What follows belongs to an exercise in optimizing a design on an open flow for small area and a short achievable clock period; a production flow would make more cautious choices. In this exercise RTL edits were held to simulation tests only and were not proved equivalent to the original. The series may have gaps, and a smaller design here may also do less where the tests do not look. Power is estimated from default activity; no workload was simulated.

[flow/run.sh]
#!/bin/bash
# synth_recipe.tcl (not shown) runs the flow's synth.tcl, then flattens the netlist and writes it again
# the make line also repeats each setting of config.mk as NAME=value (left out here)
make -C /OpenROAD-flow-scripts/flow DESIGN_CONFIG=/design/flow/config.mk WORK_HOME=/design/flow/orfs CLKGATE_MAP_FILE= SYNTH_SCRIPT=/design/flow/synth_recipe.tcl finish
[flow/config.mk]
export PLATFORM = sky130hd
export DESIGN_NAME = ARMcpu64
export DESIGN_NICKNAME = ARMcpu64
export VERILOG_FILES = /design/flow/design.v
export SDC_FILE = /design/flow/constraint.sdc
export NUM_CORES = 4
export LEC_CHECK = 0
export ABC_CLOCK_PERIOD_IN_PS = 3500
export CAP_MARGIN = 20
export CORE_MARGIN = 2
export CORE_UTILIZATION = 50
export PLACE_DENSITY = 0.6
export SETUP_SLACK_MARGIN = 5
export SLEW_MARGIN = 20
[flow/constraint.sdc]
create_clock -name core_clock -period 11.0 [get_ports {clk}]
set_input_delay 2.2000 -clock core_clock [delete_from_list [all_inputs] [get_ports {clk}]]
set_output_delay 2.2000 -clock core_clock [all_outputs]
set_load 0.01 [all_outputs]
[flow/design.v]
`timescale 1ns / 1ps
module ARMcpu64(ibus, clk, reset, daddrbus, databus_in, databus_out, dwrite, iaddrbus);
    input [31:0] ibus;
    input clk, reset;
    output [63:0] daddrbus, iaddrbus;
    input [63:0] databus_in;
    output [63:0] databus_out;
    output dwrite;
    reg [63:2] pc;
    assign iaddrbus = {pc, 2'b00};
    wire if_cb_or_st = (ibus[31:24] == 8'b10110100) | (ibus[31:24] == 8'b10110101) |
                       (ibus[31:24] == 8'b01010101) | (ibus[31:24] == 8'b01010110) |
                       (ibus[31:24] == 8'b01010111) | (ibus[31:24] == 8'b01011000) |
                       (ibus[31:21] == 11'b11111000000);
    wire [4:0] if_rb = if_cb_or_st ? ibus[4:0] : ibus[20:16];
    reg [31:0] ir;
    reg [4:0]  id_rb;
    reg [63:2] id_pc;
    always @(posedge clk) begin
        ir    <= ibus;
        id_rb <= if_rb;
        id_pc <= pc;
    end
    wire [10:0] op11 = ir[31:21];
    wire [9:0]  op10 = ir[31:22];
    wire [7:0]  op8  = ir[31:24];
    wire [5:0]  op6  = ir[31:26];
    wire [8:0]  op9  = ir[31:23];
    wire i_add   = op11 == 11'b10001011000;
    wire i_adds  = op11 == 11'b10101011000;
    wire i_sub   = op11 == 11'b11001011000;
    wire i_subs  = op11 == 11'b11101011000;
    wire i_and   = op11 == 11'b10001010000;
    wire i_ands  = op11 == 11'b11101010000;
    wire i_orr   = op11 == 11'b10101010000;
    wire i_eor   = op11 == 11'b11001010000;
    wire i_lsl   = op11 == 11'b11010011011;
    wire i_lsr   = op11 == 11'b11010011010;
    wire i_ldur  = op11 == 11'b11111000010;
    wire i_stur  = op11 == 11'b11111000000;
    wire i_addi  = op10 == 10'b1001000100;
    wire i_addis = op10 == 10'b1011000100;
    wire i_subi  = op10 == 10'b1101000100;
    wire i_subis = op10 == 10'b1111000100;
    wire i_andi  = op10 == 10'b1001001000;
    wire i_andis = op10 == 10'b1111001000;
    wire i_orri  = op10 == 10'b1011001000;
    wire i_eori  = op10 == 10'b1101001000;
    wire i_movz  = op9  == 9'b110100101;
    wire i_b     = op6  == 6'b000101;
    wire i_cbz   = op8  == 8'b10110100;
    wire i_cbnz  = op8  == 8'b10110101;
    wire i_beq   = op8  == 8'b01010101;
    wire i_bne   = op8  == 8'b01010110;
    wire i_blt   = op8  == 8'b01010111;
    wire i_bge   = op8  == 8'b01011000;
    wire d_branch = i_b | i_cbz | i_cbnz | i_beq | i_bne | i_blt | i_bge;
    wire d_immI   = i_addi | i_addis | i_subi | i_subis | i_andi | i_andis | i_orri | i_eori;
    wire d_mem    = i_ldur | i_stur;
    wire d_sub    = i_sub | i_subs | i_subi | i_subis;
    wire d_flags  = i_adds | i_subs | i_ands | i_addis | i_subis | i_andis;
    wire d_fand   = i_ands | i_andis;
    wire d_sel_and = i_and | i_ands | i_andi | i_andis;
    wire d_sel_or  = i_orr | i_orri | i_movz;
    wire d_sel_xor = i_eor | i_eori;
    wire d_sel_shl = i_lsl;
    wire d_sel_shr = i_lsr;
    wire d_sel_add = ~(d_sel_and | d_sel_or | d_sel_xor | d_sel_shl | d_sel_shr);
    wire [4:0] rn = ir[9:5];
    wire [4:0] rd = ir[4:0];
    reg  [63:0] wb_data;
    reg  [4:0]  wb_rd;
    reg         wb_we;       
    reg         wb_zero;     
    reg [31*64-1:0] rf;      
    reg [30:0] rz;           
    integer k;
    always @(posedge clk) begin
        for (k = 0; k < 31; k = k + 1)
            if (wb_we && wb_rd == k) begin
                rf[64*k +: 64] <= wb_data;
                rz[k] <= wb_zero;
            end
    end
    wire [30:0] sa, sb;
    genvar gi;
    generate
        for (gi = 0; gi < 31; gi = gi + 1) begin : g_sel
            assign sa[gi] = (rn == gi);
            assign sb[gi] = (id_rb == gi);
        end
    endgenerate
    reg [63:0] rfa, rfb;
    reg        rfbz;
    always @(*) begin
        rfa  = 64'b0;
        rfb  = 64'b0;
        rfbz = 1'b0;
        for (k = 0; k < 31; k = k + 1) begin
            rfa  = rfa  | ({64{sa[k]}} & rf[64*k +: 64]);
            rfb  = rfb  | ({64{sb[k]}} & rf[64*k +: 64]);
            rfbz = rfbz | (sb[k] & rz[k]);
        end
    end
    wire byp_a = wb_we & (wb_rd == rn);
    wire byp_b = wb_we & (wb_rd == id_rb);
    wire [63:0] ra = byp_a ? wb_data : rfa;
    wire [63:0] rb = byp_b ? wb_data : rfb;
    wire        rbz = byp_b ? wb_zero : (rfbz | (id_rb == 5'd31));
    wire [63:0] movval = {ir[22:21] == 2'd3 ? ir[20:5] : 16'b0,
                          ir[22:21] == 2'd2 ? ir[20:5] : 16'b0,
                          ir[22:21] == 2'd1 ? ir[20:5] : 16'b0,
                          ir[22:21] == 2'd0 ? ir[20:5] : 16'b0};
    wire [63:0] immval = d_mem ? {{55{ir[20]}}, ir[20:12]} : {52'b0, ir[21:10]};
    reg [63:0] ra_rev;
    always @(*) for (k = 0; k < 64; k = k + 1) ra_rev[k] = ra[63-k];
    wire [63:0] opa = i_movz ? movval : (i_lsr ? ra_rev : ra);
    wire [63:0] opb0 = i_movz ? 64'b0 : ((d_immI | d_mem) ? immval : rb);
    wire [63:0] opb = d_sub ? ~opb0 : opb0;
    reg [63:0] ex_a, ex_b;
    reg [63:0] ex_sd;
    reg        ex_cin, ex_f, ex_fand;
    reg        ex_sadd, ex_sand, ex_sor, ex_sxor, ex_sshl, ex_sshr;
    reg [5:0]  ex_sh;
    reg        ex_ld, ex_st, ex_we;
    reg [4:0]  ex_rd;
    always @(posedge clk) begin
        ex_a    <= opa;
        ex_b    <= opb;
        ex_sd   <= rb;
        ex_cin  <= d_sub;
        ex_f    <= d_flags;
        ex_fand <= d_fand;
        ex_sadd <= d_sel_add;
        ex_sand <= d_sel_and;
        ex_sor  <= d_sel_or;
        ex_sxor <= d_sel_xor;
        ex_sshl <= d_sel_shl;
        ex_sshr <= d_sel_shr;
        ex_sh   <= ir[15:10];
        ex_ld   <= i_ldur;
        ex_st   <= i_stur;
        ex_we   <= ~(i_stur | d_branch) & (rd != 5'd31);
        ex_rd   <= rd;
    end
    wire [63:0] p = ex_a ^ ex_b;
    wire [63:0] g = ex_a & ex_b;
    wire [64:0] c;
    ks64 carry(.g(g), .p(p), .cin(ex_cin), .c(c));
    wire [63:0] sum = p ^ c[63:0];
    wire [63:0] shl = ex_a << ex_sh;
    reg  [63:0] shl_rev;
    always @(*) for (k = 0; k < 64; k = k + 1) shl_rev[k] = shl[63-k];
    wire [63:0] res = ({64{ex_sadd}} & sum) |
                      ({64{ex_sand}} & g) |
                      ({64{ex_sor}}  & (p | g)) |
                      ({64{ex_sxor}} & p) |
                      ({64{ex_sshl}} & shl) |
                      ({64{ex_sshr}} & shl_rev);
    wire [63:0] kk = {ex_a[62:0] | ex_b[62:0], ex_cin};
    wire zadd = &(~(p ^ kk));
    wire zand = ~|g;
    wire fz  = ex_f & (ex_fand ? zand : zadd);
    wire flt = ex_f & (ex_fand ? (g[63] ^ c[64] ^ c[63]) : (p[63] ^ c[64]));
    wire taken = i_b | (i_cbz & rbz) | (i_cbnz & ~rbz) |
                 (i_beq & fz) | (i_bne & ~fz) | (i_blt & flt) | (i_bge & ~flt);
    wire [61:0] boff = i_b ? {{36{ir[25]}}, ir[25:0]} : {{43{ir[23]}}, ir[23:5]};
    wire [63:2] target = id_pc + boff;
    wire [63:2] pc4 = pc + 62'd1;
    always @(posedge clk) begin
        if (reset)
            pc <= 62'b0;
        else if (taken)
            pc <= target;
        else
            pc <= pc4;
    end
    reg [63:0] mem_res;
    reg [63:0] mem_sd;
    reg        mem_ld, mem_st, mem_we;
    reg [4:0]  mem_rd;
    always @(posedge clk) begin
        mem_res <= res;
        mem_sd  <= ex_sd;
        mem_ld  <= ex_ld;
        mem_st  <= ex_st;
        mem_we  <= ex_we;
        mem_rd  <= ex_rd;
    end
    assign daddrbus    = mem_res;
    assign databus_out = mem_sd;
    assign dwrite      = mem_st;
    wire [63:0] wbd = mem_ld ? databus_in : mem_res;
    always @(posedge clk) begin
        wb_data <= wbd;
        wb_zero <= ~|wbd;
        wb_we   <= mem_we;
        wb_rd   <= mem_rd;
    end
endmodule
module ks64(g, p, cin, c);
    input  [63:0] g, p;
    input         cin;
    output [64:0] c;
    wire [63:0] gg [0:6];
    wire [63:0] pp [0:6];
    assign gg[0] = {g[63:1], g[0] | (p[0] & cin)};
    assign pp[0] = p;
    genvar l, i;
    generate
        for (l = 0; l < 6; l = l + 1) begin : lvl
            for (i = 0; i < 64; i = i + 1) begin : bt
                if (i >= (1 << l)) begin : comb
                    assign gg[l+1][i] = gg[l][i] | (pp[l][i] & gg[l][i - (1 << l)]);
                    assign pp[l+1][i] = pp[l][i] & pp[l][i - (1 << l)];
                end else begin : pass
                    assign gg[l+1][i] = gg[l][i];
                    assign pp[l+1][i] = pp[l][i];
                end
            end
        end
    endgenerate
    assign c = {gg[6], cin};
endmodule
==> summary.md, run 1 <==
| Metric | Value |
|---|---|
| Distinct cells, synth | 92 |
| CP max FO | 20 |
| Max Fclk | 0.167 GHz |
| Largest cells by area after synthesis | edfxtp_1 52%, dfxtp_1 10%, a22oi_1 6.0%, a221oi_1 3.6%, a22o_1 3.5% |
| WP depth | 11 |
| Max Used Layer | met5 |
| Tapcells | 3026 |
| CP max-delay cell | a21oi_1 |
| Core Footprint | 230000 µm² |
| Setup-failing EPs final | 0 |
| CTS Buffer Depth | 4 |
| Clkbuf count | 371 |
| Psw | 9890 µW |
| Synthesis warning total | 2 |
| Worst path cell trace | buf_4, nand2b_1, nor2_4, buf_4, buf_4, a221oi_1, nand4_1, nor3_1, a21oi_1, mux2i_1, o21ai_0 |
| Hold_sp | ex_rd[3]$_DFF_P_ |
| Clk Tree Root Cell | clkbuf_16 |
| Detailed placer's ending HPWL | 372000 µm |
| Clock slew at reported path FFs | 0.06 ns |
| Row cnt | 176 |
| Max-Cap Viols | 0 |
| Period minus WS final | 5.99 ns |
| Biggest register | rf |
| Bufs w/o clock | 630 |
| First drt pass iteration count | 13 |
| Post-synth EDFFs | 2015 |
| Clk latency of the worst-skew pair | 0.97 ns |
| Post-synthesis cell count | 9097 |
| Multi-input combinational area share | 30.8% |
| Most frequent cells after synthesis | 2015 x edfxtp_1, 933 x a22oi_1, 583 x dfxtp_1 |
| Largest class | registers |
| Worst VDD drop | 0.195 mV |
| Total gr overflow | 0 |
| Metal3 WL | 117000 µm |
| H-tree levels | 5 |
| Clock skew | 0.0929 ns |
| Share of the synthesized area in the top cell type | 52.2% |
| GP Congestion | 1.09 |
| Largest family of logic cells by synthesized area | compound AO/OA/AOI/OAI gates |
| Worst setup SP type | flop |
| Commonest non-fill, non-tap cells in the layout | 2015 x edfxtp_1, 933 x a22oi_1, 561 x dfxtp_1 |
| Measured slew at the worst slew-check pin | 1.39 ns |
| Synth Flop Type | edfxtp_1 |
| Synth area leader | edfxtp_1 |
| Pint | 19900 µW |
| CP endpoint | ex_a[29]$_DFF_P_ |
| Syn Std Cell Area | 116000 µm² |
| Most common cell in the netlist | edfxtp_1 |
| LEAKAGE | 0.0447 µW |
| Status | complete, no violations |
| Hold buffers post-CTS | 0 |
| Logic pwr share | 21.2% |
| Mean Syn Cell Area | 12.7 µm² |
| Via density | 8.18 |
| Main power group | registers |
| Worst path max stage delay | 1.02 ns |
| Initial Util | 50.3% |
| Post-synthesis xor/xnor area fraction | 2.23% |
| Seq group | 13600 µW |
| Number of hold violations in the final report | 0 |
| Final Max Tran Viols | 0 |
| Reg2Reg Depth | 11 |
**Run 1: close-up of the layout**

Window x 228 to 258, y 228 to 258 µm. Cells in grey, sequential cells in the stronger grey; small squares are vias.
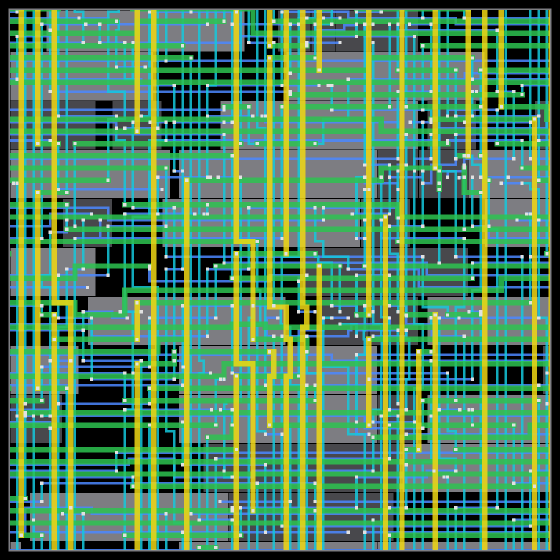
M1 -> blue
M4 -> yellow
M3 -> green
M2 -> cyan
sequential cells in the window = 14
most frequent = edfxtp_1 (14), a22oi_1 (8), clkbuf_16 (3)
netlist names of flops here include = rf (14)
cells with their middle in the window = 32

**Run 1: signal wires by layer**

Scale: 1 px per µm.
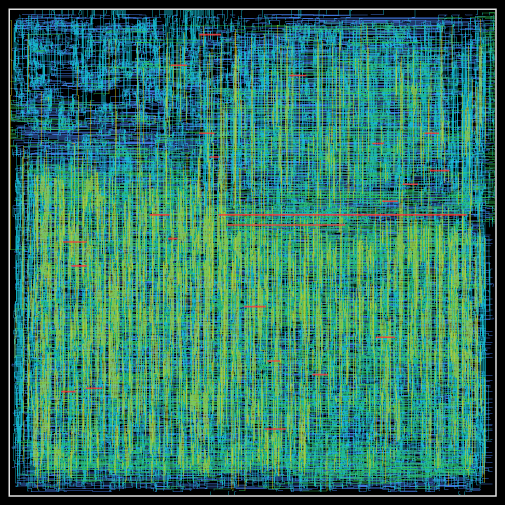
M3 -> green  # wire length 117 mm
M4 -> yellow  # wire length 58.8 mm
M1 -> blue  # wire length 210 mm
M5 -> red  # wire length 677 µm
M2 -> cyan  # wire length 240 mm
wire length per cell: 49.6 µm
Routed WL: 627000 µm

**Run 1: the whole layout, all layers**

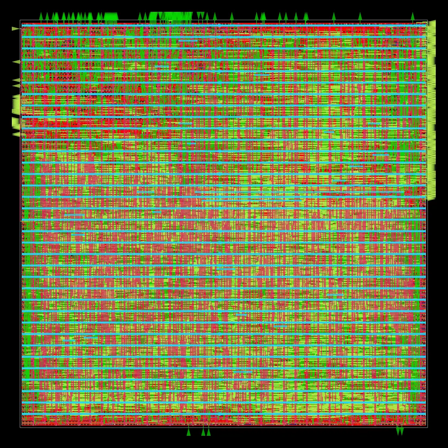
Chip Height: 485 µm
Post-Layout Cell Count: 12600
IO Pins: 291

**Run 1: where the registers sit**

Scale: 1 px per µm. Other sequential cells in the stronger grey, the rest of the logic in the fainter grey.
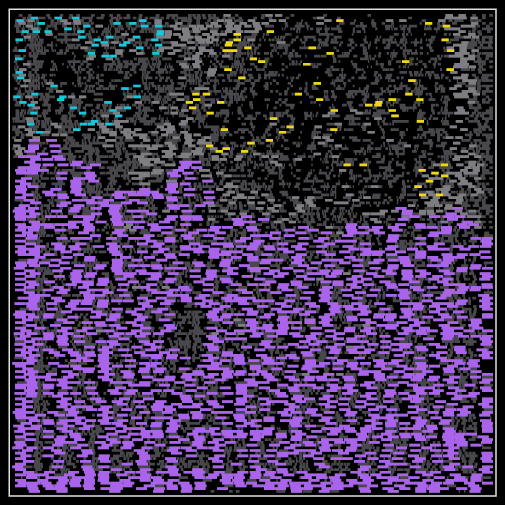

## Run 2: what changed since run 1
--- a/flow/design.v
+++ b/flow/design.v
@@ -13,13 +13,33 @@
                        (ibus[31:24] == 8'b01010111) | (ibus[31:24] == 8'b01011000) |
                        (ibus[31:21] == 11'b11111000000);
     wire [4:0] if_rb = if_cb_or_st ? ibus[4:0] : ibus[20:16];
+    wire [25:0] if_off = (ibus[31:26] == 6'b000101) ? ibus[25:0] : {{7{ibus[23]}}, ibus[23:5]};
+    wire [4:0] if_rn = ibus[9:5];
+    wire [30:0] if_sa, if_sb;
+    genvar gi;
+    generate
+        for (gi = 0; gi < 31; gi = gi + 1) begin : g_sel
+            assign if_sa[gi] = (if_rn == gi);
+            assign if_sb[gi] = (if_rb == gi);
+        end
+    endgenerate
+    reg        mem_we;
+    reg [4:0]  mem_rd;
+    wire if_byp_a = mem_we & (mem_rd == if_rn) & ~&if_rn;
+    wire if_byp_b = mem_we & (mem_rd == if_rb) & ~&if_rb;
     reg [31:0] ir;
-    reg [4:0]  id_rb;
+    reg [30:0] sa, sb;
+    reg        byp_a, byp_b;
     reg [63:2] id_pc;
-    always @(posedge clk) begin
-        ir    <= ibus;
-        id_rb <= if_rb;
-        id_pc <= pc;
+    reg [25:0] id_off;
+    always @(posedge clk) begin
+        ir     <= ibus;
+        sa     <= if_sa;
+        sb     <= if_sb;
+        byp_a  <= if_byp_a;
+        byp_b  <= if_byp_b;
+        id_pc  <= pc;
+        id_off <= if_off;
     end
     wire [10:0] op11 = ir[31:21];
     wire [9:0]  op10 = ir[31:22];
@@ -73,40 +93,30 @@
     reg         wb_we;       
     reg         wb_zero;     
     reg [31*64-1:0] rf;      
-    reg [30:0] rz;           
+    reg [30:0] rnz;          
     integer k;
     always @(posedge clk) begin
         for (k = 0; k < 31; k = k + 1)
             if (wb_we && wb_rd == k) begin
                 rf[64*k +: 64] <= wb_data;
-                rz[k] <= wb_zero;
+                rnz[k] <= ~wb_zero;
             end
     end
-    wire [30:0] sa, sb;
-    genvar gi;
-    generate
-        for (gi = 0; gi < 31; gi = gi + 1) begin : g_sel
-            assign sa[gi] = (rn == gi);
-            assign sb[gi] = (id_rb == gi);
+    reg [63:0] rfa, rfb;
+    reg        rfbnz;
+    always @(*) begin
+        rfa   = 64'b0;
+        rfb   = 64'b0;
+        rfbnz = 1'b0;
+        for (k = 0; k < 31; k = k + 1) begin
+            rfa   = rfa   | ({64{sa[k]}} & rf[64*k +: 64]);
+            rfb   = rfb   | ({64{sb[k]}} & rf[64*k +: 64]);
+            rfbnz = rfbnz | (sb[k] & rnz[k]);
         end
-    endgenerate
-    reg [63:0] rfa, rfb;
-    reg        rfbz;
-    always @(*) begin
-        rfa  = 64'b0;
-        rfb  = 64'b0;
-        rfbz = 1'b0;
-        for (k = 0; k < 31; k = k + 1) begin
-            rfa  = rfa  | ({64{sa[k]}} & rf[64*k +: 64]);
-            rfb  = rfb  | ({64{sb[k]}} & rf[64*k +: 64]);
-            rfbz = rfbz | (sb[k] & rz[k]);
-        end
-    end
-    wire byp_a = wb_we & (wb_rd == rn);
-    wire byp_b = wb_we & (wb_rd == id_rb);
+    end
     wire [63:0] ra = byp_a ? wb_data : rfa;
     wire [63:0] rb = byp_b ? wb_data : rfb;
-    wire        rbz = byp_b ? wb_zero : (rfbz | (id_rb == 5'd31));
+    wire        rbz = byp_b ? wb_zero : ~rfbnz;
     wire [63:0] movval = {ir[22:21] == 2'd3 ? ir[20:5] : 16'b0,
                           ir[22:21] == 2'd2 ? ir[20:5] : 16'b0,
                           ir[22:21] == 2'd1 ? ir[20:5] : 16'b0,
@@ -161,10 +171,10 @@
     wire zadd = &(~(p ^ kk));
     wire zand = ~|g;
     wire fz  = ex_f & (ex_fand ? zand : zadd);
-    wire flt = ex_f & (ex_fand ? (g[63] ^ c[64] ^ c[63]) : (p[63] ^ c[64]));
+    wire flt = ex_f & (c[64] ^ (ex_fand ? (g[63] ^ c[63]) : p[63]));
     wire taken = i_b | (i_cbz & rbz) | (i_cbnz & ~rbz) |
                  (i_beq & fz) | (i_bne & ~fz) | (i_blt & flt) | (i_bge & ~flt);
-    wire [61:0] boff = i_b ? {{36{ir[25]}}, ir[25:0]} : {{43{ir[23]}}, ir[23:5]};
+    wire [61:0] boff = {{36{id_off[25]}}, id_off};
     wire [63:2] target = id_pc + boff;
     wire [63:2] pc4 = pc + 62'd1;
     always @(posedge clk) begin
@@ -177,8 +187,7 @@
     end
     reg [63:0] mem_res;
     reg [63:0] mem_sd;
-    reg        mem_ld, mem_st, mem_we;
-    reg [4:0]  mem_rd;
+    reg        mem_ld, mem_st;
     always @(posedge clk) begin
         mem_res <= res;
         mem_sd  <= ex_sd;
@@ -204,7 +213,7 @@
     output [64:0] c;
     wire [63:0] gg [0:6];
     wire [63:0] pp [0:6];
-    assign gg[0] = {g[63:1], g[0] | (p[0] & cin)};
+    assign gg[0] = g;
     assign pp[0] = p;
     genvar l, i;
     generate
@@ -220,5 +229,5 @@
             end
         end
     endgenerate
-    assign c = {gg[6], cin};
+    assign c = {gg[6] | (pp[6] & {64{cin}}), cin};
 endmodule
==> flow/flow/run.sh (new file) <==
#!/bin/bash
set -euo pipefail
export SETUP_SLACK_MARGIN=7.2
bash standard.sh > standard_flow.log 2>&1
==> flow/standard.sh (new file) <==
#!/bin/bash
# synth_recipe.tcl (not shown) runs the flow's synth.tcl, then flattens the netlist and writes it again
# the make line also repeats each setting of config.mk as NAME=value (left out here)
make -C /OpenROAD-flow-scripts/flow DESIGN_CONFIG=/design/flow/config.mk WORK_HOME=/design/flow/orfs CLKGATE_MAP_FILE= SYNTH_SCRIPT=/design/flow/synth_recipe.tcl "${@:-finish}"
==> flow/config.mk (replaced) <==
export PLATFORM = sky130hd
export DESIGN_NAME = ARMcpu64
export DESIGN_NICKNAME = ARMcpu64
export VERILOG_FILES = /design/flow/design.v
export SDC_FILE = /design/flow/constraint.sdc
export NUM_CORES = 4
export LEC_CHECK = 0
export CAP_MARGIN = 20
export CORE_MARGIN = 2
export CORE_UTILIZATION = 50
export PLACE_DENSITY = 0.6
export SLEW_MARGIN = 20
export TNS_END_PERCENT = 5
removed: flow/run.sh
**Run 2: where the registers sit**

Scale: 1 px per µm. Other sequential cells in the stronger grey, the rest of the logic in the fainter grey.
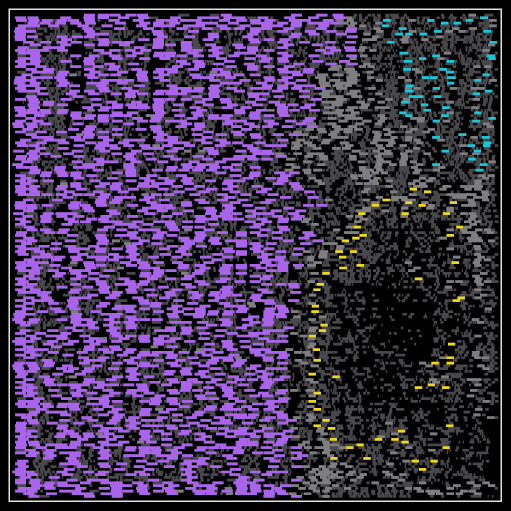
ex_b -> yellow  # flops 64
rf -> purple  # flops 1984
pc -> cyan  # flops 62, where north-east
Seq group: 14200 µW
sequential cell area: 74300 µm²
final core utilization: 58.2%
sequential cell area share: 54.2%

**Run 2: close-up of the layout**

Window x 230 to 260, y 230 to 260 µm. Cells in grey, sequential cells in the stronger grey; small squares are vias.
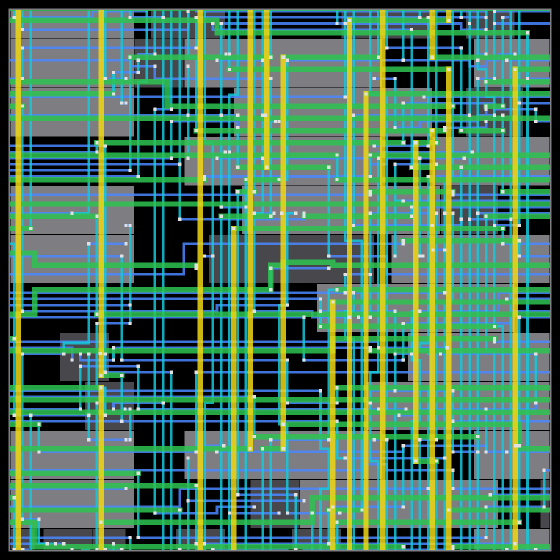
M4 -> yellow
M3 -> green
M2 -> cyan
M1 -> blue
cells with their middle in the window = 28
sequential cells in the window = 18
netlist names of flops here include = rf (18)
most frequent = edfxtp_1 (18), a22oi_1 (3)

==> run 2 against run 1 <==
Net effect: die area grew 2.1%; cell area grew 2.8%; first-iteration DRC count shrank 8.6%; sequential share of layout area is essentially flat; synthesized area grew 2.2%; global-route usage shrank 0.57 points; sequential power grew 4%; setup slack gained 1.4 ns; highest routed layer unchanged.
==> summary.md, run 2 <==
| Metric | Value |
|---|---|
| Initial Util | 50.3% (-0.064 points) |
| Detailed placer's ending HPWL | 373000 µm (+0.35%) |
| Post-synthesis cell count | 9274 (+1.9%) |
| GP Congestion | 1.05 (-3.7%) |
| Setup-failing EPs final | 0 (unchanged) |
| Logic pwr share | 18.9% (-2.3 points) |
| Clock slew at reported path FFs | 0.06 ns (about the same) |
| Largest family of logic cells by synthesized area | compound AO/OA/AOI/OAI gates |
| Tapcells | 3150 (+4.1%) |
| Routed WL | 634000 µm (+1.2%) |
| Clk Tree Root Cell | clkbuf_16 |
| Most common cell in the netlist | edfxtp_1 |
| Clk latency of the worst-skew pair | 1.01 ns (+0.04 ns) |
| Chip Height | 491 µm (+1.1%) |
| Synth area leader | edfxtp_1 |
| Max-Cap Viols | 0 (unchanged) |
| Commonest non-fill, non-tap cells in the layout | 2015 x edfxtp_1, 711 x a22oi_1, 651 x a221oi_1 |
| Number of hold violations in the final report | 0 (unchanged) |
| Pint | 20400 µW (+2.2%) |
| CP max FO | 25 (+25%) |
| Core Footprint | 235000 µm² (+2.3%) |
| H-tree levels | 5 (unchanged) |
| Biggest register | rf |
| Via density | 8.06 (-1.5%) |
| Power of the combinational group | 5690 µW |
| Worst path max stage delay | 0.88 ns (-0.14 ns) |
| Hold_sp | ex_sd[60]$_DFF_P_ |
| Clock skew | 0.0867 ns (-0.00627 ns) |
| Multi-input combinational area share | 30.7% (-0.087 points) |
| IO Pins | 291 (unchanged) |
| CTS Buffer Depth | 4 (unchanged) |
| Final Net Count | 9762 |
| Max Fclk | 0.219 GHz (+31%) |
| Distinct cells, synth | 94 (+2.2%) |
| Post-Layout Cell Count | 12900 (+2.2%) |
| Largest cells by area after synthesis | edfxtp_1 51%, dfxtp_1 11%, a221oi_1 4.8%, a22o_1 4.8%, a22oi_1 4.5% |
| Synthesis warning total | 2 (unchanged) |
| Most frequent cells after synthesis | 2015 x edfxtp_1, 711 x a22oi_1, 667 x dfxtp_1 |
| CP endpoint | ex_b[23]$_DFF_P_ |
| Post-synth EDFFs | 2015 (unchanged) |
| Hold buffers post-CTS | 0 (unchanged) |
| Mean Syn Cell Area | 12.8 µm² (+0.22%) |
| First drt pass iteration count | 9 (-4) |
| Max Used Layer | met5 |
| Metal3 WL | 116000 µm (-1.3%) |
| Measured slew at the worst slew-check pin | 1.39 ns (+0.00234 ns) |
| Final Max Tran Viols | 0 (unchanged) |
| Bufs w/o clock | 619 (-1.7%) |
| Syn Std Cell Area | 118000 µm² (+2.2%) |
| CP max-delay cell | a21oi_1 |
| Reg2Reg Depth | 8 (-3) |
| Largest class | registers |
| Die width | 491 µm |
| Synth Flop Type | edfxtp_1 |
| Main power group | registers |
| LEAKAGE | 0.0470 µW (+5.2%) |
| Psw | 9710 µW (-1.9%) |
| Worst VDD drop | 0.174 mV (-11%) |
| Status | complete, no violations |
**Run 2: signal wires by layer**

Scale: 1 px per µm.
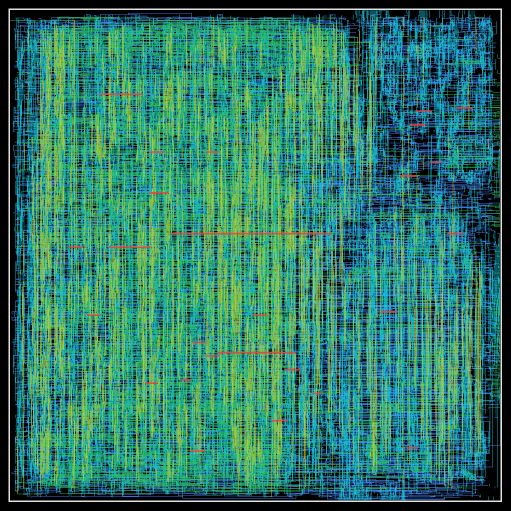

## Run 3: what changed since run 2
--- a/flow/design.v
+++ b/flow/design.v
@@ -23,21 +23,14 @@
             assign if_sb[gi] = (if_rb == gi);
         end
     endgenerate
-    reg        mem_we;
-    reg [4:0]  mem_rd;
-    wire if_byp_a = mem_we & (mem_rd == if_rn) & ~&if_rn;
-    wire if_byp_b = mem_we & (mem_rd == if_rb) & ~&if_rb;
     reg [31:0] ir;
     reg [30:0] sa, sb;
-    reg        byp_a, byp_b;
     reg [63:2] id_pc;
     reg [25:0] id_off;
     always @(posedge clk) begin
         ir     <= ibus;
         sa     <= if_sa;
         sb     <= if_sb;
-        byp_a  <= if_byp_a;
-        byp_b  <= if_byp_b;
         id_pc  <= pc;
         id_off <= if_off;
     end
@@ -88,18 +81,19 @@
     wire d_sel_add = ~(d_sel_and | d_sel_or | d_sel_xor | d_sel_shl | d_sel_shr);
     wire [4:0] rn = ir[9:5];
     wire [4:0] rd = ir[4:0];
-    reg  [63:0] wb_data;
-    reg  [4:0]  wb_rd;
-    reg         wb_we;       
-    reg         wb_zero;     
+    reg         mem_ld, mem_st, mem_we;    
+    reg [4:0]   mem_rd;
+    reg [63:0]  mem_res;
+    wire [63:0] wbd = mem_ld ? databus_in : mem_res;
+    wire        wbnz = |wbd;
     reg [31*64-1:0] rf;      
     reg [30:0] rnz;          
     integer k;
     always @(posedge clk) begin
         for (k = 0; k < 31; k = k + 1)
-            if (wb_we && wb_rd == k) begin
-                rf[64*k +: 64] <= wb_data;
-                rnz[k] <= ~wb_zero;
+            if (mem_we && mem_rd == k) begin
+                rf[64*k +: 64] <= wbd;
+                rnz[k] <= wbnz;
             end
     end
     reg [63:0] rfa, rfb;
@@ -114,9 +108,9 @@
             rfbnz = rfbnz | (sb[k] & rnz[k]);
         end
     end
-    wire [63:0] ra = byp_a ? wb_data : rfa;
-    wire [63:0] rb = byp_b ? wb_data : rfb;
-    wire        rbz = byp_b ? wb_zero : ~rfbnz;
+    wire [63:0] ra = rfa;
+    wire [63:0] rb = rfb;
+    wire        rbz = ~rfbnz;
     wire [63:0] movval = {ir[22:21] == 2'd3 ? ir[20:5] : 16'b0,
                           ir[22:21] == 2'd2 ? ir[20:5] : 16'b0,
                           ir[22:21] == 2'd1 ? ir[20:5] : 16'b0,
@@ -185,9 +179,7 @@
         else
             pc <= pc4;
     end
-    reg [63:0] mem_res;
     reg [63:0] mem_sd;
-    reg        mem_ld, mem_st;
     always @(posedge clk) begin
         mem_res <= res;
         mem_sd  <= ex_sd;
@@ -199,13 +191,6 @@
     assign daddrbus    = mem_res;
     assign databus_out = mem_sd;
     assign dwrite      = mem_st;
-    wire [63:0] wbd = mem_ld ? databus_in : mem_res;
-    always @(posedge clk) begin
-        wb_data <= wbd;
-        wb_zero <= ~|wbd;
-        wb_we   <= mem_we;
-        wb_rd   <= mem_rd;
-    end
 endmodule
 module ks64(g, p, cin, c);
     input  [63:0] g, p;
==> flow/flow/run.sh (replaced) <==
#!/bin/bash
set -euo pipefail
export SETUP_SLACK_MARGIN=7.3
export BUFFER_PORTS_ARGS="-buffer_cell sky130_fd_sc_hd__buf_2"
bash standard.sh > standard_flow.log 2>&1
--- a/flow/config.mk
+++ b/flow/config.mk
@@ -8,6 +8,7 @@
 export CAP_MARGIN = 20
 export CORE_MARGIN = 2
 export CORE_UTILIZATION = 50
+export CTS_BUF_LIST = sky130_fd_sc_hd__clkbuf_8
 export PLACE_DENSITY = 0.6
 export SLEW_MARGIN = 20
 export TNS_END_PERCENT = 5
**Run 3: signal wires by layer**

Scale: 1 px per µm.
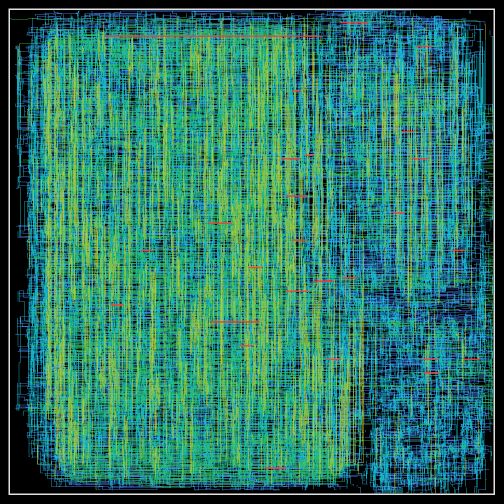
M1 -> blue  # wire length 200 mm
M3 -> green  # wire length 116 mm
M5 -> red  # wire length 610 µm
M2 -> cyan  # wire length 235 mm
M4 -> yellow  # wire length 51.7 mm
Routed WL: 603000 µm
wire length per cell: 47.5 µm
Via Count: 101000
GRT Total Usage: 49.7%

==> run 3 against run 2 <==
Net effect: still clean on timing, DRC and antenna; clock skew down 0.0020 ns; sequential share of layout area rose by 1.3 points; final cell count down 1.6%; fmax grew 2.6%; total power fell by 10%; synthesized area shrank 2.8%; die area fell by 2.8%; count of clock-buffer cells in the layout increased by 70; cell area is 4.2% lower; register-to-register slack better by 0.11 ns; critical path depth shrank 1; critical endpoint is now ex_b[42]$_DFF_P_; highest routed layer unchanged.
==> summary.md, run 3 <==
| Metric | Value |
|---|---|
| GR peak layer | met2 |
| Clk latency of the worst-skew pair | 1.19 ns (+0.18 ns) |
| Met3 Use GR | 26.0% |
| Share of the synthesized area in the top cell type | 52.6% |
| Pint | 18100 µW (-11%) |
| Bufs w/o clock | 609 (-1.6%) |
| DRT iter0 DRCs | 24300 |
| Initial Util | 50.1% (-0.16 points) |
| Sequential cell area share | 55.6% (+1.3 points) |
| Final Max Tran Viols | 0 (unchanged) |
| CP max-delay cell | buf_4 |
| CP Capture Type | flop |
| CP Buf/Inv Count | 2 |
| Via density | 7.96 (-1.2%) |
| Clk pwr share | 31.4% |
| Final Net Count | 9539 (-2.3%) |
| Most common cell after layout, fill and taps aside | edfxtp_1 |
| Met1 Wirelength | 200000 µm |
| Cts bufs inserted | 432 |
| Power of the combinational group | 5780 µW (+2%) |
| Synth Flop Type | edfxtp_1 |
| Post-synthesis cell count | 8892 (-4.1%) |
| Initial antenna violation count | 77 |
| Compound-Gate Fraction of Synth Area | 19.2% |
| Inverter count | 189 |
| Sequential cell area | 73000 µm² (-1.8%) |
| Total power | 27100 µW |
| Largest class | registers |
| Measured slew at the worst slew-check pin | 1.32 ns (-0.0727 ns) |
| Clkbuf count | 454 |
| Mean Syn Cell Area | 12.9 µm² (+1.3%) |
| Final Cycle Share | 40.5% |
| Worst Setup Path Type | flop to flop |
| Biggest register | rf |
| RR Startpoint | sb[5]$_DFF_P_ |
| Sw Ratio | 33.0% |
| Antenna diodes | 100 |
| Distinct cells, synth | 87 (-7.4%) |
| HP Class | flop to flop |
| Most frequent cells after synthesis | 2015 x edfxtp_1, 1349 x a22oi_1, 594 x dfxtp_1 |
| Largest family of logic cells by synthesized area | compound AO/OA/AOI/OAI gates |
| Syn Std Cell Area | 115000 µm² (-2.8%) |
| Post-synthesis xor/xnor area fraction | 2.09% |
| Multi-input combinational area share | 31.2% (+0.50 points) |
| RSZ-0062 raised after global routing | yes |
| Grt met1 use | 61.4% |
| Max Used Layer | met5 |
| Total gr overflow | 0 |
| Area grow syn2layout | 14.2% |
| Final instance area | 131000 µm² |
| CTS Buffer Depth | 4 (unchanged) |
| First-pass GRT wire length | 797000 µm |
| Metal3 WL | 116000 µm (+0.15%) |
| Post-synth EDFFs | 2015 (unchanged) |
| Setup-failing EPs final | 0 (unchanged) |
| First drt pass iteration count | 12 (+3) |
| Max-Cap Viols | 0 (unchanged) |
| Clock skew | 0.0846 ns (-0.00202 ns) |
| Detailed placer's ending HPWL | 353000 µm (-5.6%) |
| Worst setup SP type | flop |
| Clock slew at reported path FFs | 0.07 ns (about the same) |
| Worst path top cell family by delay | buffers and inverters |
| Crit path DAT | 5.45 ns |
| CP endpoint | ex_b[42]$_DFF_P_ |
| Cells after DPL | 11800 |
| Tapcells | 3026 (-3.9%) |
| CP max FO | 27 (+8.0%) |
| ClkCell Share | 6.26% |
| Reg2Reg Depth | 7 (-1) |
| IO Pins | 291 (unchanged) |
| Post-synth ARST share | 0% |
| Post-CTS Setup Repair Bufs | 69 |
| Post-Synth Simple-Gate Area | 7.52% |
| Max Fclk | 0.225 GHz (+2.6%) |
| GP Congestion | 1.03 (-1.6%) |
| Multiplexer share of the synthesized area | 3.19% |
| Number of hold violations in the final report | 0 (unchanged) |
| Worst VDD drop | 0.209 mV (+20%) |
| Commonest non-fill, non-tap cells in the layout | 2015 x edfxtp_1, 1348 x a22oi_1, 458 x nand3_1 |
| Placed cell areas | 120000 µm² |
| Psw | 8940 µW (-7.9%) |
| Sequential share of power | 47.2% |
| WHS Endpoint | mem_sd[23]$_DFF_P_ |
| Seq group | 12800 µW (-9.9%) |
| Largest cells by area after synthesis | edfxtp_1 53%, dfxtp_1 10%, a22oi_1 8.8%, ha_1 2.1%, a221oi_1 2.0% |
| Worst path max stage delay | 0.78 ns (-0.10 ns) |
| LEAKAGE | 0.0452 µW (-3.8%) |
| Multi-Input Combinational | 5408 |
| Fillers | 18800 |
| Core Footprint | 229000 µm² (-2.5%) |
| Hold_sp | ex_sd[23]$_DFF_P_ |
| Main power group | registers |
| Clk Tree Root Cell | clkbuf_8 |
| Most common cell in the netlist | edfxtp_1 |
| Logic pwr share | 21.4% (+2.5 points) |
| Multi-input logic area | 41000 µm² |
| Synthesis warning total | 2 (unchanged) |
| Clk pwr | 8510 µW |
| Hold buffers post-CTS | 0 (unchanged) |
| Largest net degree at the start of global routing | 77 |
| Status | complete, no violations |
| Seq_cells | 2609 |
| Max reg flops | 1984 |
| Synth area leader | edfxtp_1 |
| Synthesis-stage register bit count | 2609 |
| H-tree levels | 5 (unchanged) |
| Row cnt | 176 |
**Run 3: the whole layout, all layers**

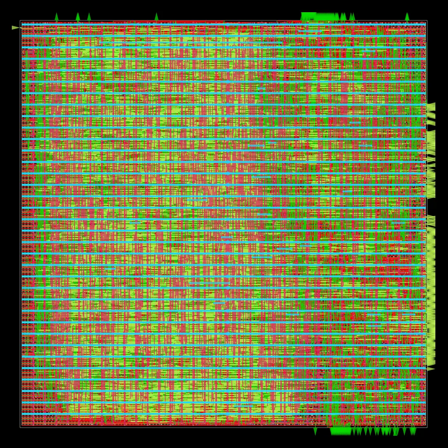
die width: 484 µm
Chip Height: 484 µm
final core utilization: 57.2%
Post-Layout Cell Count: 12700

**Run 3: close-up of the layout**

Window x 227 to 257, y 227 to 257 µm. Cells in grey, sequential cells in the stronger grey; small squares are vias.
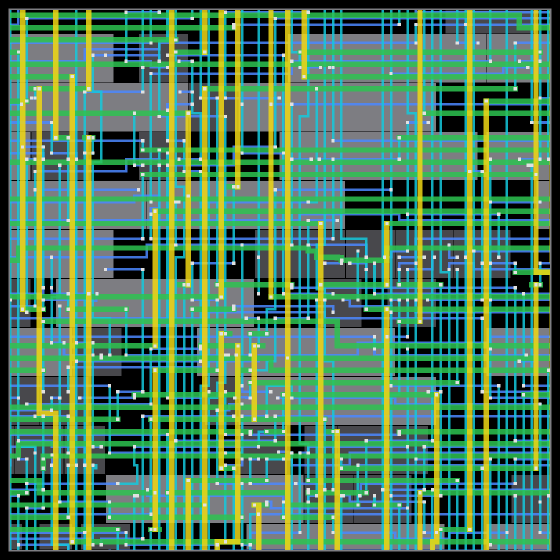

## Run 4: what changed since run 3
--- a/flow/design.v
+++ b/flow/design.v
@@ -12,7 +12,6 @@
                        (ibus[31:24] == 8'b01010101) | (ibus[31:24] == 8'b01010110) |
                        (ibus[31:24] == 8'b01010111) | (ibus[31:24] == 8'b01011000) |
                        (ibus[31:21] == 11'b11111000000);
-    wire [4:0] if_rb = if_cb_or_st ? ibus[4:0] : ibus[20:16];
     wire [25:0] if_off = (ibus[31:26] == 6'b000101) ? ibus[25:0] : {{7{ibus[23]}}, ibus[23:5]};
     wire [4:0] if_rn = ibus[9:5];
     wire [30:0] if_sa, if_sb;
@@ -20,7 +19,7 @@
     generate
         for (gi = 0; gi < 31; gi = gi + 1) begin : g_sel
             assign if_sa[gi] = (if_rn == gi);
-            assign if_sb[gi] = (if_rb == gi);
+            assign if_sb[gi] = if_cb_or_st ? (ibus[4:0] == gi) : (ibus[20:16] == gi);
         end
     endgenerate
     reg [31:0] ir;
@@ -165,19 +164,22 @@
     wire zadd = &(~(p ^ kk));
     wire zand = ~|g;
     wire fz  = ex_f & (ex_fand ? zand : zadd);
-    wire flt = ex_f & (c[64] ^ (ex_fand ? (g[63] ^ c[63]) : p[63]));
-    wire taken = i_b | (i_cbz & rbz) | (i_cbnz & ~rbz) |
-                 (i_beq & fz) | (i_bne & ~fz) | (i_blt & flt) | (i_bge & ~flt);
+    wire x_lt = ex_fand ? (g[63] ^ c[63]) : p[63];        
+    wire t_oth = i_b | (i_cbz & rbz) | (i_cbnz & ~rbz) | (i_beq & fz) | (i_bne & ~fz);
+    wire flt1 = ex_f & ~x_lt;
+    wire flt0 = ex_f & x_lt;
+    wire taken1 = t_oth | (i_blt & flt1) | (i_bge & ~flt1);
+    wire taken0 = t_oth | (i_blt & flt0) | (i_bge & ~flt0);
     wire [61:0] boff = {{36{id_off[25]}}, id_off};
     wire [63:2] target = id_pc + boff;
     wire [63:2] pc4 = pc + 62'd1;
+    wire [63:2] npc1 = taken1 ? target : pc4;
+    wire [63:2] npc0 = taken0 ? target : pc4;
     always @(posedge clk) begin
         if (reset)
             pc <= 62'b0;
-        else if (taken)
-            pc <= target;
         else
-            pc <= pc4;
+            pc <= c[64] ? npc1 : npc0;
     end
     reg [63:0] mem_sd;
     always @(posedge clk) begin
--- a/flow/config.mk
+++ b/flow/config.mk
@@ -11,4 +11,3 @@
 export CTS_BUF_LIST = sky130_fd_sc_hd__clkbuf_8
 export PLACE_DENSITY = 0.6
 export SLEW_MARGIN = 20
-export TNS_END_PERCENT = 5
**Run 4: close-up of the layout**

Window x 227 to 257, y 227 to 257 µm. Cells in grey, sequential cells in the stronger grey; small squares are vias.
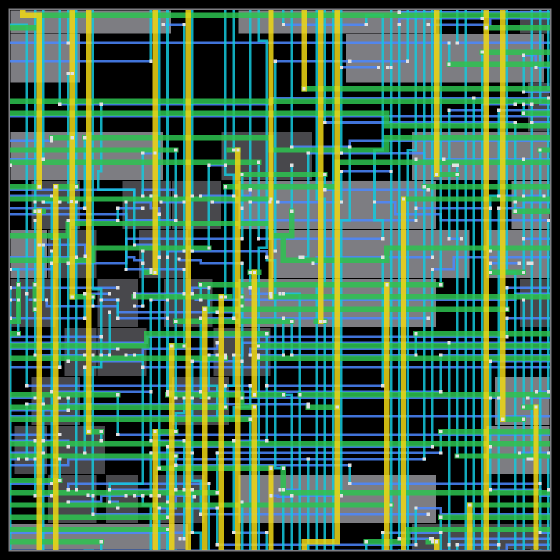
M4 -> yellow
M3 -> green
M1 -> blue
M2 -> cyan
sequential cells in the window = 8
most frequent = a22oi_1 (10), edfxtp_1 (8), nand3_1 (3)
netlist names of flops here include = rf (8)
cells with their middle in the window = 29

**Run 4: where the registers sit**

Scale: 1 px per µm. Other sequential cells in the stronger grey, the rest of the logic in the fainter grey.
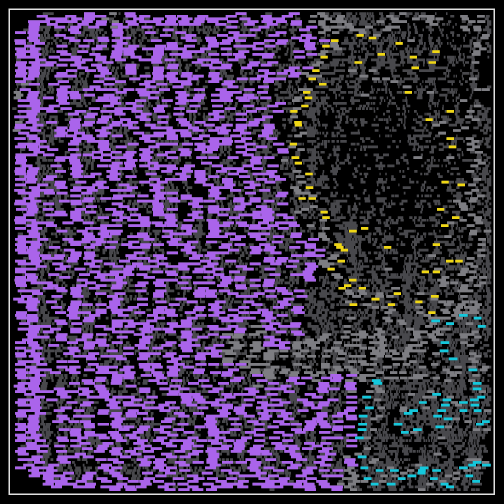
sequential cell area: 73100 µm²
Seq group: 13100 µW

==> run 4 against run 3 <==
Net effect: still clean on timing, DRC and antenna; synthesized cell count is essentially flat; fmax rose by 8.6%; clock skew is 0.0090 ns lower; setup slack gained 0.35 ns; sequential power barely moved; count of clock-buffer cells in the layout up 3; largest power group unchanged.
==> summary.md, run 4 <==
| Metric | Value |
|---|---|
| Status | complete, no violations |
| IO Pins | 291 (unchanged) |
| GP Congestion | 1.05 (+1.5%) |
| Crit path DAT | 5.01 ns (-0.44 ns) |
| Most common cell after layout, fill and taps aside | edfxtp_1 |
| Multi-input combinational area share | 31.1% (-0.13 points) |
| Commonest non-fill, non-tap cells in the layout | 2015 x edfxtp_1, 1336 x a22oi_1, 458 x nand3_1 |
| Synth area leader | edfxtp_1 |
| First-pass GRT wire length | 817000 µm (+2.5%) |
| Antenna diodes | 71 (-29%) |
| Pint | 19500 µW (+7.4%) |
| Largest family of logic cells by synthesized area | compound AO/OA/AOI/OAI gates |
| Hold_sp | ex_sd[10]$_DFF_P_ |
| Total power | 29700 µW (+9.6%) |
| Largest class | registers |
| Clk pwr share | 28.8% (-2.6 points) |
| Detailed placer's ending HPWL | 360000 µm (+2.0%) |
| Routed WL | 624000 µm (+3.3%) |
| Area grow syn2layout | 16.8% |
| Final core utilization | 58.6% (+1.4 points) |
| Clk latency of the worst-skew pair | 1.17 ns (-0.02 ns) |
| Worst VDD drop | 0.293 mV (+40%) |
| Clk Tree Root Cell | clkbuf_8 |
| RSZ-0062 raised after global routing | yes |
| RR Startpoint | sa[15]$_DFF_P_ |
| CP Capture Type | flop |
| Final Net Count | 9619 (+0.84%) |
| Total gr overflow | 0 (unchanged) |
| Via density | 8.03 (+0.81%) |
| Largest net degree at the start of global routing | 78 (+1.3%) |
| Post-CTS Setup Repair Bufs | 133 (+93%) |
| Final Cycle Share | 37.3% (-3.2 points) |
| Multi-Input Combinational | 5397 (-0.20%) |
| Multiplexer share of the synthesized area | 2.99% (-0.21 points) |
| Synthesis-stage register bit count | 2609 (unchanged) |
| Final instance area | 134000 µm² (+2.3%) |
| First drt pass iteration count | 11 (-1) |
| Synthesis warning total | 2 (unchanged) |
| HP Class | flop to flop |
| DRT iter0 DRCs | 24700 (+1.7%) |
| Biggest register | rf |
| Core Footprint | 229000 µm² (about the same) |
| Met3 Use GR | 25.8% (-0.28 points) |
| Logic pwr share | 27.0% (+5.6 points) |
| Hold buffers post-CTS | 0 (unchanged) |
| Worst path max stage delay | 0.87 ns (+0.09 ns) |
| Number of hold violations in the final report | 0 (unchanged) |
| Clock slew at reported path FFs | 0.07 ns (about the same) |
| Post-synth ARST share | 0% (unchanged) |
| Row cnt | 176 (unchanged) |
| Seq_cells | 2609 (unchanged) |
| Worst setup SP type | flop |
| Sw Ratio | 34.3% (+1.3 points) |
| Fillers | 18500 (-1.7%) |
| LEAKAGE | 0.0463 µW (+2.4%) |
| Met1 Wirelength | 210000 µm (+4.8%) |
| Final Max Tran Viols | 0 (unchanged) |
| Post-Layout Cell Count | 12800 (+0.31%) |
**Run 4: the whole layout, all layers**

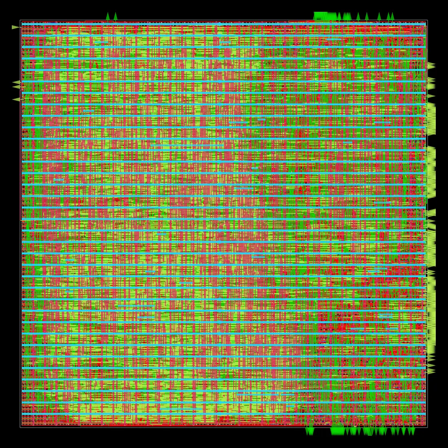

## Run 5: what changed since run 4
--- a/flow/config.mk
+++ b/flow/config.mk
@@ -9,5 +9,7 @@
 export CORE_MARGIN = 2
 export CORE_UTILIZATION = 50
 export CTS_BUF_LIST = sky130_fd_sc_hd__clkbuf_8
+export CTS_CLUSTER_SIZE = 25
 export PLACE_DENSITY = 0.6
 export SLEW_MARGIN = 20
+export TNS_END_PERCENT = 40
**Run 5: the whole layout, all layers**

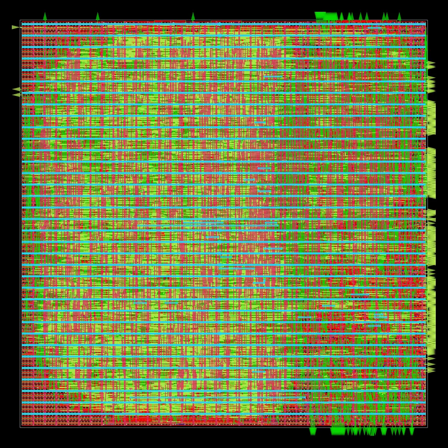
Die ar.: 234000 µm²
Chip Height: 484 µm

==> run 5 against run 4 <==
Net effect: largest cell class unchanged; still clean; setup slack improved by 0.030 ns; register-to-register slack improved by 0.03 ns; largest power group unchanged; critical path type unchanged; core utilization fell by 0.43 points; non-clock buffer count fell by 30; critical path depth did not move; clock power rose by 2.3%; total power fell by 1.0%.
==> summary.md, run 5 <==
| Metric | Value |
|---|---|
| CTS tree | built |
| Antenna diodes | 63 (-11%) |
| Hold buffers post-CTS | 0 (unchanged) |
| Sw Ratio | 33.8% (-0.53 points) |
| Largest net degree at the start of global routing | 78 (unchanged) |
| Clk latency of the worst-skew pair | 1.20 ns (+0.03 ns) |
| Hold_sp | ex_sd[14]$_DFF_P_ |
| Crit path DAT | 5.09 ns (+0.08 ns) |
| Final Cycle Share | 37.0% (-0.27 points) |
| HP Class | flop to flop |
| Multiplexer share of the synthesized area | 2.99% (unchanged) |
| Number of hold violations in the final report | 0 (unchanged) |
| Final core utilization | 58.2% (-0.43 points) |
| Post-synth ARST share | 0% (unchanged) |
| Synthesis-stage register bit count | 2609 (unchanged) |
| Synth area leader | edfxtp_1 |
| LEAKAGE | 0.0460 µW (-0.70%) |
| RR Startpoint | sb[25]$_DFF_P_ |
| IO Pins | 291 (unchanged) |
| Worst path max stage delay | 0.87 ns (about the same) |
| Final instance area | 133000 µm² (-0.73%) |
| Area grow syn2layout | 15.9% |
| Seq group | 13100 µW (about the same) |
| Core Footprint | 229000 µm² (unchanged) |
| GP Congestion | 1.07 (+2.4%) |
| Total gr overflow | 0 (unchanged) |
| First-pass GRT wire length | 793000 µm (-3.0%) |
| Via density | 7.99 (-0.41%) |
| Post-Layout Cell Count | 12700 (-0.14%) |
| Worst VDD drop | 0.241 mV (-18%) |
| Total power | 29400 µW (-1.0%) |
| RSZ-0062 raised after global routing | yes |
| Antenna-violating nets left | 0 |
| Clk Tree Root Cell | clkbuf_8 |
| Seq_cells | 2609 (unchanged) |
| Final Max Tran Viols | 0 (unchanged) |
| Most used cell, CP | buf_4 |
| Post-CTS Setup Repair Bufs | 58 (-56%) |
| Pint | 19400 µW (-0.22%) |
| Worst setup SP type | flop |
| Fillers | 18500 (+0.20%) |
| CP Capture Type | flop |
| Met3 Use GR | 24.3% (-1.4 points) |
| Status | complete, no violations |
| Post-Synth Simple-Gate Area | 7.64% |
| Logic pwr share | 25.6% (-1.4 points) |
| Multi-input combinational area share | 31.0% (-0.14 points) |
| Row cnt | 176 (unchanged) |
| Synthesis warning total | 2 (unchanged) |
| Most common cell after layout, fill and taps aside | edfxtp_1 |
| Detailed placer's ending HPWL | 346000 µm (-3.9%) |
| Routed WL | 602000 µm (-3.5%) |
| Biggest register | rf |
| Sequential cell area | 73100 µm² (about the same) |
**Run 5: close-up of the layout**

Window x 227 to 257, y 227 to 257 µm. Cells in grey, sequential cells in the stronger grey; small squares are vias.
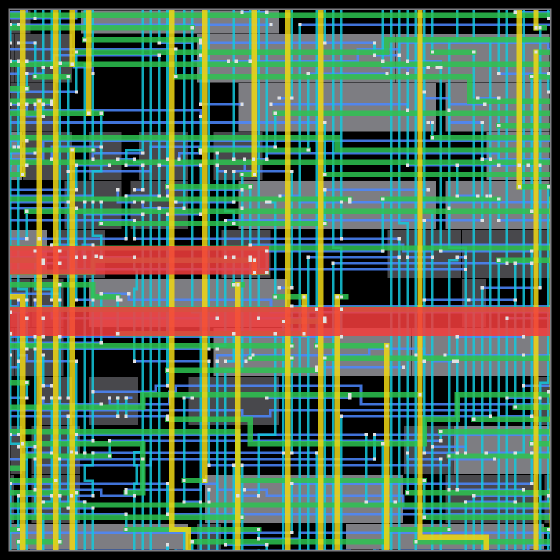
M2 -> cyan
M3 -> green
M1 -> blue
M4 -> yellow
M5 -> red
most frequent = edfxtp_1 (12), a22oi_1 (6), nand3_1 (4)
netlist names of flops here include = rf (12)
sequential cells in the window = 12
cells with their middle in the window = 36

**Run 5: where the registers sit**

Scale: 1 px per µm. Other sequential cells in the stronger grey, the rest of the logic in the fainter grey.
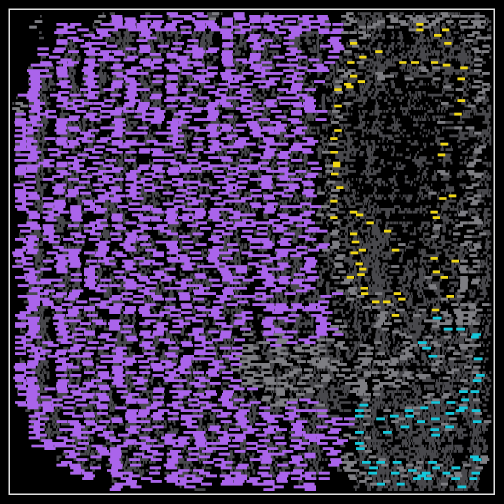

## Run 6: what changed since run 5
==> flow/flow/run.sh (replaced) <==
#!/bin/bash
set -euo pipefail
export SETUP_SLACK_MARGIN=7.5
export BUFFER_PORTS_ARGS="-buffer_cell sky130_fd_sc_hd__buf_2"
bash standard.sh > standard_flow.log 2>&1
**Run 6: where the registers sit**

Scale: 1 px per µm. Other sequential cells in the stronger grey, the rest of the logic in the fainter grey.
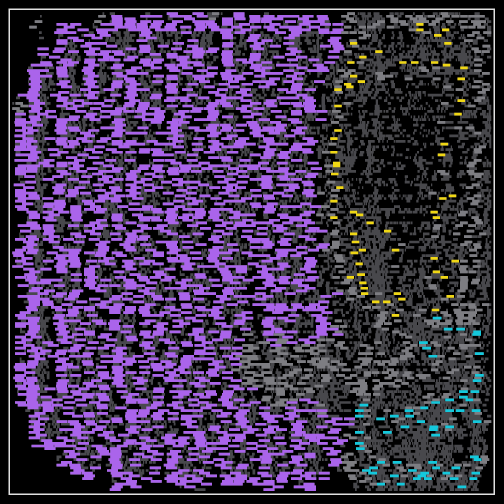
rf -> purple  # flops 1984
ex_b -> yellow  # flops 64
pc -> cyan  # flops 62, where south-east
final core utilization: 58.8%
sequential cell area: 73100 µm²
sequential cell area share: 54.2%

==> run 6 against run 5 <==
Net effect: still clean; critical path depth unchanged; total power increased by 1.4%; synthesized area unchanged; wire length increased by 0.82%; critical path type unchanged; critical endpoint is now ex_b[10]$_DFF_P_.
==> summary.md, run 6 <==
| Metric | Value |
|---|---|
| Final Cycle Share | 36.4% (-0.59 points) |
| Largest net degree at the start of global routing | 78 (unchanged) |
| DRC errors left | 0 |
| Distinct cells, synth | 95 |
| Crit path DAT | 4.99 ns (-0.10 ns) |
| Row cnt | 176 (unchanged) |
| Via density | 7.99 (about the same) |
| Pwr per Cell Area | 221 nW/µm² |
| Antenna-violating nets left | 0 (unchanged) |
| Power of the combinational group | 7940 µW |
| Grt met1 use | 62.1% |
| Logic pwr share | 26.6% (+1.0 points) |
| Post-CTS Setup Repair Bufs | 153 (+160%) |
| Antenna diodes | 61 (-3.2%) |
| Largest class | registers |
| Final Max Tran Viols | 0 (unchanged) |
| Via Count | 102000 |
| CTS resizes | 681 |
| Worst setup SP type | flop |
| RR Startpoint | sb[0]$_DFF_P_ |
| CTS tree | built |
| Clock skew | 0.0832 ns |
| Bufs w/o clock | 718 |
| Most common cell in the netlist | edfxtp_1 |
| Mean Syn Cell Area | 12.9 µm² |
| Die ar. | 234000 µm² (unchanged) |
| Measured slew at the worst slew-check pin | 1.24 ns |
| Syn Std Cell Area | 115000 µm² |
| Sequential share of power | 43.9% |
| Pint | 19700 µW (+1.3%) |
| Chip Height | 484 µm (unchanged) |
| Share of post-route cells with drive strength above 1 | 21.6% |
| Main power group | registers |
| Status | complete, no violations |
| Final instance area | 135000 µm² (+1.1%) |
| Area grow syn2layout | 17.2% |
| Final Net Count | 9637 |
| Synth area leader | edfxtp_1 |
| Multiplexer share of the synthesized area | 2.99% (unchanged) |
| Inverter count | 188 |
| Largest cells by area after synthesis | edfxtp_1 53%, dfxtp_1 10%, a22oi_1 8.7%, ha_1 2.1%, a221oi_1 2.1% |
| Clk latency of the worst-skew pair | 1.20 ns (about the same) |
| Total gr overflow | 0 (unchanged) |
| Clk Tree Root Cell | clkbuf_8 |
| CP required | 11.99 ns |
| Multi-Input Combinational | 5400 |
| Worst path max stage delay | 1.02 ns (+0.15 ns) |
| GP Congestion | 1.07 (unchanged) |
| Hold_sp | ex_sd[62]$_DFF_P_ |
| Worst R2R End | ex_b[10]$_DFF_P_ |
| Sw Ratio | 33.9% (+0.084 points) |
| Clk pwr | 8760 µW |
| Total power | 29800 µW (+1.4%) |
| First-pass GRT wire length | 800000 µm (+0.88%) |
| DRT iter0 DRCs | 25200 |
| Max Used Layer | met5 |
| HP Class | flop to flop |
| Post-synth ARST share | 0% (unchanged) |
| IO Pins | 291 (unchanged) |
| Hold_ws | 0.322 ns |
| Fillers | 18300 (-0.98%) |
| Hold depth | 0 |
| Clkbuf count | 468 |
| Worst VDD drop | 0.246 mV (+2.1%) |
| Synthesis-stage register bit count | 2609 (unchanged) |
| Routed WL | 607000 µm (+0.82%) |
| Number of hold violations in the final report | 0 (unchanged) |
| Placed cell areas | 120000 µm² |
| Post-Synth Simple-Gate Area | 7.64% (unchanged) |
| Post-Layout Cell Count | 12800 (+0.31%) |
| Post-synthesis cell count | 8884 |
| TritonCTS sink count | 2609 |
| Core Footprint | 229000 µm² (unchanged) |
| Seq_cells | 2609 (unchanged) |
| Biggest register | rf |
| Seq group | 13100 µW (about the same) |
| Met2 wire len | 236000 µm |
| Multi-input combinational area share | 31.0% (+0.048 points) |
| Psw | 10100 µW |
| LEAKAGE | 0.0465 µW (+1.1%) |
| CP Capture Type | flop |
| Met3 Use GR | 24.9% (+0.61 points) |
| Tapcells | 3026 |
| Synth Flop Type | edfxtp_1 |
| Detailed placer's ending HPWL | 346000 µm (unchanged) |
| Largest family of logic cells by synthesized area | compound AO/OA/AOI/OAI gates |
| GR peak layer | met2 |
| CP endpoint | ex_b[10]$_DFF_P_ |
| Die width | 484 µm |
| Worst R2R Setup Slack | 7.00 ns |
| Hold buffers post-CTS | 0 (unchanged) |
| Synthesis warning total | 2 (unchanged) |
| RSZ-0062 raised after global routing | yes |
| Most common cell after layout, fill and taps aside | edfxtp_1 |
**Run 6: close-up of the layout**

Window x 227 to 257, y 227 to 257 µm. Cells in grey, sequential cells in the stronger grey; small squares are vias.
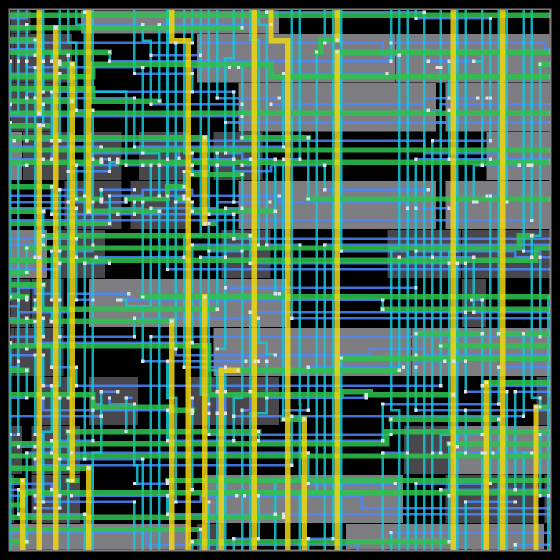
M4 -> yellow
M1 -> blue
M2 -> cyan
M3 -> green
most frequent = edfxtp_1 (12), a22oi_1 (6), nand3_1 (4)
netlist names of flops here include = rf (12)
sequential cells in the window = 12
cells with their middle in the window = 36

**Run 6: signal wires by layer**

Scale: 1 px per µm.
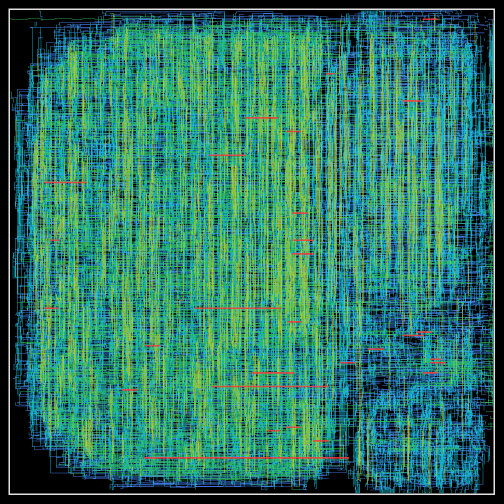

## Run 7: what changed since run 6
==> flow/flow/run.sh (replaced) <==
#!/bin/bash
set -euo pipefail
export SETUP_SLACK_MARGIN=7.8
export BUFFER_PORTS_ARGS="-buffer_cell sky130_fd_sc_hd__buf_2"
bash standard.sh > standard_flow.log 2>&1
**Run 7: signal wires by layer**

Scale: 1 px per µm.
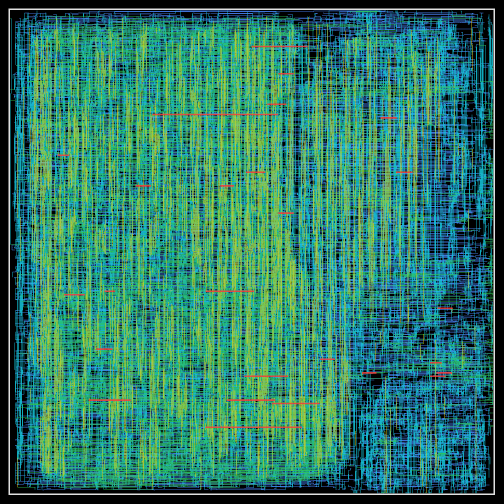
M2 -> cyan  # wire length 244 mm
M5 -> red  # wire length 745 µm
M3 -> green  # wire length 122 mm
M4 -> yellow  # wire length 56.6 mm
M1 -> blue  # wire length 209 mm
Routed WL: 632000 µm
Via Count: 103000
GRT Total Usage: 51.8%
wire length per cell: 49.3 µm

**Run 7: the whole layout, all layers**

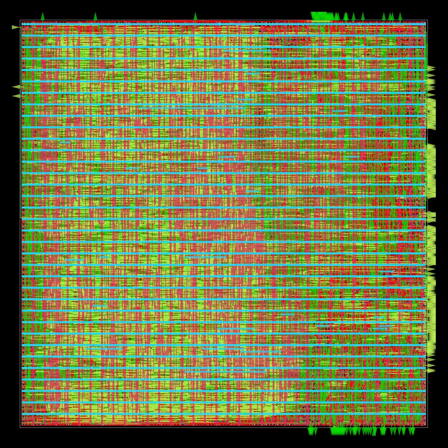
final instance area: 136000 µm²
row cnt: 176
Post-Layout Cell Count: 12800

==> run 7 against run 6 <==
Net effect: core utilization is 0.75 points higher; via count is 1.4% higher; sequential share of layout area is 0.64 points lower; still clean on timing, DRC and antenna; largest power group unchanged; largest cell class unchanged; cell area is 1.3% higher; first-iteration DRC count is 1.6% higher; global-route usage is 2.0 points higher.
==> summary.md, run 7 <==
| Metric | Value |
|---|---|
| Status | complete, no violations |
| Number of hold violations in the final report | 0 (unchanged) |
| Hold_ws | 0.319 ns (-0.00250 ns) |
| Most common cell after layout, fill and taps aside | edfxtp_1 |
| Grt met1 use | 64.1% (+1.9 points) |
| Clock skew | 0.128 ns (+0.0448 ns) |
| Sequential cell area | 73200 µm² (about the same) |
| Max Used Layer | met5 |
| Worst R2R End | pc[58]$_SDFF_PP0_ |
| Met2 wire len | 244000 µm (+3.1%) |
| CP Capture Type | primary output |
| Post-CTS Setup Repair Bufs | 163 (+6.5%) |
| Share of post-route cells with drive strength above 1 | 23.6% (+2.0 points) |
| Syn Std Cell Area | 115000 µm² (unchanged) |
| DRC errors left | 0 (unchanged) |
| Power of the combinational group | 8350 µW (+5.2%) |
| Measured slew at the worst slew-check pin | 1.26 ns (+0.0220 ns) |
| Final Cycle Share | 35.4% (-0.99 points) |
| Fillers | 18300 (-0.19%) |
| Sequential cell area share | 53.6% (-0.64 points) |
| Placed cell areas | 120000 µm² (about the same) |
| Tapcells | 3026 (unchanged) |
| RR Startpoint | sb[5]$_DFF_P_ |
| Mean Syn Cell Area | 12.9 µm² (unchanged) |
| Final Max Tran Viols | 0 (unchanged) |
| GP Congestion | 1.02 (-4.8%) |
| TritonCTS sink count | 2609 (unchanged) |
| Core Footprint | 229000 µm² (unchanged) |
| Largest family of logic cells by synthesized area | compound AO/OA/AOI/OAI gates |
| CP endpoint | databus_out[21] |
| Psw | 10400 µW (+2.8%) |
| Synth area leader | edfxtp_1 |
| Antenna diodes | 63 (+3.3%) |
| DRT iter0 DRCs | 25600 (+1.6%) |
| Sw Ratio | 34.5% (+0.64 points) |
| RSZ-0062 raised after global routing | yes |
| CTS resizes | 1030 (+51%) |
| Met3 Use GR | 28.4% (+3.5 points) |
| CTS tree | built |
| Bufs w/o clock | 775 (+7.9%) |
| Worst VDD drop | 0.215 mV (-13%) |
| Largest net degree at the start of global routing | 78 (unchanged) |
| Hold depth | 0 (unchanged) |
| Post-synth ARST share | 0% (unchanged) |
| Most common cell in the netlist | edfxtp_1 |
| CP required | 8.80 ns (-3.19 ns) |
| Clk latency of the worst-skew pair | 1.23 ns (+0.03 ns) |
| Pwr per Cell Area | 220 nW/µm² (-0.36%) |
| Clkbuf count | 476 (+1.7%) |
| Worst path max stage delay | 0.43 ns (-0.59 ns) |
| Detailed placer's ending HPWL | 363000 µm (+4.9%) |
| First-pass GRT wire length | 827000 µm (+3.4%) |
| Synthesis warning total | 2 (unchanged) |
| Post-synthesis cell count | 8884 (unchanged) |
| Clk pwr | 8570 µW (-2%) |
| Seq group | 13100 µW (about the same) |
| Main power group | registers |
| LEAKAGE | 0.0471 µW (+1.4%) |
| Via density | 8.06 (+0.93%) |
| Die width | 484 µm (unchanged) |
| Area grow syn2layout | 18.7% |
| Synthesis-stage register bit count | 2609 (unchanged) |
| Multi-input combinational area share | 31.4% (+0.40 points) |
| Multiplexer share of the synthesized area | 2.99% (unchanged) |
| Largest class | registers |
| GR peak layer | met2 |
| Pint | 19700 µW (about the same) |
| Total power | 30100 µW (+0.92%) |
| Die ar. | 234000 µm² (unchanged) |
| Total gr overflow | 0 (unchanged) |
| Post-Synth Simple-Gate Area | 7.64% (unchanged) |
| Chip Height | 484 µm (unchanged) |
| HP Class | flop to flop |
| IO Pins | 291 (unchanged) |
| Final core utilization | 59.5% (+0.75 points) |
| Hold_sp | ex_sd[58]$_DFF_P_ |
| Distinct cells, synth | 95 (unchanged) |
**Run 7: where the registers sit**

Scale: 1 px per µm. Other sequential cells in the stronger grey, the rest of the logic in the fainter grey.
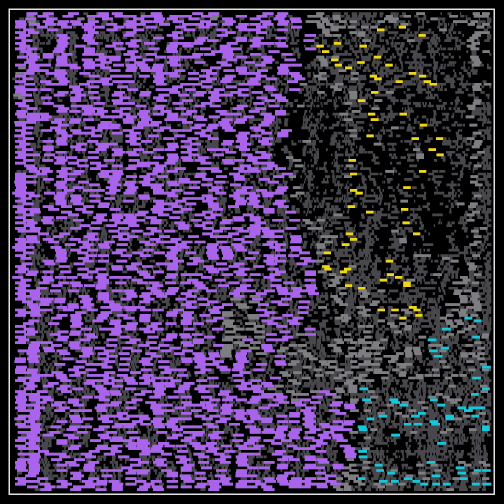

## Run 8: what changed since run 7
--- a/flow/design.v
+++ b/flow/design.v
@@ -22,14 +22,21 @@
             assign if_sb[gi] = if_cb_or_st ? (ibus[4:0] == gi) : (ibus[20:16] == gi);
         end
     endgenerate
+    reg         mem_ld, mem_st, mem_we;    
+    reg [4:0]   mem_rd;
+    wire if_bypz = mem_we & mem_ld &
+                   (if_cb_or_st ? ((mem_rd == ibus[4:0]) & ~&ibus[4:0])
+                                : ((mem_rd == ibus[20:16]) & ~&ibus[20:16]));
     reg [31:0] ir;
     reg [30:0] sa, sb;
+    reg        bypz;
     reg [63:2] id_pc;
     reg [25:0] id_off;
     always @(posedge clk) begin
         ir     <= ibus;
         sa     <= if_sa;
         sb     <= if_sb;
+        bypz   <= if_bypz;
         id_pc  <= pc;
         id_off <= if_off;
     end
@@ -80,20 +87,29 @@
     wire d_sel_add = ~(d_sel_and | d_sel_or | d_sel_xor | d_sel_shl | d_sel_shr);
     wire [4:0] rn = ir[9:5];
     wire [4:0] rd = ir[4:0];
-    reg         mem_ld, mem_st, mem_we;    
-    reg [4:0]   mem_rd;
     reg [63:0]  mem_res;
     wire [63:0] wbd = mem_ld ? databus_in : mem_res;
-    wire        wbnz = |wbd;
+    wire        resnz = |mem_res;
+    reg         wb_ldwe, wb_ldnz;
+    reg [4:0]   wb_rd;
+    always @(posedge clk) begin
+        wb_ldwe <= mem_we & mem_ld;
+        wb_ldnz <= |databus_in;
+        wb_rd   <= mem_rd;
+    end
     reg [31*64-1:0] rf;      
     reg [30:0] rnz;          
     integer k;
     always @(posedge clk) begin
         for (k = 0; k < 31; k = k + 1)
-            if (mem_we && mem_rd == k) begin
+        begin
+            if (mem_we && mem_rd == k)
                 rf[64*k +: 64] <= wbd;
-                rnz[k] <= wbnz;
-            end
+            if (mem_we && !mem_ld && mem_rd == k)
+                rnz[k] <= resnz;
+            else if (wb_ldwe && wb_rd == k)
+                rnz[k] <= wb_ldnz;
+        end
     end
     reg [63:0] rfa, rfb;
     reg        rfbnz;
@@ -109,7 +125,7 @@
     end
     wire [63:0] ra = rfa;
     wire [63:0] rb = rfb;
-    wire        rbz = ~rfbnz;
+    wire        rbz = bypz ? ~wb_ldnz : ~rfbnz;
     wire [63:0] movval = {ir[22:21] == 2'd3 ? ir[20:5] : 16'b0,
                           ir[22:21] == 2'd2 ? ir[20:5] : 16'b0,
                           ir[22:21] == 2'd1 ? ir[20:5] : 16'b0,
==> flow/flow/run.sh (replaced) <==
#!/bin/bash
set -euo pipefail
export SETUP_SLACK_MARGIN=7.3
export BUFFER_PORTS_ARGS="-buffer_cell sky130_fd_sc_hd__buf_2"
bash standard.sh > standard_flow.log 2>&1
--- a/flow/config.mk
+++ b/flow/config.mk
@@ -9,7 +9,5 @@
 export CORE_MARGIN = 2
 export CORE_UTILIZATION = 50
 export CTS_BUF_LIST = sky130_fd_sc_hd__clkbuf_8
-export CTS_CLUSTER_SIZE = 25
 export PLACE_DENSITY = 0.6
 export SLEW_MARGIN = 20
-export TNS_END_PERCENT = 40
**Run 8: where the registers sit**

Scale: 1 px per µm. Other sequential cells in the stronger grey, the rest of the logic in the fainter grey.
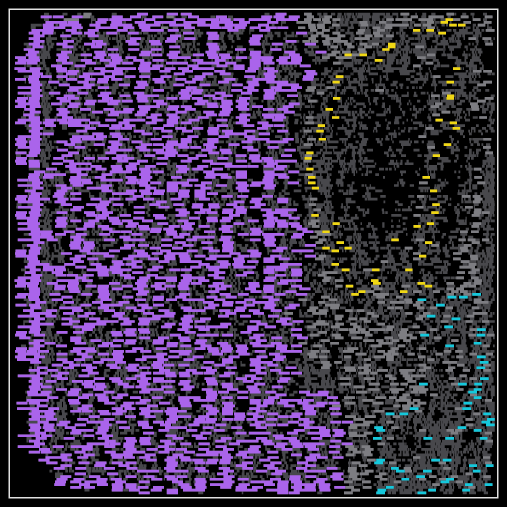
ex_b -> yellow  # flops 64
rf -> purple  # flops 1984
pc -> cyan  # flops 62, where south-east
not coloured = 507
Seq group: 12900 µW
sequential cell area: 73400 µm²
final core utilization: 58.9%
sequential cell area share: 53.6%

**Run 8: close-up of the layout**

Window x 228 to 258, y 228 to 258 µm. Cells in grey, sequential cells in the stronger grey; small squares are vias.
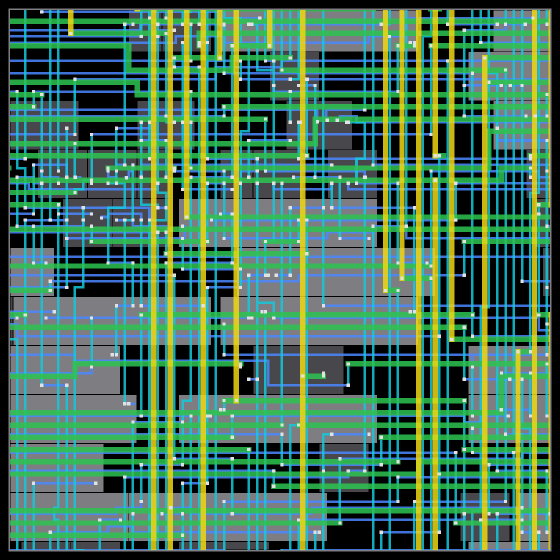
M1 -> blue
M3 -> green
M2 -> cyan
M4 -> yellow
cells with their middle in the window = 27
sequential cells in the window = 10
most frequent = edfxtp_1 (10), a22oi_1 (6), nand3_1 (3)
netlist names of flops here include = rf (10)

==> run 8 against run 7 <==
Net effect: die area increased by 1.4%; sequential cell count grew 8; clock power rose by 5.0%; total power fell by 5.7%; cell area grew 0.30%; wire length decreased by 1.1%; sequential power hardly changed; synthesized cell count is 2.8% higher; count of clock-buffer cells in the layout decreased by 6; fmax shrank 6.3%; core utilization shrank 0.61 points; critical endpoint is now ex_a[18]$_DFF_P_; largest cell class unchanged.
==> summary.md, run 8 <==
| Metric | Value |
|---|---|
| Status | complete, no violations |
| LEAKAGE | 0.0476 µW (+1.1%) |
| First-pass GRT wire length | 817000 µm (-1.2%) |
| Main power group | registers |
| Synth area leader | edfxtp_1 |
| Detailed placer's ending HPWL | 367000 µm (+1.3%) |
| Row cnt | 177 (+0.57%) |
| DRC errors left | 0 (unchanged) |
| Final Cycle Share | 37.8% (+2.4 points) |
| Worst path max stage delay | 0.75 ns (+0.32 ns) |
| Total power | 28400 µW (-5.7%) |
| Grt met1 use | 62.7% (-1.4 points) |
| Via density | 8.03 (-0.41%) |
| IO Pins | 291 (unchanged) |
| CTS resizes | 780 (-24%) |
| DRT iter0 DRCs | 24500 (-4.4%) |
| Power of the combinational group | 6460 µW (-23%) |
| Final Max Tran Viols | 0 (unchanged) |
| Core Footprint | 232000 µm² (+1.3%) |
| Clock skew | 0.138 ns (+0.0104 ns) |
| Psw | 9320 µW (-10%) |
| Met3 Use GR | 24.7% (-3.7 points) |
| Area grow syn2layout | 17.4% |
| Multi-input combinational area share | 31.4% (+0.042 points) |
| Met2 wire len | 245000 µm (+0.38%) |
| Synthesis warning total | 2 (unchanged) |
| Most common cell after layout, fill and taps aside | edfxtp_1 |
| Sw Ratio | 32.8% (-1.7 points) |
| Post-synthesis cell count | 9131 (+2.8%) |
| Signal buf overhead | 5.04% |
| Largest family of logic cells by synthesized area | compound AO/OA/AOI/OAI gates |
| Pwr per Cell Area | 207 nW/µm² (-5.9%) |
| CP required | 11.90 ns (+3.10 ns) |
| Pint | 19000 µW (-3.2%) |
| Most common cell in the netlist | edfxtp_1 |
| Mean Syn Cell Area | 12.8 µm² (-1.4%) |
| Via Count | 105000 (+1.8%) |
| TritonCTS sink count | 2617 (+0.31%) |
| Total gr overflow | 0 (unchanged) |
| Max Used Layer | met5 |
| Wire length per cell | 47.7 µm (-3.2%) |
| Bufs w/o clock | 755 (-2.6%) |
| GR peak layer | met2 |
| Post-Synth Simple-Gate Area | 7.98% (+0.34 points) |
| Largest net degree at the start of global routing | 76 (-2.6%) |
| CP endpoint | ex_a[18]$_DFF_P_ |
| Die width | 487 µm (+0.69%) |
| Clk latency of the worst-skew pair | 1.19 ns (-0.04 ns) |
| GP Congestion | 1.06 (+4.2%) |
| Hold_sp | ex_sd[57]$_DFF_P_ |
| Syn Std Cell Area | 117000 µm² (+1.4%) |
| Worst path cell trace | buf_4, buf_6, a22oi_1, nand4_1, or4_1, mux2i_2, o21ai_0 |
| Final instance area | 137000 µm² (+0.30%) |
| Hold depth | 0 (unchanged) |
| Clk pwr | 9000 µW (+5.0%) |
| Post-synth ARST share | 0% (unchanged) |
| Chip Height | 487 µm (+0.69%) |
| Worst VDD drop | 0.265 mV (+24%) |
| Largest class | registers |
| Measured slew at the worst slew-check pin | 1.30 ns (+0.0370 ns) |
| Routed WL | 625000 µm (-1.1%) |
| Tapcells | 3043 (+0.56%) |
| CTS tree | built |
| GRT Total Usage | 50.7% (-1.1 points) |
| Number of hold violations in the final report | 0 (unchanged) |
| Distinct cells, synth | 92 (-3.2%) |
| Post-Layout Cell Count | 13100 (+2.2%) |
| Placed cell areas | 122000 µm² (+1.4%) |
| Share of post-route cells with drive strength above 1 | 22.7% (-0.95 points) |
**Run 8: signal wires by layer**

Scale: 1 px per µm.
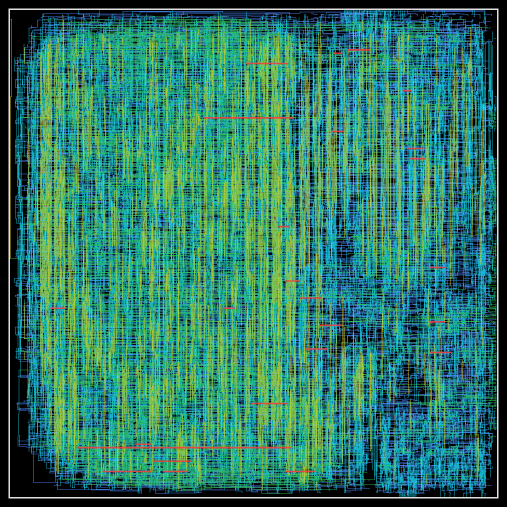

## Run 9: what changed since run 8
--- a/flow/config.mk
+++ b/flow/config.mk
@@ -9,5 +9,7 @@
 export CORE_MARGIN = 2
 export CORE_UTILIZATION = 50
 export CTS_BUF_LIST = sky130_fd_sc_hd__clkbuf_8
+export CTS_CLUSTER_SIZE = 25
 export PLACE_DENSITY = 0.6
 export SLEW_MARGIN = 20
+export TNS_END_PERCENT = 40
**Run 9: signal wires by layer**

Scale: 1 px per µm.
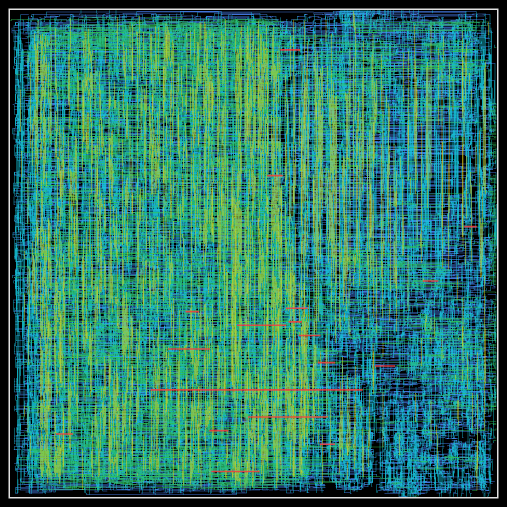
Via Count: 104000
GRT Total Usage: 51.5%

**Run 9: where the registers sit**

Scale: 1 px per µm. Other sequential cells in the stronger grey, the rest of the logic in the fainter grey.
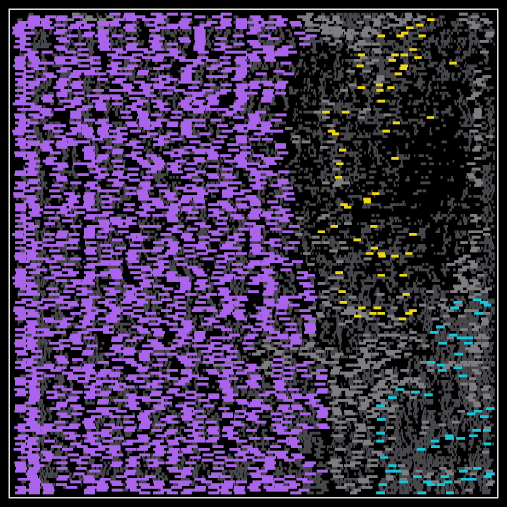
rf -> purple  # flops 1984
pc -> cyan  # flops 62, where south-east
ex_b -> yellow  # flops 64
not coloured = 507
sequential cell area: 73300 µm²
sequential cell area share: 54.3%
final core utilization: 58.1%

==> run 9 against run 8 <==
Net effect: synthesized area is the same; clock power shrank 2.9%; global-route usage grew 0.77 points; via count fell by 0.76%; clock skew rose by 0.015 ns; critical path type unchanged; largest cell class unchanged; largest power group unchanged.
==> summary.md, run 9 <==
| Metric | Value |
|---|---|
| Wire length per cell | 48.6 µm (+1.9%) |
| Setup TNS | 0 ns |
| Final Max Tran Viols | 0 (unchanged) |
| Most common cell after layout, fill and taps aside | edfxtp_1 |
| Met3 Use GR | 25.5% (+0.82 points) |
| Measured slew at the worst slew-check pin | 1.29 ns (-0.00431 ns) |
| DRT iter0 DRCs | 24900 (+1.6%) |
| LEAKAGE | 0.0470 µW (-1.3%) |
| Multi-input combinational area share | 31.5% (about the same) |
| Signal buf overhead | 4.44% (-0.59 points) |
| TritonCTS sink count | 2617 (unchanged) |
| Chip Height | 487 µm (unchanged) |
| Final Cycle Share | 38.0% (+0.17 points) |
| Worst path max stage delay | 0.86 ns (+0.11 ns) |
| Worst path cell trace | buf_6, buf_4, a222oi_1, nand3_1, or4_1, o221ai_1, xnor2_1 |
| Final Net Count | 9856 |
| Seq/Total Area, Yosys | 62.2% |
| Clock skew | 0.154 ns (+0.0151 ns) |
| Antenna diodes | 76 |
| Metal3 WL | 117000 µm |
| Crit path DAT | 5.10 ns |
| Mean Syn Cell Area | 12.8 µm² (unchanged) |
| Largest class | registers |
| Max reg flops | 1984 |
| Hold_sp | ex_sd[43]$_DFF_P_ |
| Port bufs | 288 |
| IO Pins | 291 (unchanged) |
| Die width | 487 µm (unchanged) |
| GP Congestion | 1.02 (-3.8%) |
| Syn Std Cell Area | 117000 µm² (unchanged) |
| Share of post-route cells with drive strength above 1 | 20.4% (-2.3 points) |
| CP required | 11.92 ns (+0.02 ns) |
| Clk latency of the worst-skew pair | 1.20 ns (about the same) |
| Sw Ratio | 33.4% (+0.58 points) |
| Largest net degree at the start of global routing | 76 (unchanged) |
| Psw | 9340 µW (+0.27%) |
| Seq group | 12900 µW (about the same) |
| Final instance area | 135000 µm² (-1.4%) |
| Total power | 27900 µW (-1.5%) |
| Distinct cells, synth | 92 (unchanged) |
| Clk pwr | 8740 µW (-2.9%) |
| Bufs w/o clock | 702 (-7.0%) |
| Post-Layout Cell Count | 13000 (-0.62%) |
| CTS resizes | 474 (-39%) |
| Max Used Layer | met5 |
| Post-synthesis cell count | 9131 (unchanged) |
| Status | complete, no violations |
| Placed cell areas | 122000 µm² (about the same) |
| Post-synth ARST share | 0% (unchanged) |
| Main power group | registers |
| First drt pass iteration count | 14 |
| DRC errors left | 0 (unchanged) |
| Total gr overflow | 0 (unchanged) |
| Core Footprint | 232000 µm² (unchanged) |
| Synthesis warning total | 2 (unchanged) |
| Met2 wire len | 249000 µm (+2.0%) |
| Grt met1 use | 63.8% (+1.1 points) |
| GR peak layer | met2 |
| Max-Cap Viols | 0 |
| CP endpoint | ex_b[11]$_DFF_P_ |
| Detailed placer's ending HPWL | 373000 µm (+1.6%) |
| Largest family of logic cells by synthesized area | compound AO/OA/AOI/OAI gates |
| Routed WL | 633000 µm (+1.2%) |
| Worst VDD drop | 0.283 mV (+6.7%) |
| Hold depth | 0 (unchanged) |
| Row cnt | 177 (unchanged) |
| First-pass GRT wire length | 829000 µm (+1.4%) |
| Tapcells | 3043 (unchanged) |
| Seq_cells | 2617 |
| Synth area leader | edfxtp_1 |
| Pwr per Cell Area | 207 nW/µm² (-0.11%) |
| Area grow syn2layout | 15.8% |
| Via density | 8.02 (-0.14%) |
| Post-synth EDFFs | 2015 |
| Number of hold violations in the final report | 0 (unchanged) |
| Power of the combinational group | 6270 µW (-3%) |
| CP Capture Type | flop |
| CTS tree | built |
| Most common cell in the netlist | edfxtp_1 |
| Pint | 18600 µW (-2.3%) |
**Run 9: close-up of the layout**

Window x 228 to 258, y 228 to 258 µm. Cells in grey, sequential cells in the stronger grey; small squares are vias.
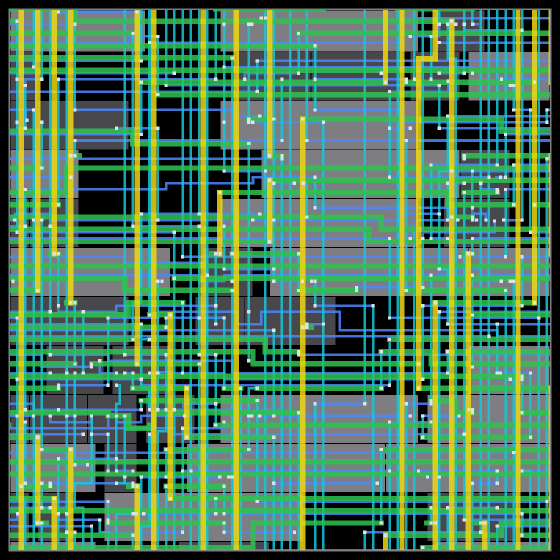

## Run 10: what changed since run 9
==> flow/flow/run.sh (replaced) <==
#!/bin/bash
set -euo pipefail
export SETUP_SLACK_MARGIN=7.5
export BUFFER_PORTS_ARGS="-buffer_cell sky130_fd_sc_hd__buf_2"
bash standard.sh > standard_flow.log 2>&1
**Run 10: close-up of the layout**

Window x 228 to 258, y 228 to 258 µm. Cells in grey, sequential cells in the stronger grey; small squares are vias.
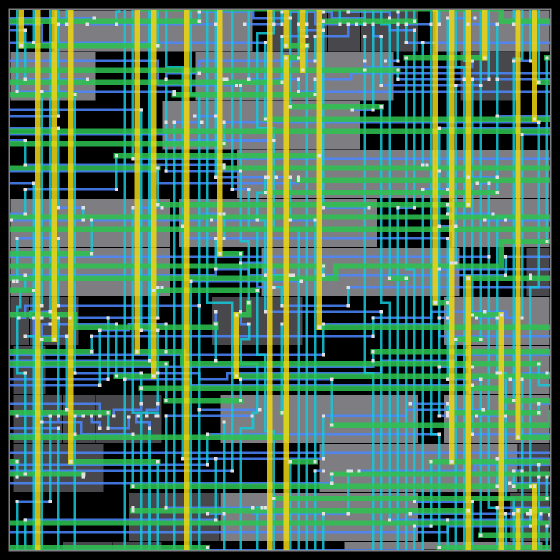

**Run 10: the whole layout, all layers**

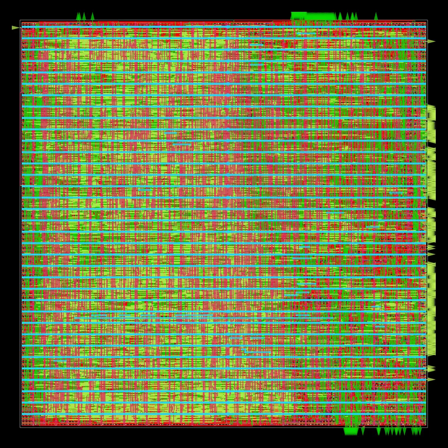
row cnt: 177
Die ar.: 237000 µm²
Routed WL: 635000 µm
Chip Height: 487 µm

==> run 10 against run 9 <==
Net effect: clock skew fell by 0.0075 ns; register-to-register slack improved by 0.07 ns; core utilization rose by 0.28 points; count of clock-buffer cells in the layout is 5 higher; sequential cell count is the same; critical path type unchanged; setup slack gained 0.069 ns; critical endpoint is now pc[22]$_SDFF_PP0_.
==> summary.md, run 10 <==
| Metric | Value |
|---|---|
| Status | complete, no violations |
| Seq/Total Area, Yosys | 62.2% (unchanged) |
| Total gr overflow | 0 (unchanged) |
| DRC errors left | 0 (unchanged) |
| Sw Ratio | 33.5% (about the same) |
| Final Net Count | 9879 (+0.23%) |
| LEAKAGE | 0.0472 µW (+0.26%) |
| Core Footprint | 232000 µm² (unchanged) |
| Metal3 WL | 117000 µm (+0.29%) |
| TritonCTS sink count | 2617 (unchanged) |
| Via density | 8.09 (+0.97%) |
| Largest class | registers |
| Pint | 18600 µW (about the same) |
| Placed cell areas | 122000 µm² (about the same) |
| GP Congestion | 1.05 (+2.6%) |
| Seq group | 12900 µW (about the same) |
| Clk pwr | 8620 µW (-1%) |
| Die width | 487 µm (unchanged) |
| Hold_sp | ex_sd[26]$_DFF_P_ |
| Post-synthesis cell count | 9131 (unchanged) |
| Max Used Layer | met5 |
| Sequential cell area share | 54.0% (-0.23 points) |
| Post-synth EDFFs | 2015 (unchanged) |
| Sequential cell area | 73300 µm² (about the same) |
| GR peak layer | met2 |
| Final Max Tran Viols | 0 (unchanged) |
| Psw | 9350 µW (+0.11%) |
| Via Count | 106000 (+1.1%) |
| Number of hold violations in the final report | 0 (unchanged) |
| Distinct cells, synth | 92 (unchanged) |
| Final Cycle Share | 37.3% (-0.63 points) |
| DRT iter0 DRCs | 25500 (+2.5%) |
| Antenna diodes | 88 (+16%) |
| Synth area leader | edfxtp_1 |
| Clk latency of the worst-skew pair | 1.19 ns (about the same) |
| Setup TNS | 0 ns (unchanged) |
| Pwr per Cell Area | 206 nW/µm² (-0.47%) |
| Total power | 27900 µW (about the same) |
| Measured slew at the worst slew-check pin | 1.33 ns (+0.0328 ns) |
| Crit path DAT | 5.03 ns (-0.07 ns) |
| Seq_cells | 2617 (unchanged) |
| IO Pins | 291 (unchanged) |
| Multi-input combinational area share | 31.5% (+0.041 points) |
| Largest family of logic cells by synthesized area | compound AO/OA/AOI/OAI gates |
| Wire length per cell | 48.7 µm (+0.27%) |
| Grt met1 use | 65.0% (+1.1 points) |
| Detailed placer's ending HPWL | 378000 µm (+1.4%) |
| GRT Total Usage | 51.8% (+0.35 points) |
| Post-Layout Cell Count | 13000 (+0.15%) |
| Worst path cell trace | ha_1, nor4_1, nand4_1, nor2_1, nand4_1, o41ai_4, mux2i_1, nor2_1, nor3_2, o211ai_4, buf_12, buf_12, buf_16, mux2i_1, nor2_1 |
| Power of the combinational group | 6400 µW (+2%) |
**Run 10: where the registers sit**

Scale: 1 px per µm. Other sequential cells in the stronger grey, the rest of the logic in the fainter grey.
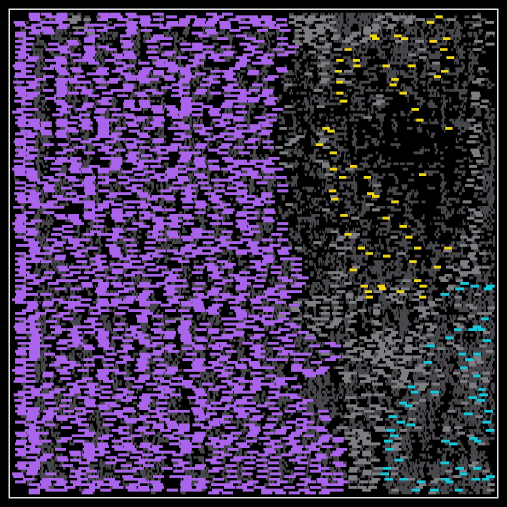

## Run 11: what changed since run 10
--- a/flow/design.v
+++ b/flow/design.v
@@ -22,13 +22,16 @@
             assign if_sb[gi] = if_cb_or_st ? (ibus[4:0] == gi) : (ibus[20:16] == gi);
         end
     endgenerate
+    wire [31:0] if_sa2w = 32'b1 << if_rn;
+    wire [31:0] if_sb2w = if_cb_or_st ? (32'b1 << ibus[4:0]) : (32'b1 << ibus[20:16]);
     reg         mem_ld, mem_st, mem_we;    
     reg [4:0]   mem_rd;
+    reg [30:0]  mem_wsel;                  
     wire if_bypz = mem_we & mem_ld &
                    (if_cb_or_st ? ((mem_rd == ibus[4:0]) & ~&ibus[4:0])
                                 : ((mem_rd == ibus[20:16]) & ~&ibus[20:16]));
     reg [31:0] ir;
-    reg [30:0] sa, sb;
+    reg [30:0] sa, sb, sa2, sb2;
     reg        bypz;
     reg [63:2] id_pc;
     reg [25:0] id_off;
@@ -36,6 +39,8 @@
         ir     <= ibus;
         sa     <= if_sa;
         sb     <= if_sb;
+        sa2    <= if_sa2w[30:0];
+        sb2    <= if_sb2w[30:0];
         bypz   <= if_bypz;
         id_pc  <= pc;
         id_off <= if_off;
@@ -103,9 +108,9 @@
     always @(posedge clk) begin
         for (k = 0; k < 31; k = k + 1)
         begin
-            if (mem_we && mem_rd == k)
+            if (mem_wsel[k])
                 rf[64*k +: 64] <= wbd;
-            if (mem_we && !mem_ld && mem_rd == k)
+            if (mem_wsel[k] && !mem_ld)
                 rnz[k] <= resnz;
             else if (wb_ldwe && wb_rd == k)
                 rnz[k] <= wb_ldnz;
@@ -118,8 +123,8 @@
         rfb   = 64'b0;
         rfbnz = 1'b0;
         for (k = 0; k < 31; k = k + 1) begin
-            rfa   = rfa   | ({64{sa[k]}} & rf[64*k +: 64]);
-            rfb   = rfb   | ({64{sb[k]}} & rf[64*k +: 64]);
+            rfa   = rfa   | ({{32{sa2[k]}}, {32{sa[k]}}} & rf[64*k +: 64]);
+            rfb   = rfb   | ({{32{sb2[k]}}, {32{sb[k]}}} & rf[64*k +: 64]);
             rfbnz = rfbnz | (sb[k] & rnz[k]);
         end
     end
@@ -205,6 +210,8 @@
         mem_st  <= ex_st;
         mem_we  <= ex_we;
         mem_rd  <= ex_rd;
+        for (k = 0; k < 31; k = k + 1)
+            mem_wsel[k] <= ex_we && (ex_rd == k);
     end
     assign daddrbus    = mem_res;
     assign databus_out = mem_sd;
==> flow/flow/run.sh (replaced) <==
#!/bin/bash
set -euo pipefail
export SETUP_SLACK_MARGIN=7.3
export BUFFER_PORTS_ARGS="-buffer_cell sky130_fd_sc_hd__buf_2"
bash standard.sh > standard_flow.log 2>&1
--- a/flow/config.mk
+++ b/flow/config.mk
@@ -7,9 +7,7 @@
 export LEC_CHECK = 0
 export CAP_MARGIN = 20
 export CORE_MARGIN = 2
-export CORE_UTILIZATION = 50
+export CORE_UTILIZATION = 58
 export CTS_BUF_LIST = sky130_fd_sc_hd__clkbuf_8
-export CTS_CLUSTER_SIZE = 25
-export PLACE_DENSITY = 0.6
+export PLACE_DENSITY = 0.65
 export SLEW_MARGIN = 20
-export TNS_END_PERCENT = 40
**Run 11: where the registers sit**

Scale: 1 px per µm. Other sequential cells in the stronger grey, the rest of the logic in the fainter grey.
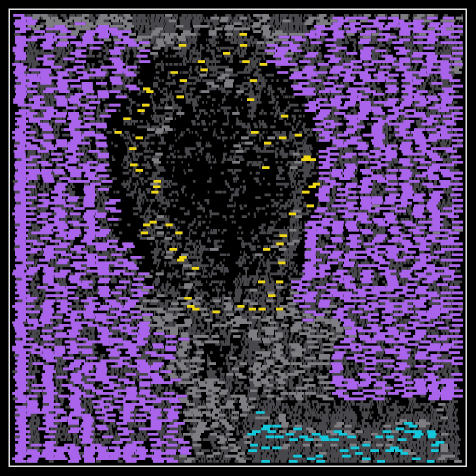
pc -> cyan  # flops 62
rf -> purple  # flops 1984, where all over the die
ex_b -> yellow  # flops 64
sequential cell area: 75200 µm²
Seq group: 13300 µW

==> run 11 against run 10 <==
Net effect: cell area about the same; sequential cell count up 93; total power up 0.27%; count of clock-buffer cells in the layout up 29; critical path depth up 1; combinational power down 8.1%; still clean.
==> summary.md, run 11 <==
| Metric | Value |
|---|---|
| Cells after DPL | 11800 |
| TritonCTS sink count | 2710 (+3.6%) |
| Total power | 28000 µW (+0.27%) |
| Cts bufs inserted | 430 |
| Share of the synthesized area in the top cell type | 51.2% |
| Seq/Total Area, Yosys | 62.9% (+0.71 points) |
| Setup TNS | 0 ns (unchanged) |
| Period minus WS final | 4.15 ns |
| Pint | 19000 µW (+2.4%) |
| Clk pwr | 8850 µW (+2.7%) |
| CP max-delay cell | nor4_4 |
| Fillers | 14400 |
| Final instance area | 136000 µm² |
| GR peak layer | met2 |
| Hold_sp | ex_sd[43]$_DFF_P_ |
| Distinct cells, synth | 100 (+8.7%) |
| Metal3 WL | 110000 µm (-6.2%) |
| Final Cycle Share | 37.7% (+0.36 points) |
| Met2 Use GR | 76.2% |
| Total gr overflow | 0 (unchanged) |
| Post-synthesis cell count | 9264 (+1.5%) |
| Max Fclk | 0.241 GHz |
| Final Net Count | 10000 (+1.4%) |
| Final core utilization | 67.1% |
| Largest net degree at the start of global routing | 76 |
| Number of hold violations in the final report | 0 (unchanged) |
| Routed WL | 598000 µm (-5.9%) |
| Slew HR | 14.6% |
| Clk Tree Root Cell | clkbuf_8 |
| Clock slew at reported path FFs | 0.07 ns |
| Tapcells | 2672 |
| Most common cell after layout, fill and taps aside | edfxtp_1 |
| Placed cell areas | 123000 µm² (+0.74%) |
| Multi-input logic area | 41600 µm² |
| Wire length per cell | 46.8 µm (-4.0%) |
| Pwr per Cell Area | 207 nW/µm² (+0.27%) |
| Post-synth EDFFs | 2015 (unchanged) |
| Synth Flop Type | edfxtp_1 |
| LEAKAGE | 0.0475 µW (+0.67%) |
| Core Footprint | 202000 µm² (-13%) |
| Detailed placer's ending HPWL | 344000 µm (-9.0%) |
| Sequential share of power | 47.4% |
| Post-CTS Setup Repair Bufs | 133 |
| Reg2Reg Depth | 16 |
| Worst path cell trace | ha_4, nor4_4, and4_1, nand4_1, or4_4, o31ai_4, buf_6, a211oi_4, nor3_4, buf_6, o311ai_4, or2_4, buf_6, buf_16, a21o_1, a21oi_2 |
| Area grow syn2layout | 14.7% |
| Multi-input combinational area share | 30.7% (-0.81 points) |
| Die ar. | 208000 µm² (-12%) |
| Post-Layout Cell Count | 12800 (-1.9%) |
| WHS Endpoint | mem_sd[43]$_DFF_P_ |
| Biggest register | rf |
| Clk latency of the worst-skew pair | 1.19 ns (about the same) |
| Die width | 456 µm (-6.4%) |
| Share of post-route cells with drive strength above 1 | 20.0% |
| Antenna diodes | 58 (-34%) |
| Commonest non-fill, non-tap cells in the layout | 2015 x edfxtp_1, 1335 x a22oi_1, 491 x clkbuf_8 |
| Power of the combinational group | 5880 µW (-8.1%) |
| Hold buffers post-CTS | 0 |
| Final Max Tran Viols | 0 (unchanged) |
| Vias in the first global route | 99000 |
| Status | complete, no violations |
| Post-synthesis adder-cell area fraction | 2.04% |
| Psw | 8980 µW (-3.9%) |
| Max reg flops | 1984 |
| Port bufs | 288 |
| IO Pins | 291 (unchanged) |
| Synthesis-stage register bit count | 2710 |
| ClkCell Share | 6.33% |
| Via density | 8.28 (+2.3%) |
| DRC errors left | 0 (unchanged) |
| Bufs w/o clock | 702 |
| CTS resizes | 556 |
| Largest class | registers |
| Measured slew at the worst slew-check pin | 1.28 ns (-0.0452 ns) |
| Grt met1 use | 63.8% (-1.1 points) |
| Sw Ratio | 32.1% (-1.4 points) |
| Synth area leader | edfxtp_1 |
| Row cnt | 165 (-6.8%) |
| Chip Height | 456 µm (-6.4%) |
| Logic pwr share | 21.0% |
| Crit path DAT | 5.18 ns (+0.15 ns) |
| DRT iter0 DRCs | 27500 (+8.0%) |
| Setup ws final | 6.85 ns |
| First-pass GRT wire length | 797000 µm |
| H-tree levels | 5 |
| Seq_cells | 2710 (+3.6%) |
| Sequential cell area share | 55.4% (+1.4 points) |
| Met3 Use GR | 27.7% |
| Worst setup path startpoint | ex_a[57]$_DFF_P_ |
| Largest family of logic cells by synthesized area | compound AO/OA/AOI/OAI gates |
| Max Used Layer | met5 |
| GP Congestion | 1.07 (+2.2%) |
| Worst VDD drop | 0.184 mV |
| Multiplexer share of the synthesized area | 2.91% |
**Run 11: signal wires by layer**

Scale: 1 px per µm.
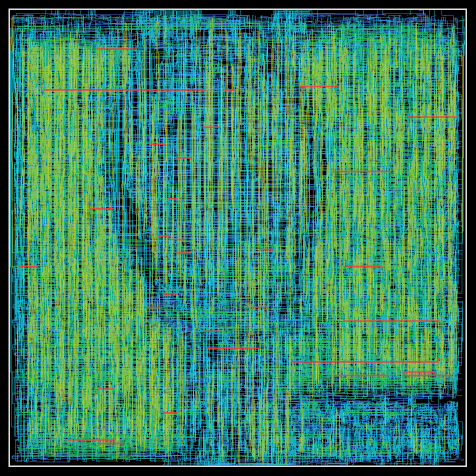
GRT Total Usage: 55.6%
Via Count: 106000

[separate check: timing with driven ports]
The results above use ideal ports. As a check the final layouts listed here were re-extracted and re-timed, cells and wires unchanged. Step 1 (the two cells are an assumption about what drives the block):
set clk [get_ports {clk}]
set_driving_cell -lib_cell sky130_fd_sc_hd__clkbuf_16 $clk
set_driving_cell -lib_cell sky130_fd_sc_hd__buf_2 [delete_from_list [all_inputs] $clk]
Step 2 moves the port delays by t, midway between the first and last clock arrival at a register: inputs arrive t later, outputs are due t later. That takes back most of the time a late clock gives input paths. Slacks: ideal / step 1 / step 2; pairs: ideal / step 1.
run	t, ns	setup WS [ns]	slew at the worst register clock pin (ns)
run 1	1.027	5.013 / 5.013 / 5.013	0.07 / 0.07
run 2	1.079	6.436 / 6.436 / 6.028	0.07 / 0.07
run 3	1.243	6.549 / 6.549 / 5.856	0.08 / 0.08
run 4	1.230	6.901 / 6.901 / 6.132	0.08 / 0.08
run 5	1.260	6.931 / 6.931 / 5.941	0.07 / 0.07
run 6	1.252	6.996 / 6.996 / 6.183	0.08 / 0.08
run 7	1.247	7.104 / 7.021 / 6.482	0.07 / 0.07
run 8	1.204	6.842 / 6.842 / 6.388	0.08 / 0.08
run 9	1.227	6.823 / 6.823 / 6.227	0.08 / 0.08
run 10	1.212	6.892 / 6.892 / 6.380	0.08 / 0.08
run 11	1.223	6.852 / 6.852 / 6.616	0.08 / 0.08
After both steps every run listed still meets setup and hold. The setup slack of run 5, which loses most, moves by 0.000 ns with the drivers and by -0.990 ns with both steps.
